From an optimization exercise on the open Yosys and OpenROAD flow, aimed at small area and a short achievable clock period; shortcuts taken in it are not production practice.
Function was checked by simulation only, so behaviour that the tests miss may differ from the original.
Not every run is shown, and edits may drop behaviour that the tests do not exercise.
Power and IR drop assume default switching activity.

===== design.v =====
module adder #(parameter WIDTH = 8)
				(input logic [WIDTH-1:0] a, b,
				output logic [WIDTH-1:0] y);
	assign y = a + b;
endmodule
module mux #(parameter WIDTH = 8) (
	input logic [WIDTH-1:0] d0,d1,
	input logic s,
	output logic [WIDTH-1:0] y);
assign y = s ? d1 : d0;
endmodule
module flopr #(parameter WIDTH = 8)
				(input logic clk, reset,
				input logic [WIDTH-1:0] d,
				output logic [WIDTH-1:0] q);
	always_ff @(posedge clk, posedge reset)
		if (reset) q <= 0;
		else q <= d;
endmodule
module flopenr #(parameter WIDTH = 8)
			(input logic clk, reset, en,
			input logic [WIDTH-1:0] d,
			output logic [WIDTH-1:0] q);
	always_ff @(posedge clk, posedge reset)
		if (reset) q <= 0;
		else if (en) q <= d;
endmodule
module extend(input logic [23:0] Instr,
				input logic [1:0] ImmSrc,
				output logic [31:0] ExtImm);
	always_comb
		case(ImmSrc)
		2'b00: ExtImm = {24'b0, Instr[7:0]};
		2'b01: ExtImm = {20'b0, Instr[11:0]};
		2'b10: ExtImm = {{6{Instr[23]}}, Instr[23:0], 2'b00};
		2'b11: ExtImm = { 24'b0, Instr[11:8] , Instr[3:0]};
		default: ExtImm = 32'bx;  
	endcase
endmodule
module shifter (input logic[31:0] a,
		input logic[2:0] opcode,
		input logic carryIn,
		input logic[4:0] shift,
		output logic[31:0] a_out,
		output logic carryOut);
always @* begin
carryOut = carryIn;  
case(opcode)
	3'h0: a_out = a << shift;
	3'h1: begin
			if (shift == 5'b00000) a_out = 32'h00000000;
			else a_out = a >> shift;
		  end
	3'h3: a_out = (a >> shift) | (a << (32-shift));
	3'h2: begin
		if (shift == 5'b00000) a_out = 32'h00000000;
		else
		begin
			if (a[31]) 
				a_out = (a >> shift) | (32'hFFFFFFFF << ~shift);
			else 
				a_out = a >> shift;
		end
	end
	3'h4: begin
		a_out[31] = carryIn;
		a_out[30:0] = a[31:1];
		carryOut = a[0];
	end
	default a_out = a;
endcase
end
endmodule
module alu (input logic [31:0] a, b,
	input logic carry,
	input logic [3:0] opcode,
	output logic [31:0] c,
	output logic [3:0] flags);
logic [31:0] temp;
always @* begin
flags[0] = 1'b0;
flags[1] = 1'b0;
case(opcode)
	4'h0: begin
		temp = a & b;	
		flags[0] = 1'b0;
		flags[1] = 1'b0;
	end
	4'h1: begin
		temp = a ^ b;
		flags[0] = 1'b0;
		flags[1] = 1'b0;
	end
	4'h2: begin
		{flags[1],temp} = (a + (~b)) + 1;
		flags[0] = (~a[31] & b[31] & temp[31]) | (a[31] & ~b[31] & ~temp[31]);
	end
	4'h3: begin
		{flags[1],temp} = ((~a) + b) + 1;
		flags[0] = (a[31] & ~b[31] & temp[31]) | (~a[31] & b[31] & ~temp[31]);
	end
	4'h4: begin
		{flags[1],temp} = a + b;
		flags[0] = (a[31] & b[31] & ~temp[31]) | (~a[31] & ~b[31] & temp[31]);
	end
	4'h5: begin
		{flags[1],temp} = a + b + carry;
		flags[0] = (a[31] & b[31] & ~temp[31]) | (~a[31] & ~b[31] & temp[31]);
	end
	4'h6: begin
		{flags[1],temp} = (a + (~b) + carry);
		flags[0] = (~a[31] & b[31] & temp[31]) | (a[31] & ~b[31] & ~temp[31]);
	end
	4'h7: begin
		{flags[1], temp} = ((~a) + b + carry);
		flags[0] = (a[31] & ~b[31] & temp[31]) | (~a[31] & b[31] & ~temp[31]);
	end
	4'h8: begin
		temp = a & b;	
		flags[0] = 1'b0;
		flags[1] = 1'b0;
	end
	4'h9: begin
		temp = a ^ b;	
		flags[0] = 1'b0;
		flags[1] = 1'b0;
	end
	4'hA: begin
		{flags[1],temp} = (a + (~b)) + 1;
		flags[0] = (~a[31] & b[31] & temp[31]) | (a[31] & ~b[31] & ~temp[31]);
	end
	4'hB: begin
		{flags[1],temp} = a + b;
		flags[0] = (a[31] & b[31] & ~temp[31]) | (~a[31] & ~b[31] & temp[31]);
	end
	4'hC: begin
		temp = a | b;
		flags[0] = 1'b0;
		flags[1] = 1'b0;
	end
	4'hD: begin  
		temp = b;
		flags[0] = 1'b0;
		flags[1] = 1'b0;
	end	
	4'hE: begin 
		temp = a & (~b);
		flags[0] = 1'b0;
		flags[1] = 1'b0;
	end	
	4'hF: begin  
		 temp = ~b;
		 flags[0] = 1'b0;
	end	
	default
		temp = 32'h00000000;
endcase
if(temp == 0)
	flags[2] = 1'b1;
else
	flags[2] = 1'b0;
flags[3] = temp[31];
end
assign c = temp;
endmodule
module regfile(input logic clk, 
		input logic we3, 
		input logic [3:0] ra1, ra2,
		input logic[3:0] ra3,
		input logic [3:0] wa3, 
		input logic [31:0] wd3, r15, 
		output logic [31:0] rd1, rd2, rd3);
	logic [31:0] rf[14:0];
	always_ff @(posedge clk) 
		if (we3 && wa3 != 4'b1111) rf[wa3] <= wd3;
	assign rd1 = (ra1 == 4'b1111) ? r15 : rf[ra1]; 
	assign rd2 = (ra2 == 4'b1111) ? r15 : rf[ra2]; 
	assign rd3 = (ra3 == 4'b1111) ? r15 : rf[ra3]; 
endmodule
module byte_enabler(input logic [1:0] ALUResult,
                 input logic [1:0] enableSelect,
                 output logic [3:0] be);
always_comb
    case(enableSelect)
		2'h0:
		begin
			case(ALUResult)
				2'b00: be = 4'b0001;
      			2'b01: be = 4'b0010;
				2'b10: be = 4'b0100;
				2'b11: be = 4'b1000;
			endcase
		end
		2'h1:
		begin
			case(ALUResult[1])
				1'b0: be = 4'b0011;
      			1'b1: be = 4'b1100;
			endcase
		end
		default: be = 4'b1111;
	endcase
endmodule
module memextend(input logic [31:0] data,
                 input logic [2:0] memSelect, 
                 input logic [3:0] be,
                 output logic [31:0] dataOut);
always_comb begin
    dataOut = data;
    case(memSelect[1:0])
		2'h0:begin
      			if(memSelect[2]) begin
              if(be[0]) dataOut = {{24{data[7]}}, data[7:0]};
      				else if(be[1]) dataOut = {{24{data[15]}}, data[15:8]};
      				else if(be[2]) dataOut = {{24{data[23]}}, data[23:16]};
              else if(be[3]) dataOut = {{24{data[31]}}, data[31:24]};
      	end
      			else begin
              if(be[0]) dataOut = {24'b0, data[7:0]};
              else if(be[1]) dataOut = {24'b0, data[15:8]};
              else if(be[2]) dataOut = {24'b0, data[23:16]};
              else if(be[3]) dataOut = {24'b0, data[31:24]};
            end
      end
		2'h1:begin
      			if(memSelect[2]) begin
              if(be[1:0]) dataOut = {{16{data[15]}}, data[15:0]};
              else if(be[3:2]) dataOut = {{16{data[31]}}, data[31:16]};
      	end
      			else begin
              if(be[1:0]) dataOut = {16'b0, data[15:0]};
              else if(be[3:2]) dataOut = {16'b0, data[31:16]};
            end 
      end
		default:begin
      	dataOut = data[31:0];
    			end
	endcase
    end
endmodule
module write_data_aligner(input logic [31:0] d,
                 input logic [1:0] enableSelect,
				 input logic [3:0] byteEnable,
                 output logic [31:0] aligned);
always_comb
    case(enableSelect)
		2'h0:
		begin
			case(byteEnable)
				4'b0001: aligned = d;
				4'b0010: aligned = d << 8;
				4'b0100: aligned = d << 16;
				4'b1000: aligned = d << 24;
				default: aligned = d;
			endcase
		end
		2'h1:
		begin
			case(byteEnable)
				4'b0011: aligned = d;
				4'b1100: aligned = d << 16;
				default: aligned = d;
			endcase
		end
		default: aligned = d;
	endcase
endmodule
module decoder(input logic [1:0] Op, 
	input logic [5:0] Funct, 
	input logic [3:0] Rd,
	input logic [11:4] Instr,
	output logic [3:0] FlagW,  
	output logic PCS, RegW, MemW, 
	output logic MemtoReg, ALUSrc,
	output logic linkSelect,
	output logic [1:0] ImmSrc, RegSrc,
	output logic [3:0] ALUControl,
	output logic [2:0] shiftOp,
	output logic registerShift,
	output logic [2:0] memSelect);
	logic [10:0] controls; 
	logic Branch, ALUOp;
	logic [1:0] enableSelect;
	logic loadSigned;
	assign registerShift = Instr[4] & ~Instr[7];
	logic RegWMask; 
	logic temp_RegW;
	always_comb 
	begin
	shiftOp = 3'h5;  
	RegWMask = 1'b1;  
	loadSigned = 1'b0;  
	enableSelect = 2'h2;  
	casex(Op)
		2'b00: begin
			if (Funct[4] & ~Funct[3]) RegWMask = 1'b0;
			if (Funct[5]) begin  
				controls = 11'b00001010010; 
				shiftOp  =  3'h3;
			end
			else begin
				if (Instr[7] & Instr[4]) begin  
					if(Instr[5]) begin  
						loadSigned = Instr[6];
						enableSelect = 2'h1;
						if(Funct[0]) controls = 11'b00111110000; 
						else controls = 11'b10111101000;  
					end
					else begin  
						loadSigned = 1'b1;
						enableSelect = 2'h0;
						controls = 11'b00111110000;
					end
				end
				else begin  
					controls = 11'b00000010010;
					if ( (Instr[11:7] == 5'b0000) && (Instr[4] == 1'b0) && (Instr[6:5] == 2'b11)) shiftOp = 3'h4;
					else shiftOp = {1'b0,Instr[6:5]};
				end
			end
		end
		2'b01: 
			if(Funct[2]) begin
				if(Funct[0]) begin
					enableSelect = 2'h0;
					controls = 11'b00011110000;
				end
				else begin
					enableSelect = 2'h0;
					controls = 11'b10011101000;
				end 
			end
			else begin
				if(Funct[0]) begin
					enableSelect = 2'h2;
					controls = 11'b00011110000;
                  		end
		                else begin
					enableSelect = 2'h2;
					controls = 11'b10011101000;
				end
			end
			2'b10: begin
				if(Funct[4]) controls = 11'b01101010101;  
				else controls = 11'b01101000100;  
			end		
			default: controls = 11'b0; 
	endcase
	end
	assign memSelect = {loadSigned,enableSelect};
	assign {RegSrc, ImmSrc, ALUSrc, MemtoReg, 
		temp_RegW, MemW, Branch, ALUOp, linkSelect} = controls;
	assign RegW = temp_RegW & RegWMask;
	always_comb 
	if (ALUOp) begin  
	 	ALUControl = Funct[4:1];
		FlagW[0] = 1'b0;
		FlagW[3] = Funct[0];
		FlagW[2] = Funct[0];
		FlagW[1] = Funct[0];
		case(Funct[4:1]) 
			4'hA: FlagW = 4'b1111; 			
			4'hB: FlagW = 4'b1111; 			
			4'h9: FlagW[3:1] = 3'b111;
			4'h8: FlagW[3:1] = 3'b111; 			
		endcase
	end	
	else begin 
		ALUControl = 4'h4;  
		FlagW = 4'b0000;  
	end
	assign PCS = ((Rd == 4'b1111) & RegW) | Branch; 
endmodule
module cond_logic(input  logic       clk, reset,
				 input  logic [3:0] Cond,
				 input  logic [3:0] ALUFlags,
				 input  logic [3:0] FlagW,
				 input  logic       PCS, RegW, MemW,
				 output logic       PCSrc, RegWrite, 
									MemWrite,
				 output logic       storedCarry);
	logic [3:0] Flags;
	logic       CondEx;
	flopenr #(1)negFlag(clk, reset, FlagW[3],
						 ALUFlags[3], Flags[3]);
	flopenr #(1)zerFlag(clk, reset, FlagW[2],
						 ALUFlags[2], Flags[2]);
	flopenr #(1)carFlag(clk, reset, FlagW[1],
						 ALUFlags[1], Flags[1]);
	flopenr #(1)ovrFlag(clk, reset, FlagW[0],
						 ALUFlags[0], Flags[0]);						 
	condcheck cc(Cond, Flags, CondEx);
	assign RegWrite  = RegW  & CondEx;
	assign MemWrite  = MemW  & CondEx;
	assign PCSrc     = PCS   & CondEx;
	assign storedCarry = Flags[1];
endmodule
module condcheck(input  logic [3:0]  Cond,
				 input  logic [3:0]  Flags,
				 output logic        CondEx);
	logic neg, zero, carry, overflow, ge;
	assign {neg, zero, carry, overflow} = Flags;
	assign ge =(neg == overflow);
	always_comb
		case(Cond)
		4'b0000: CondEx = zero;                
		4'b0001: CondEx = ~zero;               
		4'b0010: CondEx = carry;               
		4'b0011: CondEx = ~carry;              
		4'b0100: CondEx = neg;             	   
		4'b0101: CondEx = ~neg;                
		4'b0110: CondEx = overflow;            
		4'b0111: CondEx = ~overflow;           
		4'b1000: CondEx = carry & ~zero;       
		4'b1001: CondEx = ~(carry & ~zero);    
		4'b1010: CondEx = ge;                  
		4'b1011: CondEx = ~ge;             	   
		4'b1100: CondEx = ~zero & ge;          
		4'b1101: CondEx = ~(~zero & ge);       
		4'b1110: CondEx = 1'b1;                
		default: CondEx = 1'b0;                
	endcase
endmodule
module controller(	input logic clk, reset,
					input logic [31:4] Instr,
					input logic [3:0] ALUFlags,
					output logic [1:0] RegSrc,
					output logic RegWrite,
					output logic [1:0] ImmSrc,
					output logic ALUSrc,
					output logic linkSelect,
					output logic [3:0] ALUControl,
					output logic MemWrite, MemtoReg,
					output logic PCSrc,
					output logic storedCarry,
					output logic [2:0] shiftOp,
					output logic registerShift,
					output logic [2:0] memSelect);
logic [3:0] FlagW;
logic PCS, RegW, MemW;
decoder decoder(.Op(Instr[27:26]), .Funct(Instr[25:20]), .Rd(Instr[15:12]), 
			.Instr(Instr[11:4]), .FlagW(FlagW), .PCS(PCS), .RegW(RegW), .MemW(MemW),
			.MemtoReg(MemtoReg), .ALUSrc(ALUSrc), .linkSelect(linkSelect),
			.ImmSrc(ImmSrc), .RegSrc(RegSrc), .ALUControl(ALUControl),
			.shiftOp(shiftOp), .registerShift(registerShift), .memSelect(memSelect));
cond_logic cond_logic(clk, reset, Instr[31:28], ALUFlags,
			FlagW, PCS, RegW, MemW,
			PCSrc, RegWrite, MemWrite, storedCarry);
endmodule
module datapath(input logic clk, reset, 
		input logic  [1:0] RegSrc, 
		input logic  RegWrite, 
		input logic  [1:0] ImmSrc, 
		input logic  ALUSrc, 
		input logic  linkSelect,
		input logic  [3:0] ALUControl, 
		input logic  MemtoReg, 
		input logic  PCSrc, 
		output logic [3:0] ALUFlags, 
		output logic [31:0] PC, 
		input logic  [31:0] Instr, 
		output logic [31:0] ALUResult, WriteData, 
		input logic  [31:0] ReadData,
		input logic  storedCarry,
		input logic [2:0] shiftOp,
		input logic registerShift,
		input logic [2:0] memSelect,
		output logic [3:0] byteEnable);
	logic [31:0] PCNext, PCPlus4, PCPlus8; 
	logic [31:0] ExtImm, SrcA, SrcB, Result, BLResult; 
	logic [3:0] RA1, RA2, BLAmuxOut;
	logic [31:0] RD3;
	logic [4:0] shiftAmt;
	logic [31:0] shiftOut;
	logic shiftCarry;
	logic[4:0] regShiftMuxOut;
	logic [3:0] be;
	logic [31:0] ExtReadData;
	logic [31:0] rd2Data;
	mux #(5) regShiftMux(.d0(Instr[11:7]), .d1(RD3[4:0]),  .s(registerShift) , .y(regShiftMuxOut)); 
	mux #(5) immShiftMux(.d0(regShiftMuxOut), .d1({Instr[11:8],1'b0}), .s(Instr[25]), .y(shiftAmt)); 
	shifter shifter(.a(SrcB), .opcode(shiftOp), .carryIn(storedCarry), .shift( shiftAmt) , .a_out(shiftOut), .carryOut(shiftCarry));
	mux #(32) pcmux(.d0(PCPlus4), .d1(Result), .s(PCSrc), .y(PCNext)); 
	flopr #(32) pcreg(.clk(clk), .reset(reset), .d(PCNext), .q(PC)); 
	adder #(32) pcadd1(.a(PC), .b(32'b100), .y(PCPlus4)); 
	adder #(32) pcadd2(.a(PCPlus4), .b(32'b100), .y(PCPlus8));
	mux #(4) ra1mux(.d0(Instr[19:16]), .d1(4'b1111), .s(RegSrc[0]), .y(RA1)); 
	mux #(4) ra2mux(.d0(Instr[3:0]), .d1(Instr[15:12]), .s(RegSrc[1]), .y(RA2)); 
	regfile rf(.clk(clk), .we3(RegWrite), .ra1(RA1), .ra2(RA2), .ra3(Instr[11:8]), 
		.wa3(BLAmuxOut), .wd3(BLResult), .r15(PCPlus8), 
		.rd1(SrcA), .rd2(rd2Data), .rd3(RD3)); 
	mux #(32) resmux(.d0(ALUResult), .d1(ExtReadData), .s(MemtoReg), .y(Result)); 
	mux #(32) bldmux(.d0(Result), .d1(PCPlus4), .s(linkSelect), .y(BLResult));  
	mux #(4) blamux(.d0(Instr[15:12]), .d1(4'b1110), .s(linkSelect), .y(BLAmuxOut));  
 	extend ext(.Instr(Instr[23:0]), .ImmSrc(ImmSrc), .ExtImm(ExtImm));
	mux #(32) srcbmux(.d0(rd2Data), .d1(ExtImm), .s(ALUSrc), .y(SrcB)); 
    alu alu(.a(SrcA), .b(shiftOut), .carry(storedCarry), .opcode(ALUControl), .c(ALUResult), .flags(ALUFlags)); 
	byte_enabler byte_enabler(.ALUResult(ALUResult[1:0]), .enableSelect(memSelect[1:0]), .be(be));
	memextend memextend(.data(ReadData), .memSelect(memSelect), .be(be), .dataOut(ExtReadData));
	write_data_aligner write_data_aligner(.d(rd2Data), .enableSelect(memSelect[1:0]), .byteEnable(be), .aligned(WriteData));
	assign byteEnable = be;
endmodule
module arm( 
	input logic clk, reset, 
	output logic [31:0] PC, 
	input logic [31:0] Instr, 
	output logic MemWrite, 
	output logic [31:0] ALUResult, 
	output logic [31:0] WriteData, 
	input logic [31:0] ReadData ,
	output logic [3:0] byteEnable);
logic [3:0] ALUFlags, ALUControl; 
logic RegWrite, linkSelect, ALUSrc, MemtoReg, PCSrc, storedCarry, registerShift; 
logic [1:0] RegSrc, ImmSrc;
logic [2:0] shiftOp,memSelect;
controller c(clk, reset, Instr[31:4], ALUFlags, RegSrc, RegWrite, ImmSrc, ALUSrc, linkSelect,
			ALUControl, MemWrite, MemtoReg, PCSrc, storedCarry,shiftOp, registerShift, memSelect); 
datapath dp(clk, reset, RegSrc, RegWrite, ImmSrc, ALUSrc, linkSelect, ALUControl, MemtoReg, 
			PCSrc, ALUFlags, PC, Instr, ALUResult, WriteData, ReadData,storedCarry,
			shiftOp, registerShift, memSelect, byteEnable); 
endmodule

===== run.sh =====
#!/bin/bash
# synth_recipe.tcl (not shown) runs the flow's synth.tcl, then flattens the netlist and writes it again
# the make line also repeats each setting of config.mk as NAME=value (left out here)
make -C /OpenROAD-flow-scripts/flow DESIGN_CONFIG=/design/flow/config.mk WORK_HOME=/design/flow/orfs CLKGATE_MAP_FILE= SYNTH_SCRIPT=/design/flow/synth_recipe.tcl finish

===== config.mk =====
export PLATFORM = sky130hd
export DESIGN_NAME = arm
export DESIGN_NICKNAME = arm
export VERILOG_FILES = /design/flow/design.v
export SDC_FILE = /design/flow/constraint.sdc
export NUM_CORES = 4
export LEC_CHECK = 0
export CAP_MARGIN = 20
export CORE_MARGIN = 2
export CORE_UTILIZATION = 30
export SETUP_SLACK_MARGIN = 1.0
export SLEW_MARGIN = 20

===== constraint.sdc =====
create_clock -name core_clock -period 20.0 [get_ports {clk}]
set_input_delay 4.0000 -clock core_clock [delete_from_list [all_inputs] [get_ports {clk}]]
set_output_delay 4.0000 -clock core_clock [all_outputs]
set_load 0.01 [all_outputs]

==> flow_metrics.env, run 1 <==
export IMPL_status="finished clean"
export IMPL_synth_edf_count=480
export IMPL_async_flop_share=0.06977
export IMPL_initial_core_util=0.3016
export IMPL_vdd_ir_drop_max_mv=0.07710
export IMPL_insertion_delay_ns=0.66
export IMPL_crit_required_ns=16.00
export IMPL_rows=151
export IMPL_io_buffers=166
export IMPL_ys_seq_area_frac=0.3003
export IMPL_hold_depth=2
export IMPL_drv_slew=0
export IMPL_antenna_left=0
export IMPL_wirelength_mm=368.7
export IMPL_grt_usage=0.4066
export IMPL_leakagePower_nw=23.62
export IMPL_final_layout_size_suffix_gt1_frac=0.2161
export IMPL_io_pins=167
export IMPL_cpPeakStageDelay_ns=1.28
export IMPL_pwr_density_cell_nw_per_um2=122.6
export IMPL_cp_end_kind="output port"
export IMPL_ff2ff_path_depth=39
export IMPL_skew_ns=0.04842
export IMPL_vias_per_cell=6.706
export IMPL_dieArea_um2=173300
export IMPL_first_global_vias=57350
export IMPL_cts_sinks=516
export IMPL_drt_first_pass_iters=6
export IMPL_globalRouteOverflowTotal=0
export IMPL_cts_max_level=2
export IMPL_slowest_stage="clkdlybuf4s50_1"
export IMPL_crit_path_frequent_cell="buf_4"
export IMPL_synth_fp_nets=6480
export IMPL_synthCells=6264
export IMPL_dp_hpwl_mm=282.1
export IMPL_wire_per_inst_um=39.71
export IMPL_route_detailed_drc=0
export IMPL_cp_start_kind="input pin"
export IMPL_synth_flop_cell="edfxtp_1"
export IMPL_drt_iter0_drc=9744
export IMPL_rsz0062_at_grt="yes"
export IMPL_setup_viol_count_final=0
export IMPL_grt_first_pass_wirelength_mm=495.2
export IMPL_routabilityCongestion=1.072
export IMPL_ys_types=118
export IMPL_arrival_ns=14.84
export IMPL_yosys_warnings=11
-- run 1: synth_stat cells, types with 68 or more instances --
| cell | number | share of area |
|---|---|---|
| xnor2_1 | 146 | 0.025 |
| a21oi_1 | 448 | 0.044 |
| nor4_1 | 91 | 0.011 |
| nand4_1 | 81 | 0.0099 |
| mux2_2 | 109 | 0.024 |
| ha_1 | 147 | 0.036 |
| edfxtp_1 | 480 | 0.28 |
| nand2_1 | 659 | 0.049 |
| o221ai_1 | 69 | 0.012 |
| o21ai_0 | 423 | 0.042 |
| inv_1 | 170 | 0.013 |
| mux2i_1 | 200 | 0.039 |
| nand3_1 | 258 | 0.025 |
| o22ai_1 | 95 | 0.012 |
| a211oi_1 | 143 | 0.021 |
| clkbuf_1 | 351 | 0.026 |
| nor2b_1 | 86 | 0.011 |
| o211ai_1 | 94 | 0.014 |
| nor3_1 | 192 | 0.019 |
| a221oi_1 | 68 | 0.012 |
| nor2_1 | 493 | 0.036 |
| a31oi_1 | 137 | 0.017 |
-- run 1: state kept, by name, summed over array words and instances (netlist names) --
register / flops
c.cond_logic.carFlag.q: 1
c.cond_logic.negFlag.q: 1
c.cond_logic.ovrFlag.q: 1
c.cond_logic.zerFlag.q: 1
dp.pcreg.q: 32
dp.rf.rf: 480
-- run 1: critical path: cells and delay by family --
family / cells / cell delay (ns)
adder cells (fa/ha/maj): 1 / 0.41
AND/OR/NAND/NOR: 8 / 2.01
multiplexers: 2 / 1.05
buffers and inverters: 9 / 3.27
AO/OA/AOI/OAI: 15 / 4.05
-- run 1: logic make-up after synthesis --
kind of cell / after synthesis / synth area share
fa+ha+maj: 150 / 0.03724
simple gates: 2246 / 0.2151
buf+inv: 653 / 0.05032
flops: 516 / 0.3003
xor+xnor: 200 / 0.03435
compound gates: 2162 / 0.2870
mux: 337 / 0.07569
-- run 1: report_power, final --
group	switching (W)	internal, W	leakage [nW]
Clock	0.000450	0.000533	0.796
Combinational	0.00350	0.00189	18.1
Sequential	0.000105	0.00140	4.74
-- run 1: final cells by class --
class	instances	area [um^2]	area share
multi-input cells	5098	34410	0.5352
flip-flops and latches	516	15310	0.2382
repair buffers	1172	9460	0.1472
well taps	2218	2775	0.04317
clock buffers	54	1245	0.01936
inverters	183	686.9	0.01068
clock inverters	37	382.9	0.005955
diodes	6	15.01	0.0002335
-- run 1: worst paths after layout --
check                                       start                endpoint
setup / recovery                         Instr[2]           ALUResult[30]
setup reg to reg                    dp.pcreg.q[3]         dp.rf.rf[0][30]
min in group asynchronous                   reset  c.cond_logic.ovrFlag.q
hold reg to reg            c.cond_logic.negFlag.q  c.cond_logic.negFlag.q
max in group asynchronous                   reset           dp.pcreg.q[0]
hold / removal             c.cond_logic.negFlag.q  c.cond_logic.negFlag.q
-- run 1: cells in the final DEF, fill, tap and decap left out, types with 49 or more instances in the layout --
master,synthesis,final
a211oi_1,143,137
a21oi_1,448,437
a221oi_1,68,60
a22oi_1,63,57
a31oi_1,137,132
and2_1,49,49
and3_1,58,58
buf_4,9,981
clkbuf_16,0,49
clkdlybuf4s50_1,0,157
edfxtp_1,480,480
ha_1,147,142
inv_1,170,168
mux2_2,109,106
mux2i_1,200,190
nand2_1,659,657
nand2b_1,50,50
nand3_1,258,257
nand4_1,81,81
nor2_1,493,459
nor2b_1,86,86
nor3_1,192,180
nor4_1,91,82
o211ai_1,94,94
o21ai_0,423,408
o221ai_1,69,69
o22ai_1,95,93
o31ai_1,65,61
or3_1,51,49
xnor2_1,146,144
xor2_1,54,54
-- run 1: layer usage --
layer | vias up | global-route usage | part of all wire
li1 | 25660 | - | -
met1 | 30760 | 0.5175 | 0.38
met2 | 4667 | 0.6008 | 0.41
met3 | 1151 | 0.09496 | 0.11
met4 | 20 | 0.2965 | 0.094
met5 | - | 0 | 0.00038
-- run 1: metrics by stage --
step / hold slack, ns / power, W / cells / utilization / setup TNS (ns)
after floorplan: 0.4667 / 0.003792 / 6264 / - / 0
after global placement: 0.5150 / 0.006625 / 9148 / 0.3633 / -1.896
after detailed placement: 0.5344 / 0.006593 / 9149 / 0.3635 / -0.3466
after CTS: 0.5523 / 0.007601 / 9243 / 0.3747 / 0
after global routing: 0.5757 / 0.008048 / 9279 / 0.3801 / 0
final: 0.5453 / 0.007879 / 9284 / 0.3802 / 0
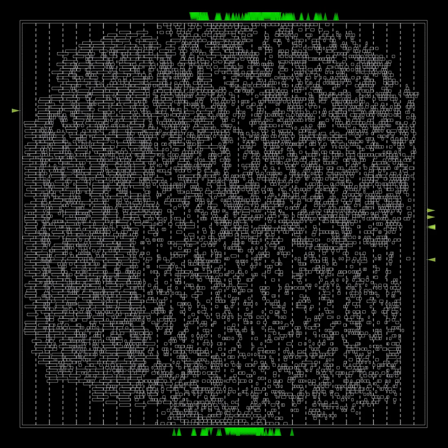
*Placed standard cells, run 1*
Seq area share: 0.2382
fillers: 17340
Tapcell Cnt: 2218
final cell count without fillers: 9284

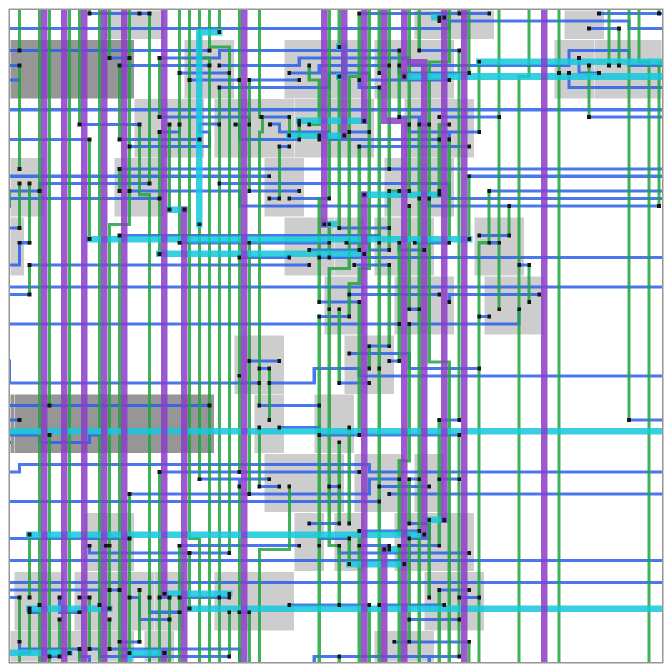
*Close-up of the layout, run 1*
Window x 193 to 223, y 276 to 306 um. Cells in grey, sequential cells in the stronger grey; small squares are vias.
colour	layer
purple	met4
green	met2
cyan	met3
blue	met1
most frequent	mux2i_1 (7), o22ai_1 (6)
netlist names of flops here include	dp.pcreg.q (2)
sequential cells in the window	2
cells with their middle in the window	44

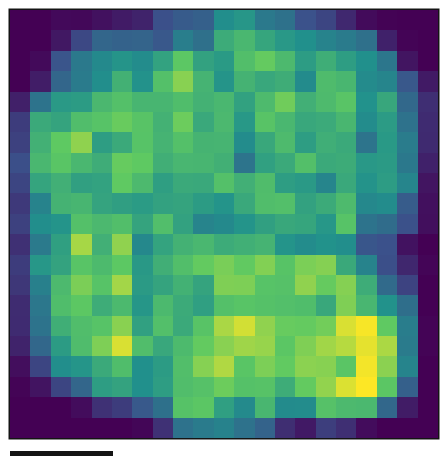
*Signal metal coverage by tile, run 1*
Scale bar: 100 um. The die is cut into 21 by 21 equal tiles; dark purple is low, yellow is high, scaled to the fullest tile. Values are wire area over tile area, all layers added.
tiles over half the peak	61%
mean over tiles	0.38
nearly empty tiles	7.9%

### M1 wires, run 1

Scale bar: 100 um. Supply wires on this layer in grey.
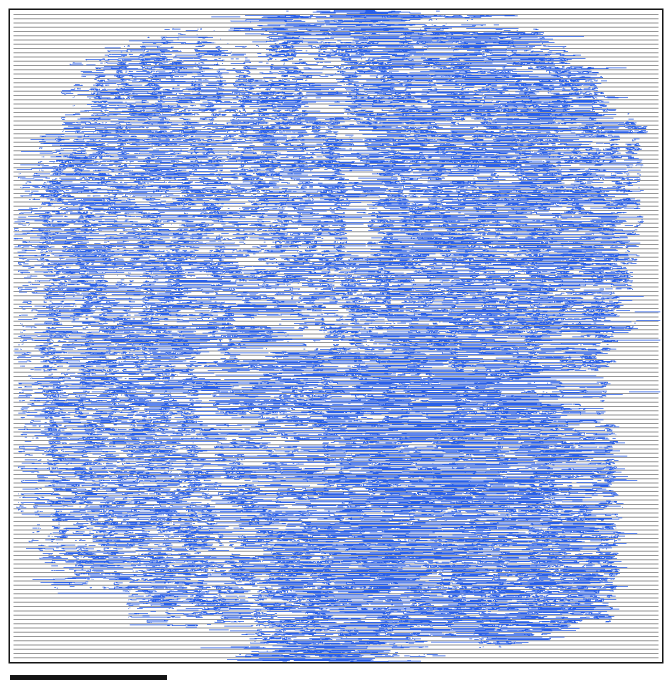

## Run 2: files that changed since run 1, shown whole
removed: run.sh
==> design.v <==
module arm(
	input  logic        clk, reset,
	output logic [31:0] PC,
	input  logic [31:0] Instr,
	output logic        MemWrite,
	output logic [31:0] ALUResult,
	output logic [31:0] WriteData,
	input  logic [31:0] ReadData,
	output logic [3:0]  byteEnable);
	logic [1:0] op;
	logic       isMH, isDP, isLS, isB, dpImm, dpReg;
	logic       mask, RegW, MemW, MemtoReg, link, PCS;
	logic [1:0] enSel;      
	logic       loadSigned;
	logic       fN, fZ, fC, fV;    
	assign op    = Instr[27:26];
	assign isMH  = (op == 2'b00) & ~Instr[25] & Instr[7] & Instr[4];
	assign isDP  = (op == 2'b00) & ~isMH;
	assign isLS  = (op == 2'b01);
	assign isB   = (op == 2'b10);
	assign dpImm = (op == 2'b00) & Instr[25];
	assign dpReg = isDP & ~Instr[25];
	assign mask  = ~(Instr[24] & ~Instr[23]);
	assign RegW = (isDP & mask)
	            | (isMH & mask & (~Instr[5] | Instr[20]))
	            | (isLS & Instr[20])
	            | (isB & Instr[24]);
	assign MemW = (isMH & Instr[5] & ~Instr[20]) | (isLS & ~Instr[20]);
	assign MemtoReg = (isMH & (~Instr[5] | Instr[20])) | (isLS & Instr[20]);
	assign link = isB & Instr[24];
	assign PCS  = isB | (RegW & (Instr[15:12] == 4'b1111));
	assign enSel = isMH ? {1'b0, Instr[5]} : (isLS & Instr[22]) ? 2'b00 : 2'b10;
	assign loadSigned = isMH & (~Instr[5] | Instr[6]);
	assign fN = isDP & (Instr[20] | (Instr[24:23] == 2'b10));
	assign fZ = fN;
	assign fC = fN;
	assign fV = isDP & (Instr[24:22] == 3'b101);
	logic flagN, flagZ, flagC, flagV;
	logic aluN, aluZ, aluC, aluV;
	logic CondEx;
	always_ff @(posedge clk, posedge reset)
		if (reset) begin
			flagN <= 1'b0; flagZ <= 1'b0; flagC <= 1'b0; flagV <= 1'b0;
		end else begin
			if (fN) flagN <= aluN;
			if (fZ) flagZ <= aluZ;
			if (fC) flagC <= aluC;
			if (fV) flagV <= aluV;
		end
	always_comb
		case (Instr[31:28])
		4'b0000: CondEx = flagZ;
		4'b0001: CondEx = ~flagZ;
		4'b0010: CondEx = flagC;
		4'b0011: CondEx = ~flagC;
		4'b0100: CondEx = flagN;
		4'b0101: CondEx = ~flagN;
		4'b0110: CondEx = flagV;
		4'b0111: CondEx = ~flagV;
		4'b1000: CondEx = flagC & ~flagZ;
		4'b1001: CondEx = ~(flagC & ~flagZ);
		4'b1010: CondEx = (flagN == flagV);
		4'b1011: CondEx = (flagN != flagV);
		4'b1100: CondEx = ~flagZ & (flagN == flagV);
		4'b1101: CondEx = ~(~flagZ & (flagN == flagV));
		4'b1110: CondEx = 1'b1;
		default: CondEx = 1'b0;
		endcase
	logic RegWrite, PCSrc;
	assign RegWrite = RegW & CondEx;
	assign MemWrite = MemW & CondEx;
	assign PCSrc    = PCS & CondEx;
	logic [31:3] pcInc;
	logic [31:0] PCPlus4, PCPlus8, PCNext, Result;
	always_comb
		for (int i = 3; i < 32; i++) pcInc[i] = PC[i] ^ (&(PC[31:3] | ~((29'd1 << (i - 3)) - 29'd1)));
	assign PCPlus4 = PC[2] ? {pcInc, 1'b0, PC[1:0]} : {PC[31:3], 1'b1, PC[1:0]};
	assign PCPlus8 = {pcInc, PC[2:0]};
	assign PCNext  = PCSrc ? Result : PCPlus4;
	always_ff @(posedge clk, posedge reset)
		if (reset) PC <= 32'b0;
		else       PC <= PCNext;
	logic [31:0] rf [0:14];
	logic [3:0]  wa;
	logic [31:0] wd;
	assign wa = link ? 4'd14 : Instr[15:12];
	assign wd = link ? PCPlus4 : Result;
	always_ff @(posedge clk)
		if (RegWrite && wa != 4'b1111) rf[wa] <= wd;
	logic [15:0] decN, decD, decM, decS, sel1, sel2;
	logic [31:0] rd1, rd2;
	logic [4:0]  rd3;
	always_comb begin
		decN = 16'b0; decN[Instr[19:16]] = 1'b1;
		decD = 16'b0; decD[Instr[15:12]] = 1'b1;
		decM = 16'b0; decM[Instr[3:0]]   = 1'b1;
		decS = 16'b0; decS[Instr[11:8]]  = 1'b1;
	end
	assign sel1 = isB ? 16'h8000 : decN;
	assign sel2 = MemW ? decD : decM;
	always_comb begin
		rd1 = {32{sel1[15]}} & PCPlus8;
		rd2 = {32{sel2[15]}} & PCPlus8;
		rd3 = {5{decS[15]}} & PCPlus8[4:0];
		for (int i = 0; i < 15; i++) begin
			rd1 = rd1 | ({32{sel1[i]}} & rf[i]);
			rd2 = rd2 | ({32{sel2[i]}} & rf[i]);
			rd3 = rd3 | ({5{decS[i]}} & rf[i][4:0]);
		end
	end
	logic        useImm;
	logic [31:0] imm, shIn, rot, keep, fill, srcB;
	logic [4:0]  s, amt;
	logic        kLSL, kLSR, kASR, kRRX, sNZ;
	logic [31:0] geS;   
	assign useImm = dpImm | isMH | isLS | isB;
	assign imm = dpImm ? {24'b0, Instr[7:0]} :
	             isB   ? {{6{Instr[23]}}, Instr[23:0], 2'b00} :
	             isLS  ? {20'b0, Instr[11:0]} :
	                     {24'b0, Instr[11:8], Instr[3:0]};
	assign shIn = useImm ? imm : rd2;
	assign s    = dpImm ? {Instr[11:8], 1'b0} : dpReg ? (Instr[4] ? rd3 : Instr[11:7]) : 5'd0;
	assign sNZ  = (s != 5'd0);
	assign kLSL = dpReg & (Instr[6:5] == 2'b00);
	assign kLSR = dpReg & (Instr[6:5] == 2'b01);
	assign kASR = dpReg & (Instr[6:5] == 2'b10);
	assign kRRX = dpReg & (Instr[6:5] == 2'b11) & ~Instr[4] & (Instr[11:7] == 5'd0);
	logic [4:0] negS;
	assign negS = {s[4] ^ (|s[3:0]), s[3] ^ (|s[2:0]), s[2] ^ (|s[1:0]), s[1] ^ s[0], s[0]};
	assign amt = kLSL ? negS : {4'b0, kRRX} | s;
	logic [31:0] r1, r2, r4, r8;
	assign r1  = amt[0] ? {shIn[0],  shIn[31:1]} : shIn;
	assign r2  = amt[1] ? {r1[1:0],  r1[31:2]}   : r1;
	assign r4  = amt[2] ? {r2[3:0],  r2[31:4]}   : r2;
	assign r8  = amt[3] ? {r4[7:0],  r4[31:8]}   : r4;
	assign rot = amt[4] ? {r8[15:0], r8[31:16]}  : r8;
	assign geS = 32'hFFFFFFFF << s;
	always_comb
		for (int j = 0; j < 32; j++) begin
			if (kLSL) keep[j] = geS[j];
			else if (kLSR | kASR) keep[j] = sNZ & geS[31 - j];
			else if (kRRX) keep[j] = (j != 31);
			else keep[j] = 1'b1;
			fill[j] = (kASR & shIn[31] & sNZ & ~geS[31 - j]) | (kRRX & flagC & (j == 31));
		end
	assign srcB = (rot & keep) | fill;
	logic [3:0]  aluOp;
	assign aluOp = isDP ? Instr[24:21] : 4'h4;
	logic        invA, invB, useC, cin, subType, arith;
	logic [31:0] x, y, sum, g, p;
	logic        selG, selP, selY;
	logic        cout;
	assign arith   = (aluOp[3:1] == 3'b001) | (aluOp[3:2] == 2'b01) | (aluOp[3:1] == 3'b101);
	assign invA    = (aluOp == 4'h3) | (aluOp == 4'h7);
	assign invB    = (aluOp == 4'h2) | (aluOp == 4'h6) | (aluOp == 4'hA) | (aluOp == 4'hE) | (aluOp == 4'hF);
	assign subType = arith & (invA | invB);
	assign useC    = (aluOp == 4'h5) | (aluOp == 4'h6) | (aluOp == 4'h7);
	assign cin     = useC ? flagC : (aluOp == 4'h2) | (aluOp == 4'h3) | (aluOp == 4'hA);
	assign x = invA ? ~rd1 : rd1;
	assign g = x & y;
	assign p = x ^ y;
	assign y = invB ? ~srcB : srcB;
	logic [31:0] gk [0:5];
	logic [31:0] pk [0:5];
	logic [32:0] c;
	always_comb begin
		gk[0] = g;
		pk[0] = p;
		gk[0][0] = (x[0] & y[0]) | ((x[0] ^ y[0]) & cin);
		for (int l = 0; l < 5; l++)
			for (int i = 0; i < 32; i++)
				if ((i >> l) & 1) begin
					gk[l+1][i] = gk[l][i] | (pk[l][i] & gk[l][((i >> l) << l) - 1]);
					pk[l+1][i] = pk[l][i] & pk[l][((i >> l) << l) - 1];
				end else begin
					gk[l+1][i] = gk[l][i];
					pk[l+1][i] = pk[l][i];
				end
		c[0] = cin;
		for (int i = 0; i < 32; i++) c[i+1] = gk[5][i];
	end
	assign sum  = pk[0] ^ c[31:0];
	assign cout = c[32];
	assign selG = (aluOp == 4'h0) | (aluOp == 4'h8) | (aluOp == 4'hC) | (aluOp == 4'hE);
	assign selP = (aluOp == 4'h1) | (aluOp == 4'h9) | (aluOp == 4'hC) | arith;
	assign selY = (aluOp == 4'hD) | (aluOp == 4'hF);
	assign ALUResult = ((g & {32{selG}}) | (p & {32{selP}}) | (y & {32{selY}})) ^ (c[31:0] & {32{arith}});
	assign aluN = ALUResult[31];
	assign aluZ = (ALUResult == 32'b0);
	assign aluC = arith & (cout ^ subType);
	assign aluV = (x[31] == y[31]) & (sum[31] != x[31]);
	logic [1:0]  addr;
	logic [31:0] extRead;
	logic [7:0]  rbyte;
	logic [15:0] rhalf;
	assign addr = rd1[1:0] + Instr[1:0];
	always_comb
		case (enSel)
		2'b00:   byteEnable = 4'b0001 << addr;
		2'b01:   byteEnable = addr[1] ? 4'b1100 : 4'b0011;
		default: byteEnable = 4'b1111;
		endcase
	always_comb
		case (enSel)
		2'b00:   WriteData = rd2 << {addr, 3'b000};
		2'b01:   WriteData = rd2 << {addr[1], 4'b0000};
		default: WriteData = rd2;
		endcase
	assign rbyte = ReadData[{addr, 3'b000} +: 8];
	assign rhalf = addr[1] ? ReadData[31:16] : ReadData[15:0];
	always_comb
		case (enSel)
		2'b00:   extRead = {{24{loadSigned & rbyte[7]}}, rbyte};
		2'b01:   extRead = {{16{loadSigned & rhalf[15]}}, rhalf};
		default: extRead = ReadData;
		endcase
	assign Result = MemtoReg ? extRead : ALUResult;
endmodule
==> flow/run.sh <==
#!/bin/bash
# Standard ORFS layout with two changes:
#  - Yosys's full/half-adder extraction is skipped (ADDER_MAP_FILE empty), so
#    ABC maps the adders and XORs itself;
#  - every port still gets a buffer, but a plain buf_2 instead of the delay
#    cell buffer_ports picks on its own.
set -euo pipefail
bash standard.sh ADDER_MAP_FILE= "BUFFER_PORTS_ARGS=-buffer_cell sky130_fd_sc_hd__buf_2" finish > make_finish.log 2>&1
==> standard.sh <==
#!/bin/bash
# synth_recipe.tcl (not shown) runs the flow's synth.tcl, then flattens the netlist and writes it again
# the make line also repeats each setting of config.mk as NAME=value (left out here)
make -C /OpenROAD-flow-scripts/flow DESIGN_CONFIG=/design/flow/config.mk WORK_HOME=/design/flow/orfs CLKGATE_MAP_FILE= SYNTH_SCRIPT=/design/flow/synth_recipe.tcl "${@:-finish}"
==> config.mk <==
export PLATFORM = sky130hd
export DESIGN_NAME = arm
export DESIGN_NICKNAME = arm
export VERILOG_FILES = /design/flow/design.v
export SDC_FILE = /design/flow/constraint.sdc
export NUM_CORES = 4
export LEC_CHECK = 0
export ABC_AREA = 1
export CAP_MARGIN = 30
export CORE_MARGIN = 2
export CORE_UTILIZATION = 45
export GPL_TIMING_DRIVEN = 0
export SETUP_SLACK_MARGIN = 5.0
export SLEW_MARGIN = 20
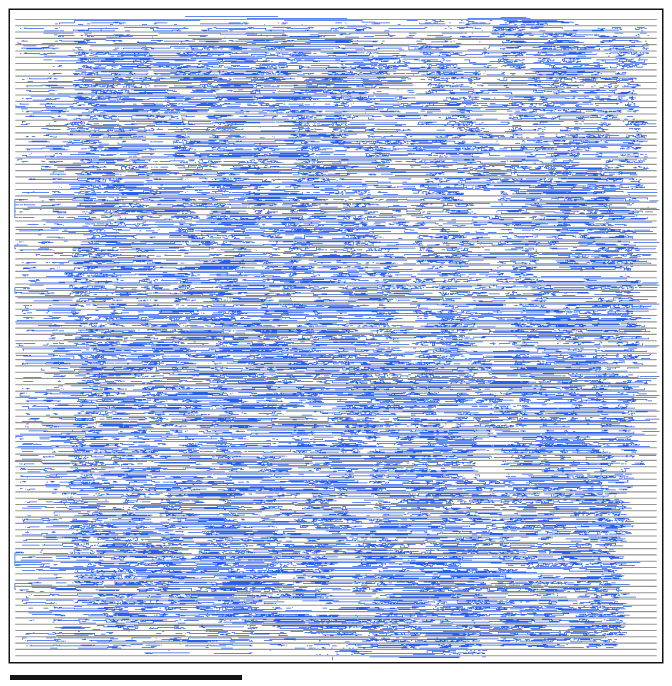
*M1 wires, run 2*
Scale bar: 100 um. Supply wires on this layer in grey.
main direction	horizontal
share of all routed wire	35%
longest straight run	129 um

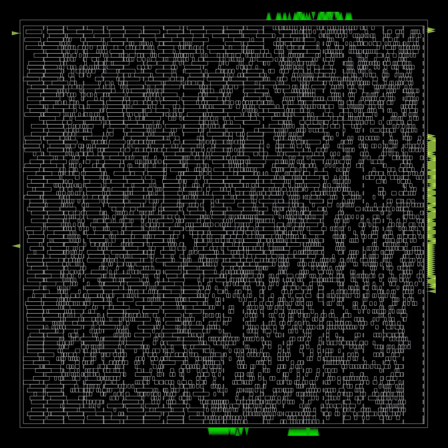
*Placed standard cells, run 2*
Tapcell Cnt: 1030
seq_cells: 516
fillers: 7452
final cell count without fillers: 5936
Layout Utilization: 0.5285

==> run 2 against run 1 <==
Against the previous run:
- die area fell by 54%
- synthesized cell count fell by 27%
- non-clock buffer count fell by 694
- sequential power barely moved
- total power fell by 44%
- setup slack improved by 3.9 ns
- clock skew rose by 0.012 ns
- sequential cell count did not move
- via count fell by 36%
- utilization rose by 15 points
- hold slack improved by 0.017 ns
- critical endpoint is now ALUResult[31]
- highest routed layer unchanged
==> flow_metrics.env, run 2 <==
export IMPL_core_area_um2=76080
export IMPL_ys_types=65
export IMPL_drt_iter0_drc=7694
export IMPL_cp_end_kind="output port"
export IMPL_yosys_top_cells_count="nand2_1 (1272), nand3_1 (708), edfxtp_1 (480)"
export IMPL_crit_path_frequent_cell="nand2_1"
export IMPL_first_global_vias=35690
export IMPL_crit_required_ns=16.00
export IMPL_vdd_ir_drop_max_mv=0.09039
export IMPL_synth_flop_cell="edfxtp_1"
export IMPL_switchingPower_w=0.001959
export IMPL_gr_usage_met1=0.6097
export IMPL_slowest_stage="nor2_1"
export IMPL_synth_fp_nets=4609
export IMPL_power_frac_seq=0.332
export IMPL_synthCells=4543
export IMPL_wire_per_inst_um=33.83
export IMPL_tns_ns=0
export IMPL_ys_seq_area_frac=0.4419
export IMPL_final_common_cell="nand2_1"
export IMPL_wirelength_mm=200.8
export IMPL_async_flop_share=0.06977
export IMPL_cts_sinks=516
export IMPL_antenna_left=0
export IMPL_dp_hpwl_mm=151.7
export IMPL_fin_hold_ws_ns=0.5625
export IMPL_synth_top_area_cell="edfxtp_1"
export IMPL_swShare=0.4423
export IMPL_drt_first_pass_iters=12
export IMPL_power_w=0.004429
export IMPL_drv_slew=0
export IMPL_routabilityCongestion=1.066
export IMPL_io_buffers=164
export IMPL_arrival_ns=10.94
export IMPL_multi_input_area_um2=16960
export IMPL_leakagePower_nw=16.70
export IMPL_cpPeakStageDelay_ns=0.70
export IMPL_setup_viol_count_final=0
export IMPL_skew_ns=0.05997
export IMPL_yosys_warnings=3
export IMPL_pwr_density_cell_nw_per_um2=110.2
export IMPL_vias_per_cell=6.716
export IMPL_gr_usage_met2=0.6956
export IMPL_mostFrequentLayoutCells="nand2_1 (1272), nand3_1 (703), edfxtp_1 (480), inv_1 (360), nor2_1 (332)"
export IMPL_post_synth_top_count_cell="nand2_1"
export IMPL_seq_area_um2=15310
export IMPL_rsz0062_at_grt="no"
export IMPL_synth_edf_count=480
export IMPL_status="finished clean"
export IMPL_post_place_cells=5813
export IMPL_insertion_delay_ns=0.65
export IMPL_largest_reg_flops=480
export IMPL_pwr_share_comb=0.423
export IMPL_grt_usage=0.4983
export IMPL_route_detailed_drc=0
export IMPL_top_register="rf"
export IMPL_final_layout_size_suffix_gt1_frac=0.1279
export IMPL_synth_area_per_cell_um2=7.629
export IMPL_grt_first_pass_wirelength_mm=273.8
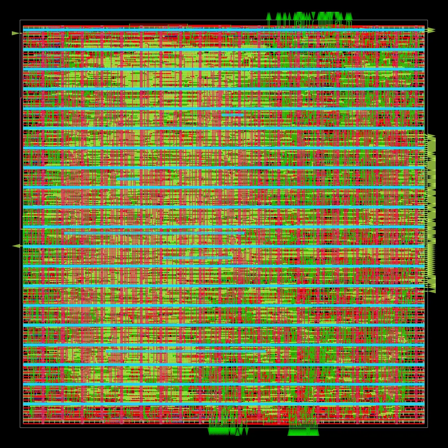
*Top view of the die, run 2*
Ports: 167
die area: 79250 um^2
num rows: 101
die outline height: 281.5 um

-- run 2: final cells by class --
type | count | area share
multi-input cells | 3383 | 0.4218
flip-flops and latches | 516 | 0.3809
repair buffers | 252 | 0.05187
inverters | 418 | 0.03949
clock buffers | 57 | 0.03283
well taps | 1030 | 0.03205
plain buffers | 226 | 0.02698
clock inverters | 41 | 0.01332
diodes | 13 | 0.0008091
-- run 2: per-layer routing --
layer | share of wire | up-vias | wire length, um
met1 | 0.35 | 18570 | 69430
met5 | 0.0015 | - | 304
met4 | 0.097 | 10 | 19410
met2 | 0.39 | 3769 | 79310
li1 | - | 16530 | -
met3 | 0.16 | 980 | 32340
-- run 2: power groups by stage --
stage	Clock (W)	Combinational (W)	Sequential [W]
3_3_place_gp	0	0.00165	0.00150
6_report	0.00109	0.00188	0.00147
2_1_floorplan	0	0.000905	0.00147
5_1_grt	0.00111	0.00194	0.00147
4_1_cts	0.00107	0.00174	0.00146
3_5_place_dp	0	0.00174	0.00149
-- run 2: worst paths after layout --
kind / startpoint / to / cells after the start
max: Instr[27] / ALUResult[31] / 38
min: flagZ / flagZ / 2
max reg2reg: PC[3] / rf[13][31] / 35
min reg2reg: flagZ / flagZ / 2
max in group asynchronous: reset / PC[4] / 3
min in group asynchronous: reset / PC[14] / 2
-- run 2: critical path: cells and delay by family --
family                 cells  cell delay [ns]
buffers and inverters      9             1.37
and+or+nand+nor           29             5.51
-- run 2: metrics by stage --
step / cell area, um^2 / setup slack (ns)
after floorplan: 34660 / 8.469
after global placement: 36770 / 4.763
after detailed placement: 38120 / 5.268
after CTS: 39970 / 5.250
after global routing: 40170 / 5.004
final: 40210 / 5.059
-- run 2: cell families (layout without fill, tap and decap cells) --
| group | after synthesis | after routing | synth area share |
|---|---|---|---|
| AOI/OAI and AO/OA | 716 | 716 | 0.1333 |
| xor gates and xnor gates | 56 | 56 | 0.01437 |
| buffers and inverters | 644 | 994 | 0.07632 |
| DFF | 516 | 516 | 0.4419 |
| other | 0 | 13 | 0 |
| and+or+nand+nor | 2611 | 2611 | 0.3341 |
-- run 2: what timing repair did --
item | CTS | global route
resized for setup | 0 | 18
setup buffers | 0 | 4
endpoints found under the setup margin | 0 | 18
### Close-up of the layout, run 2

Window x 126 to 156, y 182 to 212 um. Cells in grey, sequential cells in the stronger grey; small squares are vias.
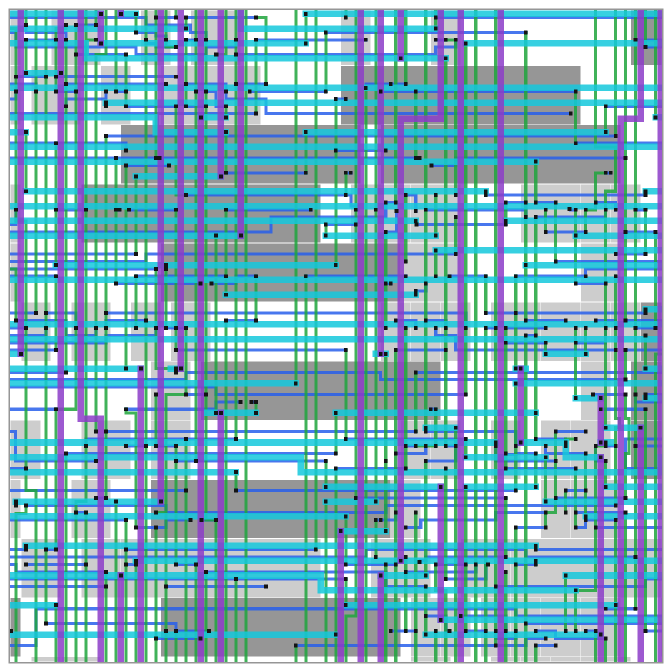

==> run 3: changes to the inputs <==
==> flow/run.sh (replaced) <==
#!/bin/bash
# Standard ORFS layout, except that Yosys's full/half-adder extraction is
# skipped (ADDER_MAP_FILE empty) so ABC maps the adders and XORs itself.
set -euo pipefail
bash standard.sh ADDER_MAP_FILE= finish > make_finish.log 2>&1
--- a/config.mk
+++ b/config.mk
@@ -8,3 +8,3 @@
 export ABC_AREA = 1
-export CAP_MARGIN = 30
+export CAP_MARGIN = 20
 export CORE_MARGIN = 2
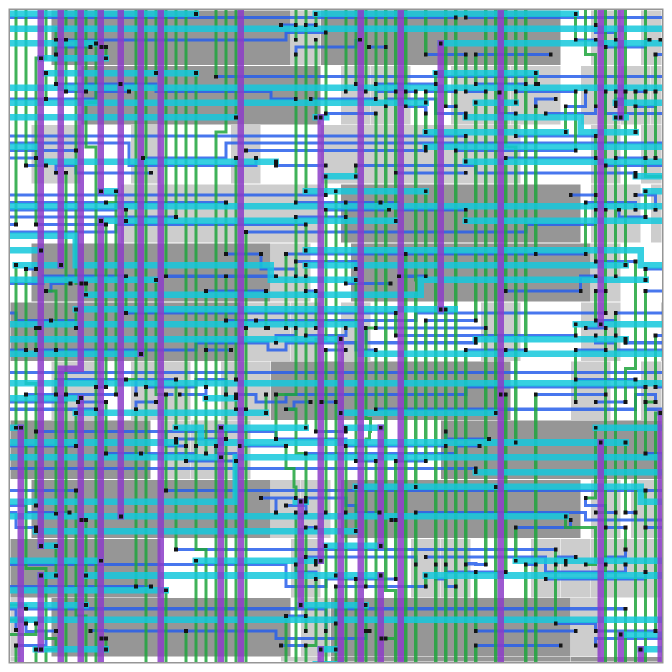
*Close-up of the layout, run 3*
Window x 126 to 156, y 182 to 212 um. Cells in grey, sequential cells in the stronger grey; small squares are vias.
colour	layer
blue	met1
purple	met4
cyan	met3
green	met2
cells with their middle in the window	56
most frequent	nand2_1 (15), edfxtp_1 (15), nand4_1 (6)
sequential cells in the window	15
netlist names of flops here include	rf (15)

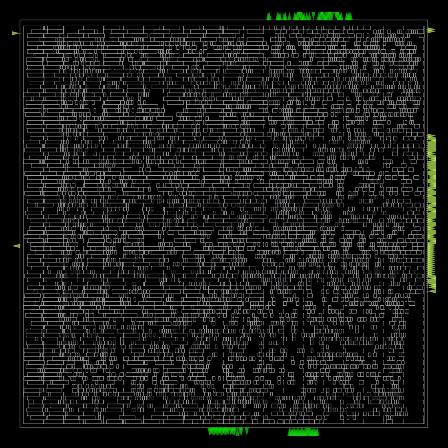
*Placed standard cells, run 3*
Layout Utilization: 0.5396
core area: 76080 um^2
Seq area share: 0.3731
fillers: 7349

==> run 3 against run 2 <==
Against the previous run:
- non-clock buffer count shrank 13
- total power increased by 0.69%
- sequential cell count unchanged
==> flow_metrics.env, run 3 <==
export IMPL_dp_hpwl_mm=152.4
export IMPL_crit_required_ns=16.00
export IMPL_die_h_um=281.5
export IMPL_p_int_w=0.002510
export IMPL_pwr_share_comb=0.440
export IMPL_top_register="rf"
export IMPL_synth_area_per_cell_um2=7.629
export IMPL_largest_reg_flops=480
export IMPL_wirelength_mm=200.8
export IMPL_final_layout_size_suffix_gt1_frac=0.1021
export IMPL_rsz0062_at_grt="yes"
export IMPL_io_buffers=164
export IMPL_wire_per_inst_um=33.95
export IMPL_dp_slack_ns=4.368
export IMPL_switchingPower_w=0.001950
export IMPL_power_frac_clock=0.229
export IMPL_cts_sinks=516
export IMPL_dieArea_um2=79250
export IMPL_yosys_top_cells_count="nand2_1 (1272), nand3_1 (708), edfxtp_1 (480)"
export IMPL_mostFrequentLayoutCells="nand2_1 (1270), nand3_1 (695), edfxtp_1 (480), inv_1 (360), nor2_1 (325)"
export IMPL_synth_fp_nets=4609
export IMPL_final_common_cell="nand2_1"
export IMPL_arrival_ns=11.28
export IMPL_synth_edf_count=480
export IMPL_cts_max_level=2
export IMPL_yosysTopAreaCellShare=0.4159
export IMPL_globalRouteOverflowTotal=0
export IMPL_ys_seq_area_frac=0.4419
export IMPL_drt_first_pass_iters=8
export IMPL_cpPeakStageDelay_ns=0.65
export IMPL_synth_flop_cell="edfxtp_1"
export IMPL_insertion_delay_ns=0.64
export IMPL_tns_ns=0
export IMPL_skew_ns=0.02821
export IMPL_reg_top3="rf (480), PC (32)"
export IMPL_yosys_warnings=3
export IMPL_worst_hold_startpoint="flagZ"
export IMPL_rows=101
export IMPL_swShare=0.4371
export IMPL_drt_iter0_drc=7382
export IMPL_power_frac_seq=0.331
export IMPL_r2r_start="PC[3]"
export IMPL_pwr_density_cell_nw_per_um2=108.6
export IMPL_ys_types=65
export IMPL_leakagePower_nw=16.72
export IMPL_status="finished clean"
export IMPL_startpoint="Instr[16]"
export IMPL_cp_end_kind="output port"
export IMPL_synth_top_area_cell="edfxtp_1"
export IMPL_vdd_ir_drop_max_mv=0.08371
export IMPL_initial_core_util=0.4556
export IMPL_cp_start_kind="input pin"
export IMPL_post_synth_top_count_cell="nand2_1"
export IMPL_slowest_stage="a2111oi_0"
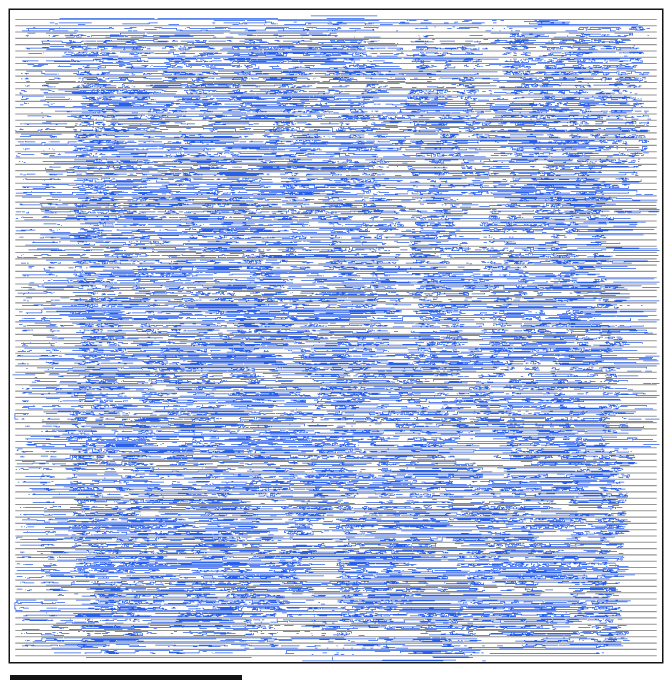
*M1 wires, run 3*
Scale bar: 100 um. Supply wires on this layer in grey.
wire length on this layer	69.7 mm
share of all routed wire	35%
longest straight run	93.1 um

==> run 3: cell count changes in the layout (fill, tap and decap cells not counted), sizes merged <==
cell	before	now
buf	372	185
clkdlybuf4s50	0	164
clkbuf	162	180
inv	407	409
clkdlybuf4s18	1	0
clkinvlp	10	7
clkdlybuf4s15	0	2
clkinv	31	29
diode	13	6
bufinv	11	4
==> run 3: worst paths after layout <==
path | slack (ns) | endpoint | cells after the start
worst max-delay path | 4.72 | ALUResult[31] | 30
worst min-delay path | 0.57 | flagZ | 2
worst max register to register | 12.02 | rf[0][30] | 33
worst min register to register | 0.57 | flagZ | 2
max in group asynchronous | 15.90 | PC[0] | 3
min in group asynchronous | 3.63 | PC[17] | 2
==> run 3: critical path, delay by kind of cell <==
| family | cells | cell delay, ns |
|---|---|---|
| AOI/OAI and AO/OA | 3 | 1.42 |
| and+or+nand+nor | 17 | 2.83 |
| xor gates and xnor gates | 1 | 0.41 |
| buffers and inverters | 9 | 2.59 |
==> run 3: metal layers <==
layer | vias to the layer above | global-route usage | wire, um
li1 | 16510 | - | -
met1 | 18370 | 0.6087 | 69700
met2 | 3707 | 0.6945 | 79580
met3 | 979 | 0.1921 | 31400
met4 | 12 | 0.3808 | 19910
met5 | - | 0.01343 | 247
==> run 3: cell type report <==
cell class / instances / area [um^2] / share of cell area
Clock inverter: 31 / 299.0 / 0.007284
Buffer: 226 / 1172 / 0.02856
Multi-Input combinational cell: 3383 / 17140 / 0.4176
Antenna cell: 6 / 15.01 / 0.0003657
Sequential cell: 516 / 15310 / 0.3731
Timing Repair Buffer: 239 / 2768 / 0.06742
Clock buffer: 66 / 1458 / 0.03551
Inverter: 418 / 1595 / 0.03886
Tap cell: 1030 / 1289 / 0.03139
==> run 3: repair_timing <==
| action | CTS | global route |
|---|---|---|
| hold endpoints to repair | 0 | 0 |
| buffers inserted | 7 | 11 |
| resized for setup | 24 | 108 |
| endpoints found under the setup margin | 18 | 33 |
| hold buffers | 0 | 0 |
| pin swaps | 3 | 8 |
| cloned | 0 | 0 |
==> run 3: through the flow <==
step	instance area, um^2	hold slack (ns)	utilization	total power [W]	instances
5_1_grt	41040	0.6057	0.5394	0.004549	5909
2_1_floorplan	34660	0.4923	-	0.002375	4543
6_report	41050	0.5740	0.5396	0.004460	5915
4_1_cts	40640	0.5640	0.5342	0.004318	5896
3_3_place_gp	37590	0.5368	0.4941	0.003254	5737
3_5_place_dp	38750	0.5478	0.5094	0.003314	5792
==> run 3: power groups by stage <==
stage,Clock (W),Combinational (W),Sequential (W)
floorplan,0,0.000905,0.00147
global placement,0,0.00175,0.00151
detailed placement,0,0.00182,0.00149
CTS,0.00102,0.00183,0.00147
global route,0.00105,0.00202,0.00147
finish,0.00102,0.00196,0.00147
==> run 3: logic make-up after synthesis <==
logic type / after synthesis / synth area share
XOR/XNOR: 56 / 0.01437
AND/OR/NAND/NOR: 2611 / 0.3341
flip-flops: 516 / 0.4419
buffers and inverters: 644 / 0.07632
AO/OA/AOI/OAI: 716 / 0.1333
### Top view of the die, run 3

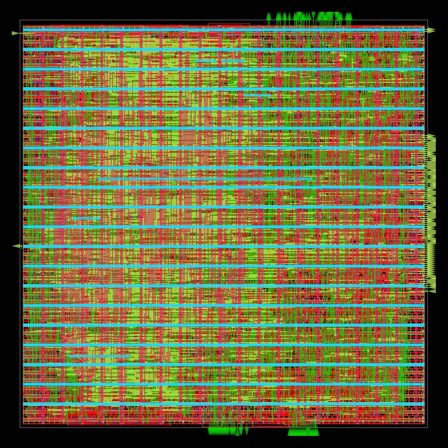

==> run 4: changes to the inputs <==
--- a/design.v
+++ b/design.v
@@ -111,3 +111,3 @@
 	logic        useImm;
-	logic [31:0] imm, shIn, rot, keep, fill, srcB;
+	logic [31:0] imm, shIn, rot, srcB;
 	logic [4:0]  s, amt;
@@ -137,11 +137,13 @@
 	assign geS = 32'hFFFFFFFF << s;
-	always_comb
-		for (int j = 0; j < 32; j++) begin
-			if (kLSL) keep[j] = geS[j];
-			else if (kLSR | kASR) keep[j] = sNZ & geS[31 - j];
-			else if (kRRX) keep[j] = (j != 31);
-			else keep[j] = 1'b1;
-			fill[j] = (kASR & shIn[31] & sNZ & ~geS[31 - j]) | (kRRX & flagC & (j == 31));
-		end
-	assign srcB = (rot & keep) | fill;
+	logic        kR, kRz, fb;
+	logic [31:0] kill;
+	assign kR  = kLSR | kASR;
+	assign kRz = kR & ~sNZ;
+	assign fb  = kASR & shIn[31] & sNZ;
+	always_comb
+		for (int j = 0; j < 32; j++)
+			kill[j] = (kLSL & ~geS[j]) | (kR & ~geS[31 - j]) | kRz | ((j == 31) & kRRX);
+	always_comb
+		for (int j = 0; j < 32; j++)
+			srcB[j] = kill[j] ? ((j == 31) ? (fb | (kRRX & flagC)) : fb) : rot[j];
 	logic [3:0]  aluOp;
==> flow/run.sh (replaced) <==
#!/bin/bash
# Standard ORFS layout with these changes:
#  - Yosys's full/half-adder extraction is skipped (ADDER_MAP_FILE empty), so
#    ABC maps the adders and XORs itself;
#  - every port still gets a buffer, but a plain buf_2 instead of the delay
#    cell buffer_ports picks on its own;
set -euo pipefail
bash standard.sh ADDER_MAP_FILE= SETUP_SLACK_MARGIN=6.5 \
  "BUFFER_PORTS_ARGS=-buffer_cell sky130_fd_sc_hd__buf_2" finish > make_finish.log 2>&1
--- a/config.mk
+++ b/config.mk
@@ -8,3 +8,3 @@
 export ABC_AREA = 1
-export CAP_MARGIN = 20
+export CAP_MARGIN = 30
 export CORE_MARGIN = 2
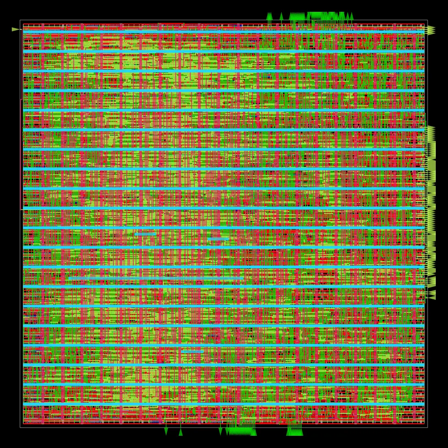
*Top view of the die, run 4*
num rows: 102
final cell count without fillers: 6051

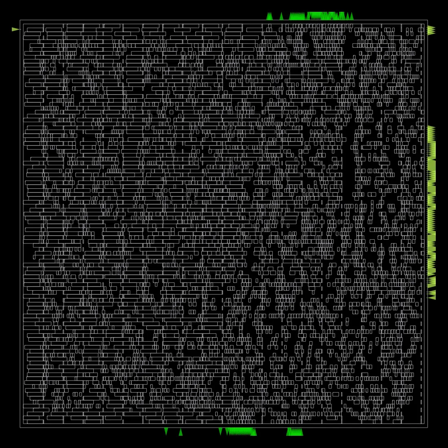
*Placed standard cells, run 4*
core area: 77210 um^2
Seq area share: 0.3628

==> run 4 against run 3 <==
Against the previous run:
- clock power about the same
- routed wire length down 0.91%
- register-to-register slack better by 0.96 ns
- sequential cell count unchanged
- critical path type unchanged
- largest cell class unchanged
==> flow_metrics.env, run 4 <==
export IMPL_status="finished clean"
export IMPL_insertion_delay_ns=0.64
export IMPL_final_layout_size_suffix_gt1_frac=0.1718
export IMPL_ff2ff_path_depth=37
export IMPL_synth_area_per_cell_um2=7.608
export IMPL_slowest_stage="nor2_1"
export IMPL_grt_first_pass_wirelength_mm=270.9
export IMPL_yosys_warnings=3
export IMPL_synth_fp_nets=4668
export IMPL_tns_ns=0
export IMPL_pwr_density_cell_nw_per_um2=106.3
export IMPL_cts_sinks=516
export IMPL_fill_cells=7443
export IMPL_initial_core_util=0.4534
export IMPL_route_detailed_drc=0
export IMPL_ys_seq_area_frac=0.4374
export IMPL_r2r_start="PC[3]"
export IMPL_ys_types=70
export IMPL_ff2ff_setup_slack_ns=12.98
export IMPL_drt_first_pass_iters=7
export IMPL_setup_viol_count_final=0
export IMPL_io_buffers=164
export IMPL_synth_top_area_cell="edfxtp_1"
export IMPL_cpPeakStageDelay_ns=0.54
export IMPL_crit_buf_inv=10
export IMPL_top_register="rf"
export IMPL_synth_flop_cell="edfxtp_1"
export IMPL_vdd_ir_drop_max_mv=0.09032
export IMPL_drv_slew=0
export IMPL_reg_top3="rf (480), PC (32)"
export IMPL_crit_path_frequent_cell="nand2_1"
export IMPL_dieArea_um2=80050
export IMPL_vias_per_cell=6.554
export IMPL_async_flop_share=0.06977
export IMPL_antenna_left=0
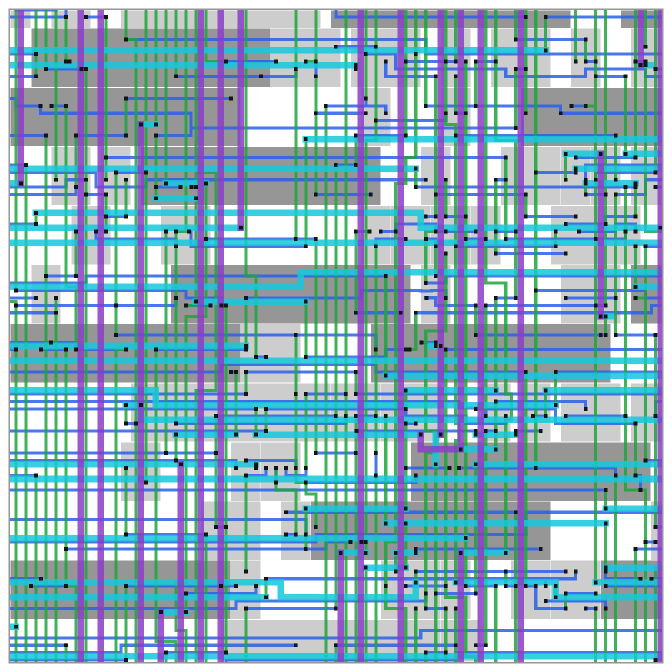
*Close-up of the layout, run 4*
Window x 126 to 156, y 183 to 213 um. Cells in grey, sequential cells in the stronger grey; small squares are vias.
colour	layer
cyan	met3
purple	met4
blue	met1
green	met2
most frequent	nand2_1 (12), edfxtp_1 (10)
cells with their middle in the window	56
sequential cells in the window	10
netlist names of flops here include	rf (10)

run 4: changes by cell type after synthesis, sizes merged, moves of 10 or more:
cell | before | now
nand2 | 1298 | 1370
nand3 | 726 | 773
nor2 | 376 | 334
inv | 406 | 433
nand4 | 151 | 126
a221oi | 53 | 37
or2 | 4 | 18
o21ai | 269 | 258
a22oi | 98 | 108
run 4: logic make-up after synthesis:
| logic type | share of synthesized area |
|---|---|
| compound gates | 0.1277 |
| simple gates | 0.3438 |
| xor+xnor | 0.01172 |
| buf+inv | 0.07877 |
| flops | 0.4374 |
| mux | 0.0005718 |
run 4: worst min-delay path by stage:
stage / startpoint / slack (ns) / cells after the start / endpoint
floorplan: flagZ / 0.49 / 2 / flagZ
global placement: flagZ / 0.54 / 2 / flagZ
detailed placement: flagZ / 0.54 / 2 / flagZ
CTS: flagZ / 0.56 / 2 / flagZ
global route: flagZ / 0.62 / 2 / flagZ
finish: flagZ / 0.57 / 2 / flagZ
run 4: power by group:
part           total (W)  internal (W)  switching, W  leakage [nW]
Clock            0.00102      0.000573      0.000452         0.837
Combinational    0.00199      0.000517       0.00147          12.1
Sequential       0.00147       0.00140     0.0000738          4.76
run 4: area by class of cell:
cell class	instances	share of cell area
antenna	6	0.0003556
sequential	516	0.3628
timing repair buffer	305	0.06262
multi-input combinational	3426	0.4312
inverter	442	0.04013
tap	1040	0.03082
buffer	218	0.03124
clock buffer	67	0.03417
clock inverter	31	0.006757
run 4: worst min-delay path, cell delays in order (launching register included):
cell and delay [ns]:
dfrtp_1 0.41, nand2_1 0.07, nand2_1 0.06
run 4: per-stage QoR:
stage,util,setup slack [ns],power (W),instances,cell area [um^2]
6_report,0.5468,6.489,0.004487,6051,42220
4_1_cts,0.5319,6.501,0.004298,6012,41070
3_5_place_dp,0.4999,4.754,0.003268,5884,38600
5_1_grt,0.5466,6.363,0.004587,6045,42200
3_3_place_gp,0.4809,4.345,0.003202,5806,37130
2_1_floorplan,-,8.377,0.002410,4602,35010
run 4: timing repair:
action | CTS | global route
hold buffers | 0 | 0
gates resized for setup | 115 | 229
setup endpoints to repair | 60 | 34
pin swaps | 21 | 43
endpoints found under the hold margin | 0 | 0
buffers inserted | 30 | 30
run 4: metal layers:
| layer | vias up | global-route usage | part of all wire |
|---|---|---|---|
| met3 | 893 | 0.1626 | 0.15 |
| met1 | 18580 | 0.5817 | 0.35 |
| met2 | 3427 | 0.6996 | 0.41 |
| li1 | 16760 | - | - |
| met5 | - | 0 | 0.00080 |
| met4 | 8 | 0.3648 | 0.094 |
### Signal metal coverage by tile, run 4

Scale bar: 100 um. The die is cut into 28 by 28 equal tiles; dark purple is low, yellow is high, scaled to the fullest tile. Values are wire area over tile area, all layers added.
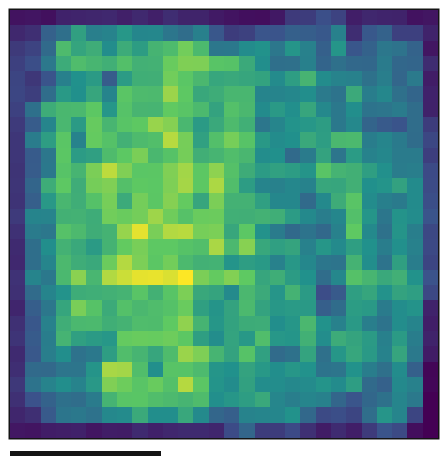

==> run 5: changes to the inputs <==
--- a/config.mk
+++ b/config.mk
@@ -11,2 +11,3 @@
 export CORE_UTILIZATION = 45
+export CTS_BUF_LIST = sky130_fd_sc_hd__clkbuf_8
 export GPL_TIMING_DRIVEN = 0
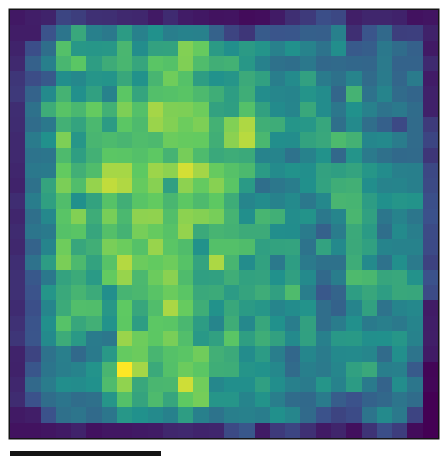
*Signal metal coverage by tile, run 5*
Scale bar: 100 um. The die is cut into 28 by 28 equal tiles; dark purple is low, yellow is high, scaled to the fullest tile. Values are wire area over tile area, all layers added.
fullest tile	0.96
densest ninth of the die	centre
nearly empty tiles	0.60%
mean over tiles	0.47
tiles over half the peak	48%
total track usage: 0.4808
per-cell routed wire length: 32.80 um
Vias: 39990
WL final: 200.4 mm

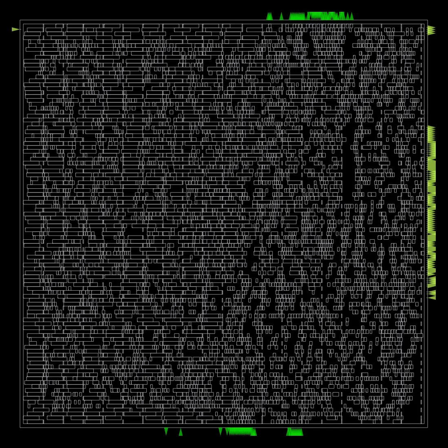
*Placed standard cells, run 5*
fillers: 7510
Tapcell Cnt: 1040
Layout Utilization: 0.5453

==> run 5 against run 4 <==
Against the previous run:
- clock power is 9% lower
- count of clock-buffer cells in the layout is 20 higher
- clock skew is 0.030 ns higher
- utilization is 0.15 points lower
- hold slack worse by 0.0089 ns
- sequential power hardly changed
- critical path depth is 3 higher
==> flow_metrics.env, run 5 <==
export IMPL_status="finished clean"
export IMPL_first_global_vias=36010
export IMPL_arrival_ns=9.46
export IMPL_dp_slack_ns=4.754
export IMPL_final_layout_size_suffix_gt1_frac=0.1799
export IMPL_async_flop_share=0.06977
export IMPL_switchingPower_w=0.002034
export IMPL_cts_max_level=3
export IMPL_synth_flop_cell="edfxtp_1"
export IMPL_globalRouteOverflowTotal=0
export IMPL_dieArea_um2=80050
export IMPL_setup_viol_count_final=0
export IMPL_reg_top3="rf (480), PC (32)"
export IMPL_rows=102
export IMPL_cp_end_kind="output port"
export IMPL_antenna_left=0
export IMPL_post_synth_top_count_cell="nand2_1"
export IMPL_synth_area_per_cell_um2=7.608
export IMPL_final_common_cell="nand2_1"
export IMPL_cts_sinks=516
export IMPL_initial_core_util=0.4534
export IMPL_io_pins=167
export IMPL_synthCells=4602
export IMPL_synth_compound_area_share=0.1277
export IMPL_yosys_top_cells_count="nand2_1 (1342), nand3_1 (745), edfxtp_1 (480)"
export IMPL_ff2ff_setup_slack_ns=12.88
export IMPL_tns_ns=0
export IMPL_core_area_um2=77210
export IMPL_pwr_density_cell_nw_per_um2=104.4
export IMPL_vdd_ir_drop_max_mv=0.05892
export IMPL_skew_ns=0.05681
export IMPL_p_int_w=0.002361
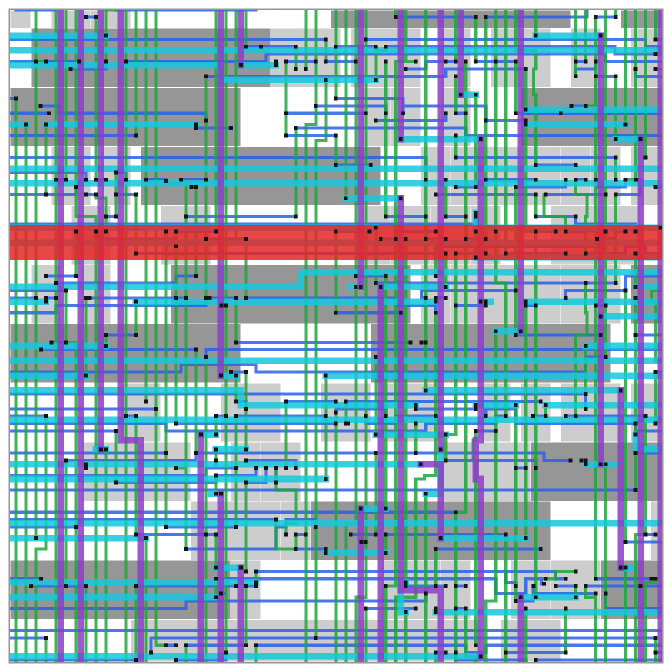
*Close-up of the layout, run 5*
Window x 126 to 156, y 183 to 213 um. Cells in grey, sequential cells in the stronger grey; small squares are vias.

run 5: cell counts after synthesis:
No cell type changed its count.
run 5: critical path, stage by stage:
cell and delay, ns:
buf_4 0.16, nand2_2 0.13, nor2_4 0.20, nand3_4 0.13, nand2_8 0.13, nand3_1 0.09, nand2_2 0.16, inv_1 0.25
buf_2 0.34, nand2_1 0.11, nand3_1 0.09, nor2_1 0.25, nand4_1 0.19, buf_12 0.21, nand4_1 0.21, inv_1 0.08
buf_2 0.21, buf_4 0.22, o31ai_1 0.65, xor2_1 0.36, or2_2 0.42, o22a_1 0.17, nand2_1 0.08, nand3_1 0.11
nand2_2 0.15, inv_2 0.07, buf_4 0.12, buf_2 0.13
run 5: per-stage QoR:
| stage | cell area [um^2] | instances | util |
|---|---|---|---|
| after global placement | 37130 | 5806 | 0.4809 |
| after floorplan | 35010 | 4602 | - |
| after CTS | 40870 | 6068 | 0.5293 |
| after global routing | 42090 | 6104 | 0.5451 |
| final | 42100 | 6111 | 0.5453 |
| after detailed placement | 38600 | 5884 | 0.4999 |
run 5: timing repair:
| action | CTS | global route |
|---|---|---|
| pin swaps | 20 | 39 |
| setup endpoints to repair | 61 | 34 |
| gates cloned | 0 | 0 |
| resized for setup | 107 | 264 |
| setup buffers | 27 | 33 |
run 5: worst paths after layout:
check                              start       endpoint  cells after the start
min in group asynchronous          reset         PC[29]                      2
worst max-delay path            Instr[4]  ALUResult[31]                     28
worst max register to register     PC[3]      rf[4][30]                     35
worst min-delay path               flagZ          flagZ                      2
worst min register to register     flagZ          flagZ                      2
max in group asynchronous          reset          PC[2]                      3
run 5: kinds of logic (layout without fill, tap and decap cells):
| logic type | Yosys count | in the layout |
|---|---|---|
| buffers and inverters | 660 | 1121 |
| and+or+nand+nor | 2686 | 2686 |
| AOI/OAI and AO/OA | 692 | 692 |
| xor gates and xnor gates | 46 | 46 |
| muxes | 2 | 2 |
| DFF | 516 | 516 |
| other | 0 | 8 |
run 5: final cells by class:
class	instances	area, um^2
timing repair buffer	304	2599
clock buffer	87	1197
sequential	516	15310
inverter	442	1700
tap	1040	1301
fill	7510	35110
buffer	218	1365
multi-input combinational	3426	18190
antenna	8	20.02
clock inverter	70	415.4
run 5: power groups by stage:
stage	registers, W	logic [W]	clock network [W]
CTS	0.00147	0.00181	0.000918
global placement	0.00151	0.00169	0
global route	0.00147	0.00206	0.000963
floorplan	0.00148	0.000933	0
finish	0.00147	0.00199	0.000932
detailed placement	0.00149	0.00178	0
run 5: metal layers:
| layer | part of all wire | vias to the layer above | global-route usage | routed length [um] |
|---|---|---|---|---|
| met4 | 0.095 | 16 | 0.3767 | 19090 |
| met2 | 0.41 | 3527 | 0.6991 | 82460 |
| met5 | 0.00086 | - | 0.007143 | 172 |
| li1 | - | 16840 | - | - |
| met3 | 0.15 | 951 | 0.1646 | 29550 |
| met1 | 0.34 | 18660 | 0.5820 | 69140 |
### M2 wires, run 5

Scale bar: 100 um.
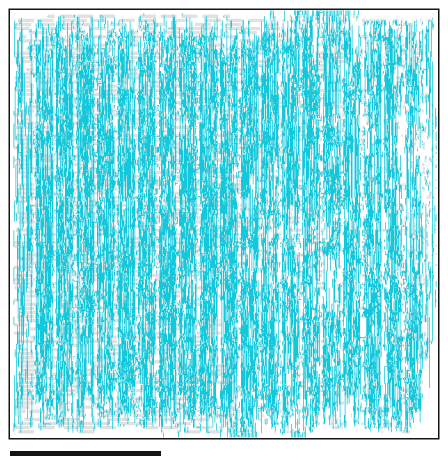

==> run 6: changes to the inputs <==
--- a/config.mk
+++ b/config.mk
@@ -11,4 +11,4 @@
 export CORE_UTILIZATION = 45
-export CTS_BUF_LIST = sky130_fd_sc_hd__clkbuf_8
 export GPL_TIMING_DRIVEN = 0
+export PLACE_DENSITY = 0.75
 export SETUP_SLACK_MARGIN = 5.0
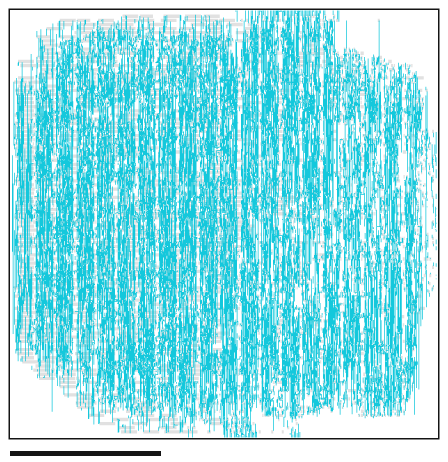
*M2 wires, run 6*
Scale bar: 100 um.
wire length on this layer	78.5 mm
nets with wire on the layer	4178
Vias: 40150
WL final: 194.5 mm

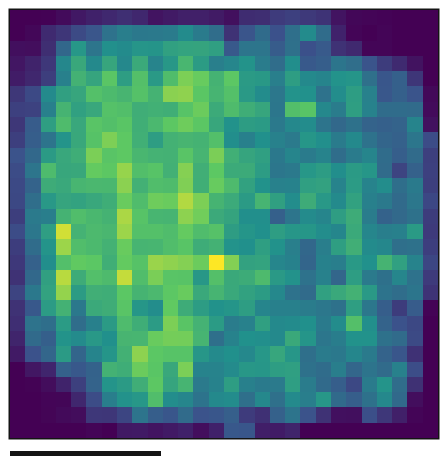
*Signal metal coverage by tile, run 6*
Scale bar: 100 um. The die is cut into 28 by 28 equal tiles; dark purple is low, yellow is high, scaled to the fullest tile. Values are wire area over tile area, all layers added.
per-cell routed wire length: 32.07 um
total track usage: 0.4656

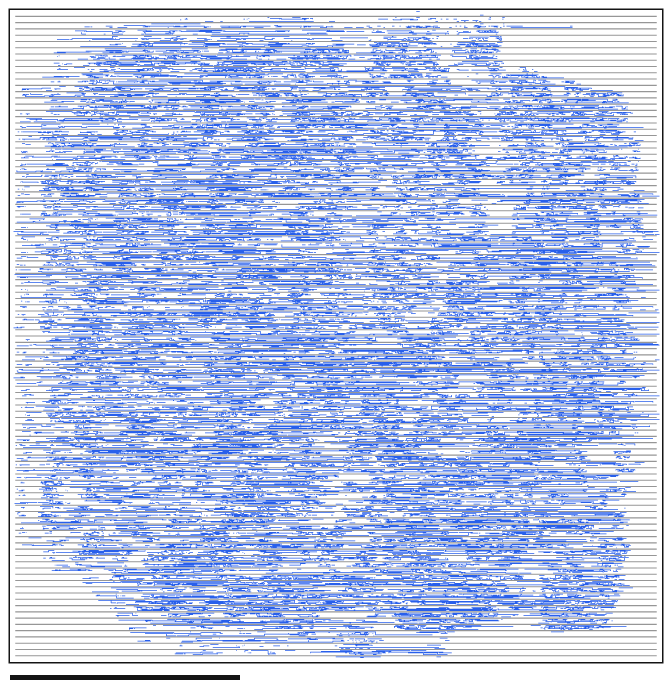
*M1 wires, run 6*
Scale bar: 100 um. Supply wires on this layer in grey.
share of all routed wire	33%
main direction	horizontal
nets with wire on the layer	4760

==> run 6 against run 5 <==
Against the previous run:
- still clean on timing, DRC and antenna
- maximum frequency about the same
- combinational power hardly changed
- final cell count down 0.74%
- sequential share of layout area fell by 0.13 points
- die area is the same
- total power rose by 1.4%
- non-clock buffer count grew 18
- synthesized cell count unchanged
- via count is 0.39% higher
- hold slack improved by 0.0096 ns
- highest routed layer unchanged
==> flow_metrics.env, run 6 <==
export IMPL_synth_edf_count=480
export IMPL_fill_cells=7311
export IMPL_skew_ns=0.03932
export IMPL_cts_sinks=516
export IMPL_fin_area_um2=42260
export IMPL_io_buffers=164
export IMPL_postPlaceCellArea_um2=38610
export IMPL_cts_max_level=2
export IMPL_power_frac_seq=0.331
export IMPL_cp_start_kind="input pin"
export IMPL_tns_ns=0
export IMPL_io_pins=167
export IMPL_grt_first_pass_wirelength_mm=265.0
export IMPL_synthTopCellsByArea="edfxtp_1 (41%), nand2_1 (14%), nand3_1 (11%), inv_1 (4.3%), o21ai_0 (3.3%)"
export IMPL_async_flop_share=0.06977
export IMPL_swShare=0.4470
export IMPL_post_place_cells=5887
export IMPL_yosys_warnings=3
export IMPL_initial_core_util=0.4534
export IMPL_ff2ff_setup_slack_ns=12.70
export IMPL_synth_top_area_cell="edfxtp_1"
export IMPL_dieArea_um2=80050
export IMPL_reg_top3="rf (480), PC (32)"
export IMPL_dp_slack_ns=4.989
export IMPL_insertion_delay_ns=0.65
export IMPL_drt_first_pass_iters=10
export IMPL_switchingPower_w=0.001993
export IMPL_post_synth_top_count_cell="nand2_1"
export IMPL_drv_slew=0
export IMPL_status="finished clean"
export IMPL_routabilityCongestion=1.092
## run 6: path summary, 6_finish.rpt
check | from | to | depth (start not counted)
min in group asynchronous | reset | PC[24] | 2
worst max register to register | PC[3] | rf[8][24] | 35
worst min-delay path | flagZ | flagZ | 2
worst min register to register | flagZ | flagZ | 2
max in group asynchronous | reset | PC[0] | 3
worst max-delay path | Instr[16] | ALUResult[31] | 28
## run 6: what timing repair did
action | 4_1_cts | 5_1_grt
setup buffers | 23 | 48
hold buffers | 0 | 0
endpoints found under the hold margin | 0 | 0
endpoints found under the setup margin | 54 | 39
resized for setup | 84 | 278
gates cloned | 1 | 0
pin swaps | 17 | 53
## run 6: metrics by stage
step / total power [W] / utilization
global placement: 0.003180 / 0.4809
detailed placement: 0.003249 / 0.5001
floorplan: 0.002410 / -
CTS: 0.004234 / 0.5284
global route: 0.004554 / 0.5471
finish: 0.004458 / 0.5473
## run 6: kinds of logic (layout without fill, tap and decap cells)
kind of cell | after synthesis | after routing | share of synthesized area
AOI/OAI and AO/OA | 692 | 692 | 0.1277
xor gates and xnor gates | 46 | 46 | 0.01172
buffers and inverters | 660 | 1075 | 0.07877
DFF | 516 | 516 | 0.4374
muxes | 2 | 2 | 0.0005718
other | 0 | 8 | 0
and+or+nand+nor | 2686 | 2687 | 0.3438
## run 6: area by class of cell
cell class              count  area (um^2)  share of cell area
clock inverters            34        377.9            0.008942
clock buffers              59         1285             0.03041
flip-flops and latches    516        15310              0.3624
inverters                 442         1709             0.04045
diodes                      8        20.02           0.0004738
repair buffers            322         2783             0.06585
plain buffers             218         1339             0.03168
multi-input cells        3427        18130              0.4290
well taps                1040         1301             0.03079
## run 6: per-layer routing
metal	vias up	share of wire	GRT usage	wire [um]
met3	1067	0.16	0.1919	31390
li1	16800	-	-	-
met5	-	0.0010	0.007738	196
met2	3712	0.40	0.6674	78540
met4	24	0.10	0.3654	19810
met1	18550	0.33	0.5506	64580
## run 6: critical path, stage by stage
cell	delay [ns]
buf_2	0.14
nor2_1	0.19
nand2_1	0.14
nor2_1	0.11
inv_1	0.06
nand2_2	0.14
nand3_2	0.36
clkinv_1	0.44
clkbuf_1	0.47
buf_1	0.73
a22oi_1	0.15
o2111ai_1	0.50
xor2_1	0.36
inv_1	0.15
nor2_4	0.20
a21oi_2	0.07
nand2_1	0.09
nand2_1	0.12
nand2_2	0.12
nand2_4	0.10
a21oi_2	0.16
nand2_1	0.10
nand2_1	0.07
nand2_1	0.06
nand2_2	0.10
inv_2	0.05
buf_4	0.13
buf_2	0.13
## run 6: power groups by stage
stage	sequential, W	clock (W)	combinational, W
final	0.00147	0.000991	0.00199
after global routing	0.00147	0.00102	0.00206
after CTS	0.00147	0.000978	0.00179
after detailed placement	0.00149	0	0.00176
after global placement	0.00151	0	0.00167
after floorplan	0.00148	0	0.000933
### Top view of the die, run 6

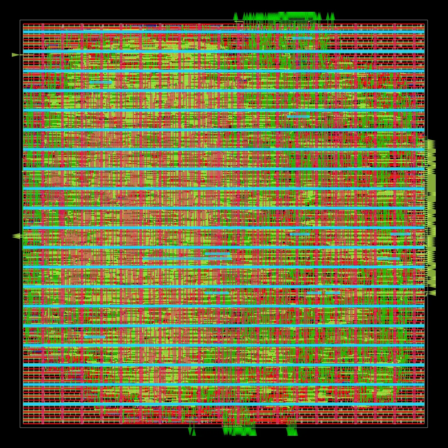

==> run 7: changes to the inputs <==
--- a/config.mk
+++ b/config.mk
@@ -10,5 +10,5 @@
 export CORE_MARGIN = 2
-export CORE_UTILIZATION = 45
+export CORE_UTILIZATION = 52
+export CTS_BUF_LIST = sky130_fd_sc_hd__clkbuf_8
 export GPL_TIMING_DRIVEN = 0
-export PLACE_DENSITY = 0.75
 export SETUP_SLACK_MARGIN = 5.0
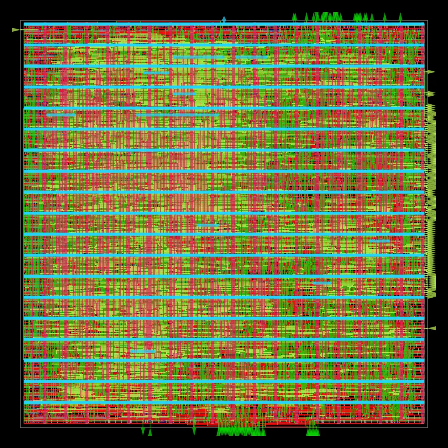
*Top view of the die, run 7*
num rows: 95
Finished Cell Area: 41830 um^2
die outline height: 263.5 um

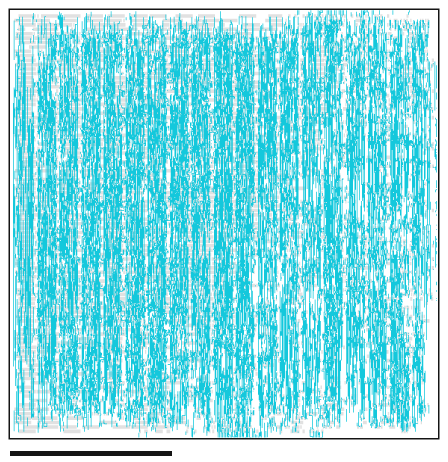
*M2 wires, run 7*
Scale bar: 100 um.
nets with wire on the layer	4192
longest straight run	162 um
share of all routed wire	40%
main direction	vertical
WL final: 191.9 mm
Vias: 40820
met2 Track Usage GR: 0.7471

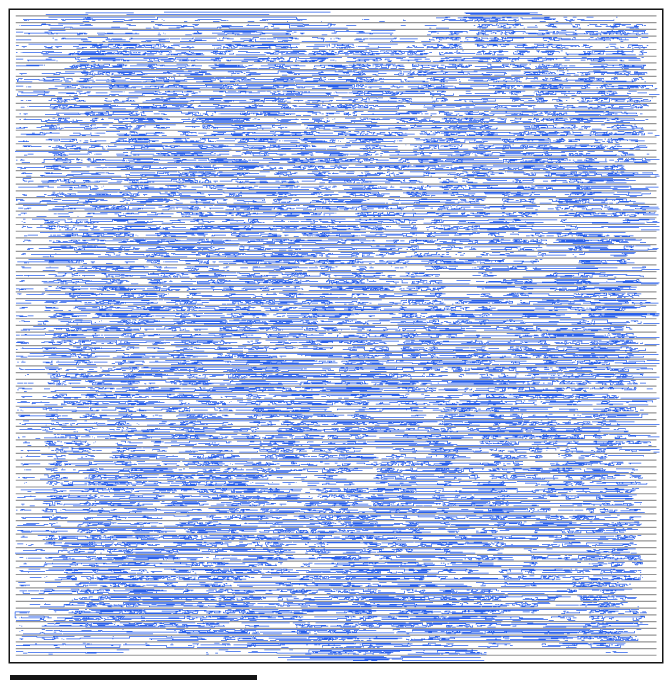
*M1 wires, run 7*
Scale bar: 100 um. Supply wires on this layer in grey.
longest straight run	79.7 um
wire length on this layer	63.0 mm
share of all routed wire	33%
main direction	horizontal

==> run 7 against run 6 <==
Against the previous run:
- still clean
- clock power shrank 14%
- synthesized cell count is the same
- combinational power is essentially flat
- via count grew 1.7%
- utilization grew 7.8 points
- register-to-register slack is essentially flat
- largest cell class unchanged
==> flow_metrics.env, run 7 <==
export IMPL_slowest_stage="a2bb2oi_1"
export IMPL_pwr_density_cell_nw_per_um2=103.1
export IMPL_synth_area_per_cell_um2=7.608
export IMPL_yosys_warnings=3
export IMPL_synthTopCellsByArea="edfxtp_1 (41%), nand2_1 (14%), nand3_1 (11%), inv_1 (4.3%), o21ai_0 (3.3%)"
export IMPL_io_buffers=164
export IMPL_cp_start_kind="input pin"
export IMPL_crit_path_frequent_cell="nand2_1"
export IMPL_post_synth_top_count_cell="nand2_1"
export IMPL_cpPeakStageDelay_ns=0.60
export IMPL_reg_top3="rf (480), PC (32)"
export IMPL_synth_edf_count=480
export IMPL_first_global_vias=36030
export IMPL_final_common_cell="nand2_1"
export IMPL_core_area_um2=66920
export IMPL_drt_first_pass_iters=9
export IMPL_routabilityCongestion=1.066
export IMPL_rsz0062_at_grt="yes"
export IMPL_grt_usage=0.5320
export IMPL_status="finished clean"
export IMPL_final_cell_count_no_fill=5945
export IMPL_leakagePower_nw=17.79
export IMPL_top_layer="met5"
export IMPL_route_detailed_drc=0
export IMPL_final_layout_size_suffix_gt1_frac=0.1827
export IMPL_ff2ff_path_depth=35
export IMPL_ys_seq_area_frac=0.4374
export IMPL_ys_types=70
export IMPL_wl_met3_mm=32.21
export IMPL_dp_hpwl_mm=143.2
export IMPL_crit_required_ns=16.00
export IMPL_vdd_ir_drop_max_mv=0.08941
export IMPL_cts_hold_buffers=0
export IMPL_cts_sinks=516
export IMPL_drt_met1_wl_mm=62.96
export IMPL_fill_cells=6011
export IMPL_drv_slew=0
export IMPL_mostFrequentLayoutCells="nand2_1 (1297), nand3_1 (672), edfxtp_1 (480), inv_1 (425), nor2_1 (267)"
export IMPL_vias_per_cell=6.867
## run 7: cell count changes in the layout (fill, tap and decap cells not counted), moves of 7 or more
cell	before	now
clkbuf_8	0	83
clkbuf_16	50	0
inv_1	398	425
clkbuf_1	83	68
clkbuf_2	22	35
buf_6	45	34
buf_4	105	114
nor2_2	23	31
clkinv_1	14	21
nand2_2	48	55
nand3_1	679	672
## run 7: path summary, 6_finish.rpt
check	startpoint	endpoint	slack, ns
max	Instr[18]	WriteData[23]	6.35
min	flagZ	flagZ	0.57
max reg2reg	PC[3]	rf[14][15]	12.70
min reg2reg	flagZ	flagZ	0.57
max in group asynchronous	reset	PC[0]	16.14
min in group asynchronous	reset	PC[6]	3.32
## run 7: cell families (layout without fill, tap and decap cells)
group / after synthesis / after routing / share of synthesized area
AOI/OAI and AO/OA: 692 / 692 / 0.1277
xor gates and xnor gates: 46 / 46 / 0.01172
buffers and inverters: 660 / 1116 / 0.07877
DFF: 516 / 516 / 0.4374
muxes: 2 / 2 / 0.0005718
other: 0 / 14 / 0
and+or+nand+nor: 2686 / 2686 / 0.3438
## run 7: tightest hold or removal path, delay by kind of cell (launching register included)
kind	cells	cell delay, ns
DFF	1	0.40
and+or+nand+nor	2	0.14
## run 7: through the flow
step | instance area, um^2 | worst slack, ns | hold WS [ns]
2_1_floorplan | 35010 | 8.377 | 0.4933
3_3_place_gp | 36920 | 4.521 | 0.5449
3_5_place_dp | 38250 | 5.260 | 0.5565
4_1_cts | 40220 | 6.380 | 0.5679
5_1_grt | 41800 | 6.318 | 0.6202
6_report | 41830 | 6.349 | 0.5719
## run 7: cell type report
| cell class | instances | area (um^2) | share of cell area |
|---|---|---|---|
| multi-input cells | 3426 | 18220 | 0.4356 |
| flip-flops and latches | 516 | 15310 | 0.3661 |
| plain buffers | 218 | 1345 | 0.03215 |
| clock inverters | 60 | 316.6 | 0.007567 |
| diodes | 14 | 35.03 | 0.0008374 |
| clock buffers | 82 | 1129 | 0.02698 |
| repair buffers | 314 | 2665 | 0.06371 |
| inverters | 442 | 1715 | 0.04101 |
| well taps | 873 | 1092 | 0.02611 |
## run 7: timing repair
action / 4_1_cts / 5_1_grt
pin swaps: 13 / 62
resized for setup: 97 / 301
buffers inserted: 21 / 55
endpoints found under the setup margin: 58 / 40
## run 7: report_power, final
part	switching [W]	internal, W	total, W
Sequential	0.0000753	0.00140	0.00147
Clock	0.000453	0.000398	0.000851
Combinational	0.00146	0.000526	0.00199
## run 7: layer usage
layer	global-route usage	vias up
met3	0.2264	1223
met5	0.006930	-
met2	0.7471	4097
met4	0.4398	20
li1	-	16840
met1	0.6304	18650
### Placed standard cells, run 7

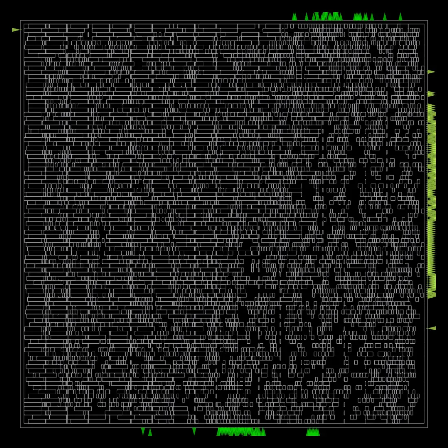

==> run 8: changes to the inputs <==
--- a/flow/run.sh
+++ b/flow/run.sh
@@ -7,3 +7,3 @@
 set -euo pipefail
-bash standard.sh ADDER_MAP_FILE= SETUP_SLACK_MARGIN=6.5 \
+bash standard.sh ADDER_MAP_FILE= SETUP_SLACK_MARGIN=6.0 \
   "BUFFER_PORTS_ARGS=-buffer_cell sky130_fd_sc_hd__buf_2" finish > make_finish.log 2>&1
--- a/config.mk
+++ b/config.mk
@@ -10,3 +10,3 @@
 export CORE_MARGIN = 2
-export CORE_UTILIZATION = 52
+export CORE_UTILIZATION = 45
 export CTS_BUF_LIST = sky130_fd_sc_hd__clkbuf_8
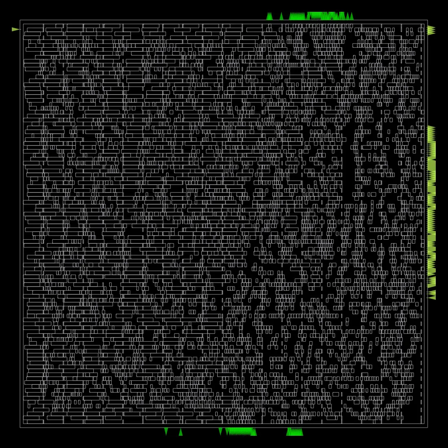
*Placed standard cells, run 8*
Seq area share: 0.3740
fillers: 7617
Layout Utilization: 0.5304
num rows: 102
final cell count without fillers: 6078

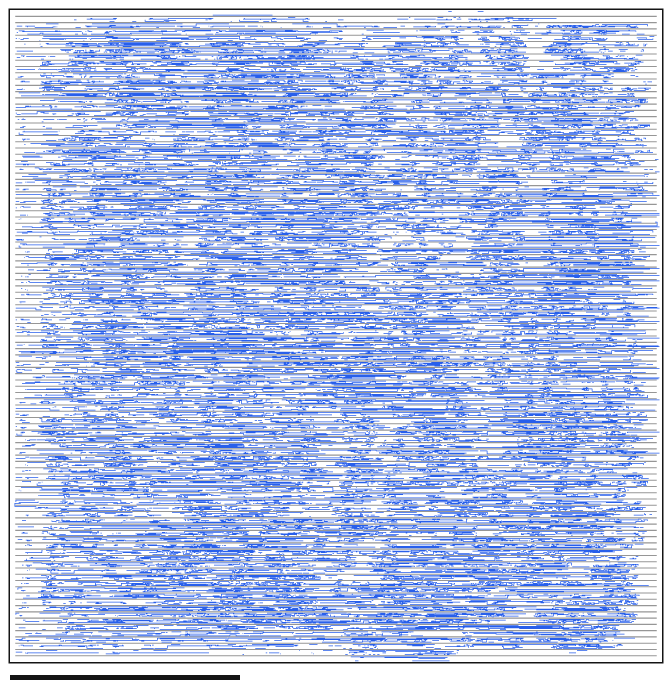
*M1 wires, run 8*
Scale bar: 100 um. Supply wires on this layer in grey.
share of all routed wire	35%
wire length on this layer	69.4 mm

==> run 8 against run 7 <==
Against the previous run:
- still clean on timing, DRC and antenna
- sequential share of layout area is 0.79 points higher
- via count is 2.9% lower
- register-to-register slack got worse by 0.09 ns
- critical endpoint is now ALUResult[31]
- setup slack got worse by 0.42 ns
- final area decreased by 2.1%
==> flow_metrics.env, run 8 <==
export IMPL_crit_path_frequent_cell="nand2_1"
export IMPL_worstHoldPathType="reg2reg"
export IMPL_synth_top_area_cell="edfxtp_1"
export IMPL_first_global_vias=35780
export IMPL_crit_required_ns=16.00
export IMPL_drv_slew=0
export IMPL_initial_core_util=0.4534
export IMPL_yosys_warnings=3
export IMPL_setup_viol_count_final=0
export IMPL_grt_first_pass_wirelength_mm=271.0
export IMPL_skew_ns=0.05948
export IMPL_io_buffers=164
export IMPL_largest_reg_flops=480
export IMPL_synth_area_per_cell_um2=7.608
export IMPL_ys_types=70
export IMPL_insertion_delay_ns=0.74
export IMPL_slowest_stage="a2111oi_2"
export IMPL_worst_hold_startpoint="flagZ"
export IMPL_cp_end_kind="output port"
export IMPL_drt_first_pass_iters=7
export IMPL_final_common_cell="nand2_1"
export IMPL_mostFrequentLayoutCells="nand2_1 (1333), nand3_1 (730), edfxtp_1 (480), inv_1 (429), nor2_1 (284)"
export IMPL_io_pins=167
export IMPL_vdd_ir_drop_max_mv=0.05747
export IMPL_dp_slack_ns=4.754
export IMPL_async_flop_share=0.06977
export IMPL_hold_depth=2
export IMPL_dp_hpwl_mm=151.3
export IMPL_top_register="rf"
export IMPL_synthCells=4602
export IMPL_antenna_left=0
export IMPL_grt_usage=0.4794
export IMPL_postPlaceCellArea_um2=38600
export IMPL_startpoint="Instr[27]"
export IMPL_synth_edf_count=480
export IMPL_globalRouteOverflowTotal=0
export IMPL_ff2ff_path_depth=34
export IMPL_core_area_um2=77210
export IMPL_vias_per_cell=6.520
export IMPL_yosys_top_cells_count="nand2_1 (1342), nand3_1 (745), edfxtp_1 (480)"
export IMPL_leakagePower_nw=17.39
export IMPL_cp_start_kind="input pin"
export IMPL_routabilityCongestion=1.038
export IMPL_yosysTopAreaCellShare=0.4117
export IMPL_crit_buf_inv=12
export IMPL_status="finished clean"
export IMPL_path_depth=28
export IMPL_cts_hold_buffers=0
export IMPL_num_vias=39630
export IMPL_route_detailed_drc=0
export IMPL_cts_sinks=516
export IMPL_r2r_start="PC[3]"
export IMPL_arrival_ns=10.07
export IMPL_setup_ws_ns=5.930
export IMPL_synthTopCellsByArea="edfxtp_1 (41%), nand2_1 (14%), nand3_1 (11%), inv_1 (4.3%), o21ai_0 (3.3%)"
export IMPL_wire_per_inst_um=32.75
export IMPL_critPathTopFamily="buffers and inverters"
export IMPL_drt_iter0_drc=6635
export IMPL_cpPeakStageDelay_ns=0.81
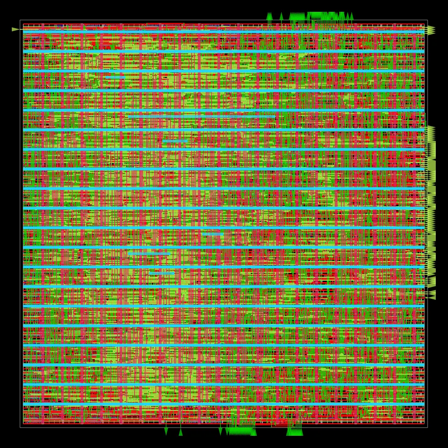
*Top view of the die, run 8*
die outline height: 282.9 um
die area: 80050 um^2
Finished Cell Area: 40950 um^2
WL final: 199.0 mm
Die W: 282.9 um

run 8: cell counts after synthesis:
No cell type changed its count.
run 8: routing by layer:
metal | up-vias | GRT usage | part of all wire
li1 | 16750 | - | -
met1 | 18520 | 0.5815 | 0.35
met2 | 3430 | 0.7025 | 0.41
met3 | 916 | 0.1668 | 0.15
met4 | 12 | 0.3576 | 0.093
met5 | - | 0.002976 | 0.00092
run 8: cell type report:
cell class | count | area, um^2
fill | 7617 | 36260
clock inverter | 70 | 415.4
multi-input combinational | 3426 | 17520
antenna | 9 | 22.52
timing repair buffer | 270 | 2354
buffer | 218 | 1147
inverter | 442 | 1677
clock buffer | 87 | 1197
tap | 1040 | 1301
sequential | 516 | 15310
run 8: cells by family (layout without fill, tap and decap cells):
group                  count (synthesis)  after routing  synth area share
flip-flops                           516            516            0.4374
XOR/XNOR                              46             46           0.01172
buffers and inverters                660           1087           0.07877
multiplexers                           2              2         0.0005718
other                                  0              9                 0
AO/OA/AOI/OAI                        692            692            0.1277
AND/OR/NAND/NOR                     2686           2686            0.3438
run 8: path summary, 6_finish.rpt:
check	end	slack, ns
setup / recovery	ALUResult[31]	5.93
hold / removal	flagZ	0.57
setup reg to reg	rf[4][30]	12.61
hold reg to reg	flagZ	0.57
max in group asynchronous	PC[2]	16.24
min in group asynchronous	PC[29]	3.22
run 8: worst min-delay path: cells and delay by family, from the launching register on:
family	cells	cell delay, ns
flops	1	0.41
simple gates	2	0.13
run 8: through the flow:
| step | cells | utilization | total power [W] | hold slack [ns] |
|---|---|---|---|---|
| final | 6078 | 0.5304 | 0.004331 | 0.5720 |
| after global routing | 6070 | 0.5301 | 0.004439 | 0.6175 |
| after CTS | 6046 | 0.5227 | 0.004176 | 0.5576 |
| after detailed placement | 5884 | 0.4999 | 0.003268 | 0.5432 |
| after global placement | 5806 | 0.4809 | 0.003202 | 0.5437 |
| after floorplan | 4602 | - | 0.002410 | 0.4933 |
run 8: repair_timing:
action	4_1_cts	5_1_grt
pin swaps	4	15
gates resized for setup	25	97
endpoints found under the hold margin	0	0
setup buffers	5	17
setup endpoints to repair	52	26
run 8: where the power goes:
group          total [W]  switching [W]  internal, W  leakage, nW
combinational    0.00193        0.00145     0.000482         11.7
sequential       0.00147      0.0000744      0.00140         4.76
clock           0.000930       0.000480     0.000450        0.937
### M2 wires, run 8

Scale bar: 100 um.
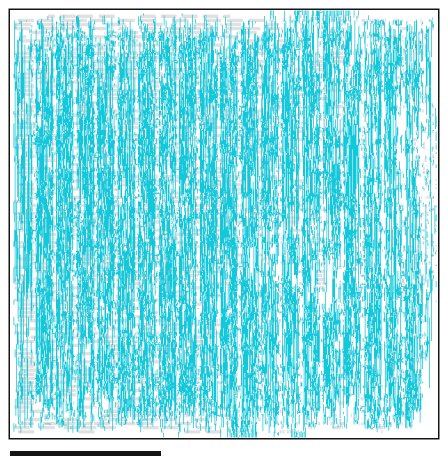

==> run 9: changes to the inputs <==
--- a/flow/run.sh
+++ b/flow/run.sh
@@ -7,3 +7,3 @@
 set -euo pipefail
-bash standard.sh ADDER_MAP_FILE= SETUP_SLACK_MARGIN=6.0 \
+bash standard.sh ADDER_MAP_FILE= SETUP_SLACK_MARGIN=6.5 \
   "BUFFER_PORTS_ARGS=-buffer_cell sky130_fd_sc_hd__buf_2" finish > make_finish.log 2>&1
--- a/config.mk
+++ b/config.mk
@@ -11,3 +11,5 @@
 export CORE_UTILIZATION = 45
-export CTS_BUF_LIST = sky130_fd_sc_hd__clkbuf_8
+export CTS_BUF_LIST = sky130_fd_sc_hd__clkbuf_16
+export CTS_CLUSTER_DIAMETER = 60
+export CTS_CLUSTER_SIZE = 14
 export GPL_TIMING_DRIVEN = 0
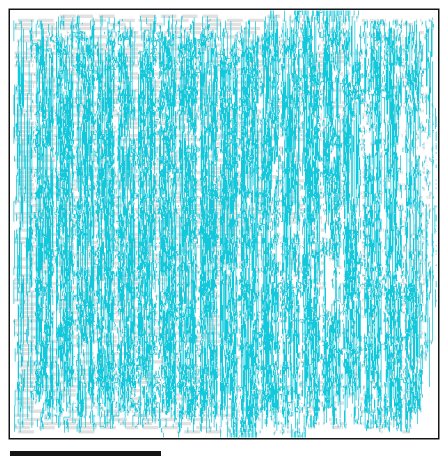
*M2 wires, run 9*
Scale bar: 100 um.
wire length on this layer	81.7 mm
longest straight run	185 um
share of all routed wire	41%
main direction	vertical
Vias: 39380
WL final: 198.4 mm

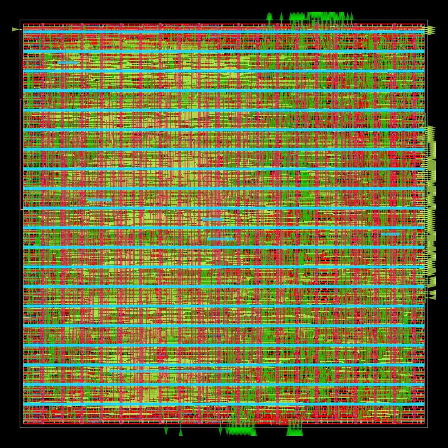
*Top view of the die, run 9*
final cell count without fillers: 6006
Layout Utilization: 0.5404
Finished Cell Area: 41730 um^2

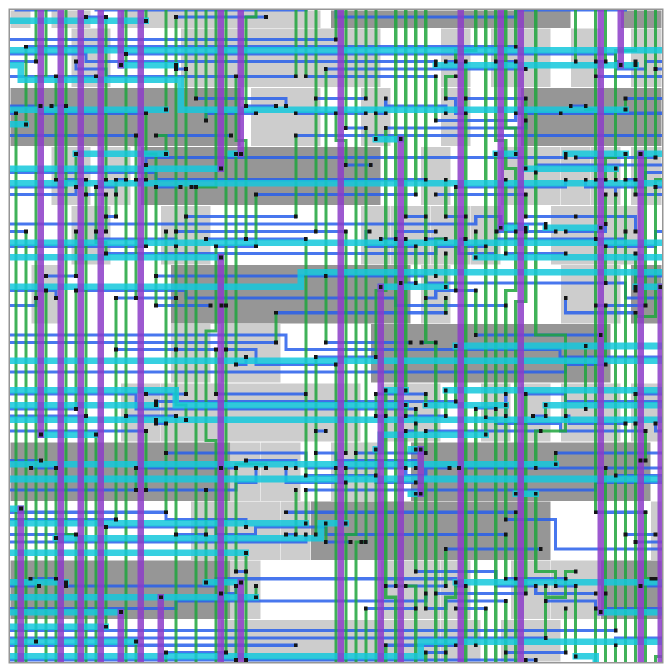
*Close-up of the layout, run 9*
Window x 126 to 156, y 183 to 213 um. Cells in grey, sequential cells in the stronger grey; small squares are vias.
colour	layer
purple	met4
green	met2
blue	met1
cyan	met3
sequential cells in the window	9
netlist names of flops here include	rf (9)
most frequent	nand2_1 (12), edfxtp_1 (9)
cells with their middle in the window	58

==> run 9 against run 8 <==
Against the previous run:
- still clean
- count of clock-buffer cells in the layout shrank 40
- sequential cell count is the same
- routed wire length shrank 0.31%
- highest routed layer unchanged
- setup slack gained 0.55 ns
==> flow_metrics.env, run 9 <==
export IMPL_ys_seq_area_frac=0.4374
export IMPL_synth_area_per_cell_um2=7.608
export IMPL_async_flop_share=0.06977
export IMPL_tns_ns=0
export IMPL_routabilityCongestion=1.038
export IMPL_wire_per_inst_um=33.04
export IMPL_synth_flop_cell="edfxtp_1"
export IMPL_grt_first_pass_wirelength_mm=270.5
export IMPL_final_layout_size_suffix_gt1_frac=0.1716
export IMPL_setup_ws_ns=6.482
export IMPL_rsz0062_at_grt="yes"
export IMPL_pwr_density_cell_nw_per_um2=103.2
export IMPL_final_common_cell="nand2_1"
export IMPL_drt_iter0_drc=6525
export IMPL_switchingPower_w=0.001961
export IMPL_crit_end="ALUResult[31]"
export IMPL_ys_types=70
export IMPL_globalRouteOverflowTotal=0
export IMPL_dieArea_um2=80050
export IMPL_synth_top_area_cell="edfxtp_1"
export IMPL_cp_start_kind="input pin"
export IMPL_initial_core_util=0.4534
export IMPL_post_synth_top_count_cell="nand2_1"
export IMPL_arrival_ns=9.52
export IMPL_die_h_um=282.9
export IMPL_insertion_delay_ns=0.63
export IMPL_largest_reg_flops=480
export IMPL_drt_first_pass_iters=6
export IMPL_crit_path_frequent_cell="nand2_1"
export IMPL_status="finished clean"
export IMPL_cts_max_level=2
export IMPL_route_detailed_drc=0
export IMPL_setup_viol_count_final=0
export IMPL_synth_fp_nets=4668
export IMPL_slowest_stage="clkinv_1"
export IMPL_swShare=0.4554
export IMPL_synthCells=4602
export IMPL_dp_slack_ns=4.754
export IMPL_leakagePower_nw=17.51
export IMPL_cts_hold_buffers=0
export IMPL_antenna_left=0
export IMPL_yosys_top_cells_count="nand2_1 (1342), nand3_1 (745), edfxtp_1 (480)"
export IMPL_die_x_um=282.9
export IMPL_synthTopCellsByArea="edfxtp_1 (41%), nand2_1 (14%), nand3_1 (11%), inv_1 (4.3%), o21ai_0 (3.3%)"
export IMPL_first_global_vias=35610
export IMPL_yosys_warnings=3
export IMPL_grt_usage=0.4777
export IMPL_mostFrequentLayoutCells="nand2_1 (1299), nand3_1 (687), edfxtp_1 (480), inv_1 (402), nor2_1 (271)"
export IMPL_worstHoldPathType="reg2reg"
export IMPL_power_frac_clock=0.198
export IMPL_ff2ff_setup_slack_ns=12.91
export IMPL_fill_cells=7485
export IMPL_cts_sinks=516
## run 9: kinds of logic after synthesis
logic type,synth area share
xor gates and xnor gates,0.01172
muxes,0.0005718
DFF,0.4374
AOI/OAI and AO/OA,0.1277
and+or+nand+nor,0.3438
buffers and inverters,0.07877
## run 9: worst min path at each step
| stage | depth (start not counted) | end | slack (ns) |
|---|---|---|---|
| global route | 2 | flagZ | 0.62 |
| finish | 2 | flagZ | 0.56 |
| floorplan | 2 | flagZ | 0.49 |
| detailed placement | 2 | flagZ | 0.54 |
| CTS | 2 | flagZ | 0.56 |
| global placement | 2 | flagZ | 0.54 |
## run 9: repair_timing
action,4_1_cts,5_1_grt
gates resized for setup,118,245
buffers inserted,28,24
pin swaps,21,40
endpoints found under the setup margin,61,34
## run 9: final cells by class
type,count,area share
multi-input cells,3426,0.4363
flip-flops and latches,516,0.3670
repair buffers,297,0.06072
inverters,442,0.04060
plain buffers,218,0.03241
well taps,1040,0.03118
clock buffers,47,0.02819
clock inverters,14,0.003178
diodes,6,0.0003598
## run 9: critical path: cells and delay by family
kind / cells / cell delay [ns]
compound gates: 4 / 1.02
xor+xnor: 1 / 0.40
buf+inv: 11 / 2.36
simple gates: 13 / 1.73
## run 9: layer usage
metal | vias to the layer above | wire length (um) | GRT usage | part of all wire
li1 | 16690 | - | - | -
met1 | 18450 | 69070 | 0.5810 | 0.35
met2 | 3319 | 81660 | 0.6991 | 0.41
met3 | 915 | 28360 | 0.1636 | 0.14
met4 | 12 | 19180 | 0.3593 | 0.097
met5 | - | 149 | 0 | 0.00075
## run 9: metrics by stage
step | total power [W] | area (um^2) | std cells | util
6_report | 0.004305 | 41730 | 6006 | 0.5404
5_1_grt | 0.004407 | 41710 | 6000 | 0.5402
4_1_cts | 0.004127 | 40640 | 5973 | 0.5263
3_5_place_dp | 0.003268 | 38600 | 5884 | 0.4999
3_3_place_gp | 0.003202 | 37130 | 5806 | 0.4809
2_1_floorplan | 0.002410 | 35010 | 4602 | -
## run 9: power by group through the flow
stage                     Sequential (W)  Combinational, W  Clock (W)
after floorplan                  0.00148          0.000933          0
after global placement           0.00151           0.00169          0
after detailed placement         0.00149           0.00178          0
after CTS                        0.00147           0.00182   0.000843
after global routing             0.00147           0.00206   0.000876
final                            0.00147           0.00198   0.000854
### Signal metal coverage by tile, run 9

Scale bar: 100 um. The die is cut into 28 by 28 equal tiles; dark purple is low, yellow is high, scaled to the fullest tile. Values are wire area over tile area, all layers added.
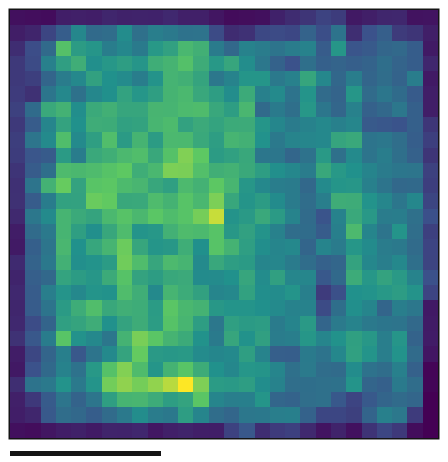

==> run 10: changes to the inputs <==
==> flow/run.sh (replaced) <==
#!/bin/bash
# Standard ORFS layout with these changes:
#  - Yosys's full/half-adder extraction is skipped (ADDER_MAP_FILE empty), so
#    ABC maps the adders and XORs itself;
#  - ABC maps with flow/abc_map.script (via flow/my_synth.tcl, which then runs
#    the standard flow's own synthesis script unchanged);
#  - every port still gets a buffer, but a plain buf_2 instead of the delay
#    cell buffer_ports picks on its own.
set -euo pipefail
export MY_ABC_SCRIPT=$PWD/flow/abc_map.script
export FLOW_SYNTH_TCL=$PWD/synth_recipe.tcl
bash standard.sh ADDER_MAP_FILE= SYNTH_SCRIPT=$PWD/flow/my_synth.tcl \
  "BUFFER_PORTS_ARGS=-buffer_cell sky130_fd_sc_hd__buf_2" finish > make_finish.log 2>&1
==> flow/abc_map.script (new file) <==
strash
&get -n
&dch -f
&nf
&put
buffer -c
topo
stime -c
upsize -c
dnsize -c
==> flow/my_synth.tcl (new file) <==
# The standard flow's synthesis script unchanged, except that ABC's combinational
# mapping uses flow/abc_map.script instead of ORFS's abc_speed/abc_area.
proc abc {args} {
  set i [lsearch -exact $args -script]
  if {$i >= 0} { lset args [expr {$i + 1}] $::env(MY_ABC_SCRIPT) }
  yosys abc {*}$args
}
source $::env(FLOW_SYNTH_TCL)
--- a/config.mk
+++ b/config.mk
@@ -11,5 +11,2 @@
 export CORE_UTILIZATION = 45
-export CTS_BUF_LIST = sky130_fd_sc_hd__clkbuf_16
-export CTS_CLUSTER_DIAMETER = 60
-export CTS_CLUSTER_SIZE = 14
 export GPL_TIMING_DRIVEN = 0
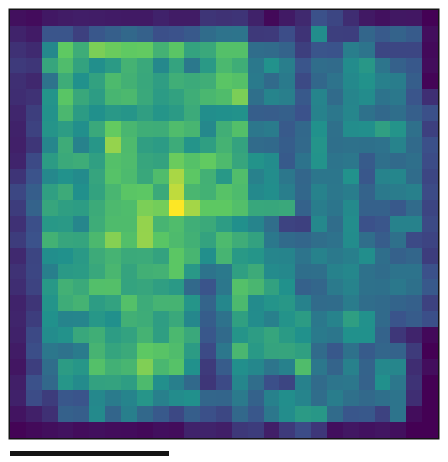
*Signal metal coverage by tile, run 10*
Scale bar: 100 um. The die is cut into 27 by 27 equal tiles; dark purple is low, yellow is high, scaled to the fullest tile. Values are wire area over tile area, all layers added.
per-cell routed wire length: 39.75 um
Vias: 33470
WL final: 176.2 mm
total track usage: 0.4663

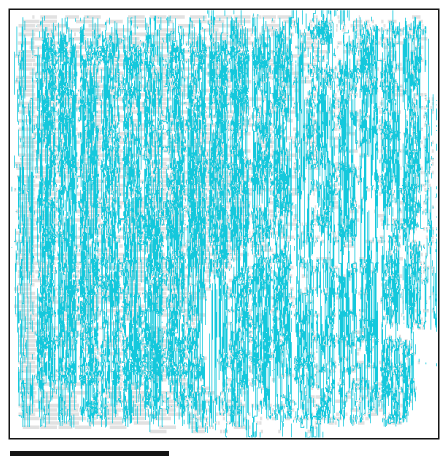
*M2 wires, run 10*
Scale bar: 100 um.
nets with wire on the layer	3123
share of all routed wire	40%
main direction	vertical

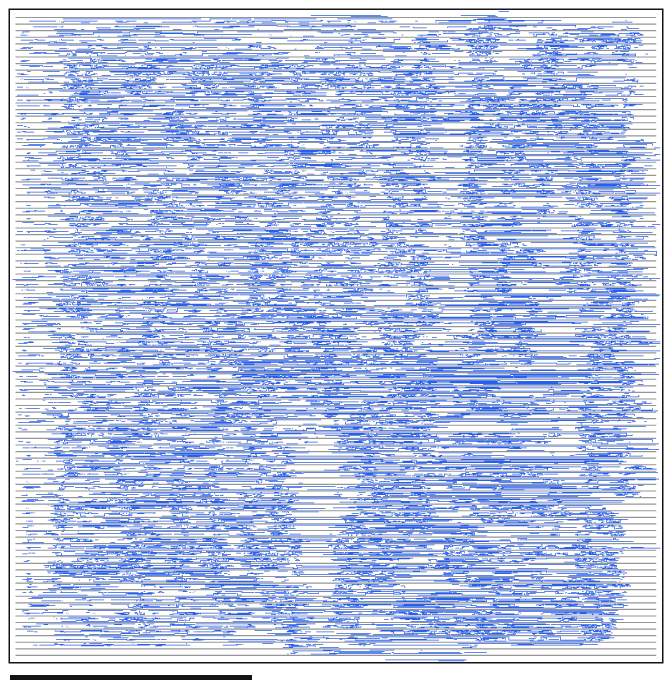
*M1 wires, run 10*
Scale bar: 100 um. Supply wires on this layer in grey.
longest straight run	96.1 um
nets with wire on the layer	3324
wire length on this layer	60.2 mm
share of all routed wire	34%
met1 usage: 0.5702

==> run 10 against run 9 <==
Against the previous run:
- still clean
- synthesized cell count decreased by 33%
- largest cell class unchanged
- clock power increased by 17%
- highest routed layer unchanged
- total power increased by 14%
==> flow_metrics.env, run 10 <==
export IMPL_status="finished clean"
export IMPL_cp_end_kind="output port"
export IMPL_ys_types=94
export IMPL_final_common_cell="edfxtp_1"
export IMPL_grt_first_pass_wirelength_mm=240.3
export IMPL_final_layout_size_suffix_gt1_frac=0.2139
export IMPL_top_layer="met5"
export IMPL_wl_met3_mm=28.16
export IMPL_initial_core_util=0.4544
export IMPL_core_area_um2=69910
export IMPL_leakagePower_nw=13.23
export IMPL_io_pins=167
export IMPL_ys_seq_area_frac=0.4821
export IMPL_dp_slack_ns=3.196
export IMPL_drt_met1_wl_mm=60.22
export IMPL_worstHoldPathType="reg2reg"
export IMPL_io_buffers=152
export IMPL_crit_required_ns=16.00
export IMPL_skew_ns=0.02922
export IMPL_reg_top3="rf (480), PC (32)"
export IMPL_mostFrequentLayoutCells="edfxtp_1 (480), nand2_1 (282), nor2_1 (202), buf_2 (177), a21oi_1 (175)"
export IMPL_pwr_density_cell_nw_per_um2=127.0
export IMPL_rsz0062_at_grt="no"
export IMPL_rows=97
export IMPL_post_synth_top_count_cell="edfxtp_1"
export IMPL_die_x_um=269.7
export IMPL_tns_ns=0
export IMPL_route_detailed_drc=0
export IMPL_yosys_warnings=3
export IMPL_synthTopCellsByArea="edfxtp_1 (45%), a222oi_1 (5.0%), a22oi_1 (3.8%), nand2_1 (3.5%), xnor2_1 (3.1%)"
export IMPL_dp_hpwl_mm=132.7
export IMPL_setup_ws_ns=4.958
export IMPL_post_place_cells=4255
export IMPL_ff2ff_setup_slack_ns=10.45
export IMPL_vdd_ir_drop_max_mv=0.09363
export IMPL_cp_start_kind="input pin"
export IMPL_drt_iter0_drc=8078
export IMPL_insertion_delay_ns=0.63
export IMPL_synth_area_per_cell_um2=10.34
export IMPL_routabilityCongestion=1.068
export IMPL_synthCells=3073
export IMPL_final_cell_count_no_fill=4433
export IMPL_antenna_left=0
export IMPL_synth_fp_nets=3139
export IMPL_yosys_top_cells_count="edfxtp_1 (480), nand2_1 (293), nor2_1 (226)"
export IMPL_cts_max_level=2
export IMPL_largest_reg_flops=480
export IMPL_top_register="rf"
export IMPL_drv_slew=0
export IMPL_dr_wl_met2_mm=71.34
export IMPL_synth_edf_count=480
export IMPL_yosysTopAreaCellShare=0.4538
export IMPL_fin_hold_ws_ns=0.5806
[run 10: changes by cell type after synthesis, sizes merged, moves of 107 or more]
| cell | previous run | this run |
|---|---|---|
| a222oi | 0 | 160 |
| nand3 | 773 | 62 |
| inv | 433 | 31 |
| nor2 | 334 | 227 |
| nand2 | 1370 | 293 |
| xnor2 | 3 | 112 |
| a21oi | 84 | 196 |
[run 10: worst max-delay path, cell delays in order]
cell and delay, ns:
buf_2 0.17, nor3_1 0.33, xnor2_1 0.22, nand2_1 0.23
nor2_1 0.61, clkbuf_1 0.89, buf_1 0.42, clkbuf_1 0.88
a222oi_1 0.28, and4_1 0.22, nand2_1 0.23, a21oi_1 0.14
xnor2_1 0.50, xor2_2 0.31, nand2_1 0.17, nor3_4 0.27
nand3_1 0.15, a21oi_2 0.18, o21bai_1 0.14, nor2_1 0.19
xor2_2 0.23, buf_4 0.14, buf_2 0.12
[run 10: layer usage]
metal,global-route usage,up-vias
met5,0.009868,-
met4,0.3354,6
met3,0.1810,896
met2,0.6702,3407
met1,0.5702,15960
li1,-,13200
[run 10: worst paths after layout]
kind | startpoint | end | cells after the start
max in group asynchronous | reset | PC[1] | 3
worst max register to register | PC[3] | rf[6][14] | 29
min in group asynchronous | reset | PC[21] | 2
worst min register to register | flagN | flagN | 1
worst min-delay path | flagN | flagN | 1
worst max-delay path | Instr[16] | ALUResult[31] | 23
[run 10: stage by stage]
stage / utilization / instance area (um^2) / power, W
finish: 0.5529 / 38650 / 0.004910
floorplan: - / 31760 / 0.002642
global route: 0.5527 / 38640 / 0.004982
CTS: 0.5409 / 37810 / 0.004696
global placement: 0.4821 / 33700 / 0.003533
detailed placement: 0.5029 / 35160 / 0.003646
[run 10: power breakdown]
| part | total, W | switching (W) | internal, W |
|---|---|---|---|
| Clock | 0.00100 | 0.000437 | 0.000566 |
| Sequential | 0.00158 | 0.0000874 | 0.00149 |
| Combinational | 0.00233 | 0.00164 | 0.000689 |
| Total | 0.00491 | 0.00217 | 0.00274 |
[run 10: kinds of logic after synthesis]
logic type      synth area share
compound gates            0.2696
xor+xnor                 0.05042
fa+ha+maj              0.0003151
buf+inv                  0.03655
flops                     0.4821
mux                      0.02005
simple gates              0.1409
[run 10: final cells by class]
class	count	area [um^2]
fill	6037	31260
multi-input combinational	2279	16320
sequential	516	15310
timing repair buffer	325	2686
buffer	246	1315
clock buffer	55	1270
tap	940	1176
clock inverter	35	437.9
inverter	32	120.1
antenna	5	12.51
[run 10: what timing repair did]
item,4_1_cts,5_1_grt
pin swaps,24,34
gates resized for setup,147,172
buffers inserted,44,25
endpoints found under the setup margin,29,26
### Placed standard cells, run 10

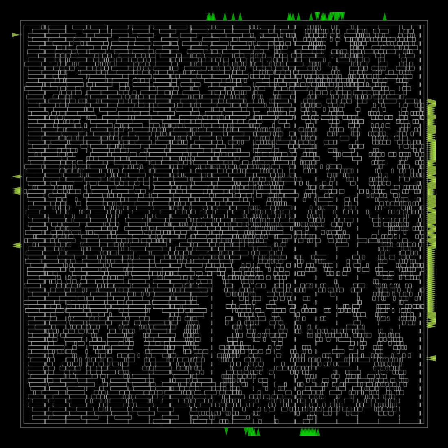

==> run 11: too many edits to list; what changed since run 10 <==
design.v: 220 -> 247 lines; modules unchanged: 0
  arm: edited, 220 -> 247 lines
==> flow/run.sh (replaced) <==
#!/bin/bash
# Standard ORFS layout with these changes:
#  - Yosys's full/half-adder extraction is skipped (ADDER_MAP_FILE empty), so
#    ABC maps the adders and XORs itself;
#  - every port still gets a buffer, but a plain buf_2 instead of the delay
#    cell buffer_ports picks on its own;
set -euo pipefail
bash standard.sh ADDER_MAP_FILE= SETUP_SLACK_MARGIN=6.5 \
  "BUFFER_PORTS_ARGS=-buffer_cell sky130_fd_sc_hd__buf_2" finish > make_finish.log 2>&1
--- a/config.mk
+++ b/config.mk
@@ -10,4 +10,7 @@
 export CORE_MARGIN = 2
 export CORE_UTILIZATION = 45
+export CTS_BUF_LIST = sky130_fd_sc_hd__clkbuf_16
+export CTS_CLUSTER_DIAMETER = 60
+export CTS_CLUSTER_SIZE = 14
 export GPL_TIMING_DRIVEN = 0
 export SETUP_SLACK_MARGIN = 5.0
removed: flow/abc_map.script
removed: flow/my_synth.tcl
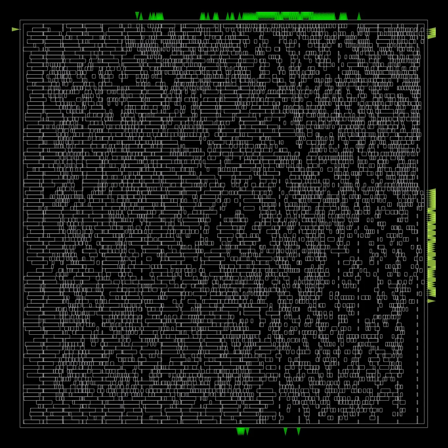
*Placed standard cells, run 11*
num rows: 103
fillers: 7420
Tapcell Cnt: 1050

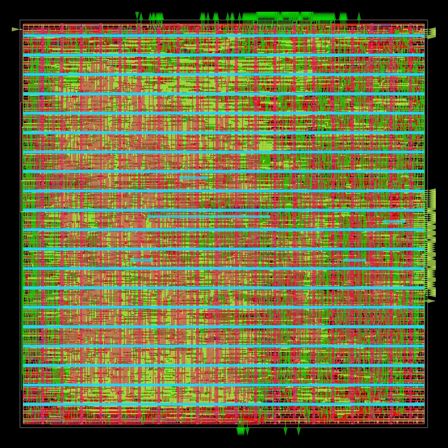
*Top view of the die, run 11*
Layout Utilization: 0.5521
WL final: 225.7 mm
Die W: 285.7 um
die outline height: 285.7 um
die area: 81620 um^2

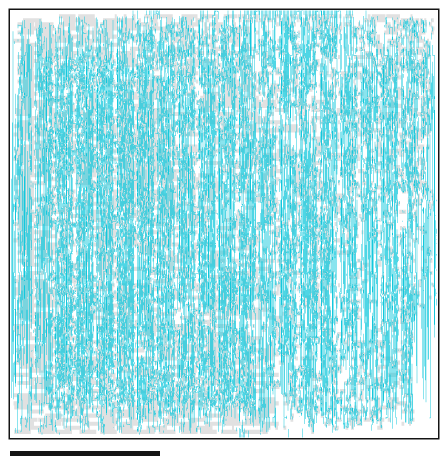
*M2 wires, run 11*
Scale bar: 100 um.
main direction	vertical
share of all routed wire	40%

==> run 11 against run 10 <==
Against the previous run:
- via count grew 30%
- die area grew 12%
- first-iteration DRC count increased by 16%
- final area rose by 12%
- largest cell class unchanged
==> flow_metrics.env, run 11 <==
export IMPL_status="finished clean"
export IMPL_yosysTopAreaCellShare=0.4037
export IMPL_drv_slew=0
export IMPL_final_common_cell="nand2_1"
export IMPL_post_synth_top_count_cell="nand2_1"
export IMPL_yosys_top_cells_count="nand2_1 (1171), nand3_1 (558), edfxtp_1 (480)"
export IMPL_top_register="rf"
export IMPL_synth_mux_area_frac=0
export IMPL_reg_top3="rf (480), PC (32)"
export IMPL_wire_per_inst_um=36.66
export IMPL_pwr_density_cell_nw_per_um2=102.3
export IMPL_dp_hpwl_mm=169.8
export IMPL_grt_usage=0.5347
export IMPL_rsz0062_at_grt="yes"
export IMPL_drt_iter0_drc=9389
export IMPL_insertion_delay_ns=0.66
export IMPL_first_global_vias=38410
export IMPL_yosys_warnings=1
export IMPL_leakagePower_nw=17.93
export IMPL_skew_ns=0.04148
export IMPL_pwr_share_comb=0.455
export IMPL_synth_fa_ha_area_frac=0
export IMPL_route_detailed_drc=0
export IMPL_setup_viol_count_final=0
export IMPL_globalRouteOverflowTotal=0
export IMPL_vdd_ir_drop_max_mv=0.1025
export IMPL_arrival_ns=9.64
export IMPL_synth_edf_count=480
export IMPL_num_vias=43600
export IMPL_fin_area_um2=43480
export IMPL_synth_fp_nets=4734
export IMPL_vias_per_cell=7.081
export IMPL_antenna_left=0
export IMPL_cts_sinks=516
export IMPL_mostFrequentLayoutCells="nand2_1 (1145), nand3_1 (485), edfxtp_1 (480), nand4_1 (403), inv_1 (380)"
export IMPL_synth_flop_cell="edfxtp_1"
export IMPL_synthTopCellsByArea="edfxtp_1 (40%), nand2_1 (12%), nand3_1 (7.8%), nand4_1 (7.1%), inv_1 (4.0%)"
export IMPL_cp_end_kind="output port"
==> run 11: power by group through the flow <==
| stage | clock (W) | combinational, W | sequential [W] |
|---|---|---|---|
| after detailed placement | 0 | 0.00178 | 0.00147 |
| after global placement | 0 | 0.00167 | 0.00149 |
| after floorplan | 0 | 0.000884 | 0.00146 |
| after global routing | 0.000989 | 0.00206 | 0.00146 |
| after CTS | 0.000950 | 0.00181 | 0.00145 |
| final | 0.000967 | 0.00203 | 0.00146 |
==> run 11: cell families (layout without fill, tap and decap cells) <==
group	after synthesis	after routing
simple gates	2664	2664
compound gates	719	719
buf+inv	702	1119
flops	516	516
xor+xnor	67	67
other cells	0	22
==> run 11: cell type report <==
class | count | area (um^2) | share of cell area
clock buffer | 53 | 1326 | 0.03051
timing repair buffer | 331 | 3044 | 0.07002
multi-input combinational | 3450 | 18870 | 0.4341
antenna | 22 | 55.05 | 0.001266
clock inverter | 33 | 267.8 | 0.006159
inverter | 423 | 1628 | 0.03744
sequential | 516 | 15310 | 0.3523
tap | 1050 | 1314 | 0.03022
buffer | 279 | 1653 | 0.03802
==> run 11: through the flow <==
stage | hold slack (ns) | total power (W) | utilization | cells
finish | 0.5365 | 0.004449 | 0.5521 | 6157
global route | 0.5693 | 0.004504 | 0.5515 | 6137
CTS | 0.5418 | 0.004207 | 0.5306 | 6066
detailed placement | 0.5274 | 0.003250 | 0.5018 | 5963
global placement | 0.5297 | 0.003162 | 0.4805 | 5881
floorplan | 0.4910 | 0.002348 | - | 4668
==> run 11: routing by layer <==
layer,global-route usage,routed length [um],vias to the layer above
li1,-,-,17400
met5,0.009884,142,-
met3,0.2482,36280,1476
met1,0.6112,73420,20200
met4,0.4440,26440,10
met2,0.7594,89400,4513
==> run 11: worst paths after layout <==
kind	from	end	slack, ns	cells past startpoint
worst min register to register	flagZ	flagZ	0.54	2
max in group asynchronous	reset	flagN	16.04	3
worst min-delay path	flagZ	flagZ	0.54	2
worst max register to register	PC[3]	rf[10][10]	12.28	32
worst max-delay path	Instr[27]	ALUResult[31]	6.36	25
min in group asynchronous	reset	PC[11]	3.40	2
==> run 11: repair_timing <==
action                     4_1_cts  5_1_grt
pin swaps                       10       52
setup endpoints to repair       63       56
resized for setup              153      310
setup buffers                   17       62
==> run 11: worst max-delay path, stage by stage <==
cell and delay, ns:
buf_2 0.14, inv_1 0.13, nor2_2 0.10, clkbuf_4 0.21
nor2_1 0.38, clkinvlp_4 0.39, nor2_4 0.39, buf_8 0.23
clkbuf_1 0.50, clkbuf_1 0.43, buf_6 0.28, a21oi_1 0.20
o221ai_2 0.26, xor2_1 0.26, nand3_1 0.16, nand2_1 0.20
o21ai_1 0.16, a21oi_1 0.26, nand2_4 0.13, a21oi_2 0.17
nand2_1 0.09, nand3b_1 0.11, nand2_2 0.12, buf_4 0.15
buf_2 0.13

==> re-timing with driven ports <==
How much do the figures lean on ideal ports? The routed layouts below were timed once more, with nothing changed but the port constraints. Step 1 assumes that a clkbuf_16 drives the clock port and a buf_2 every other input. Step 2 times the ports against the registers' clock, not the clock port: input delays grow and output delays shrink by t, the midpoint of the rising clock arrivals with the driver on. Slacks: ideal ports / drivers / drivers and shift; pairs: ideal ports / drivers.
run	shift t [ns]	setup WS [ns]	worst register clock-pin slew, ns	worst slew at a driven data input, ns	pins driven straight from the clock port
run 1	0.696	1.162 / 0.980 / 0.980	0.09 / 0.09	0.20	1
run 2	0.685	5.059 / 5.036 / 5.036	0.07 / 0.07	0.06	1
run 3	0.691	4.723 / 4.687 / 4.687	0.07 / 0.07	0.09	1
run 4	0.690	6.489 / 6.468 / 6.468	0.07 / 0.07	0.05	1
run 5	0.785	6.544 / 6.520 / 6.520	0.08 / 0.08	0.05	1
run 6	0.692	6.541 / 6.519 / 6.519	0.07 / 0.07	0.11	1
run 7	0.782	6.349 / 6.320 / 6.320	0.07 / 0.07	0.10	1
run 8	0.778	5.930 / 5.899 / 5.899	0.08 / 0.08	0.05	1
run 9	0.662	6.482 / 6.460 / 6.460	0.07 / 0.07	0.05	1
run 10	0.681	4.958 / 4.921 / 4.921	0.07 / 0.07	0.12	1
run 11	0.706	6.361 / 6.341 / 6.341	0.08 / 0.08	0.11	1
After both steps setup and hold are still met in every run listed. For run 1, which loses most, drivers alone change the setup slack by -0.182 ns; drivers and shift together by -0.182 ns.
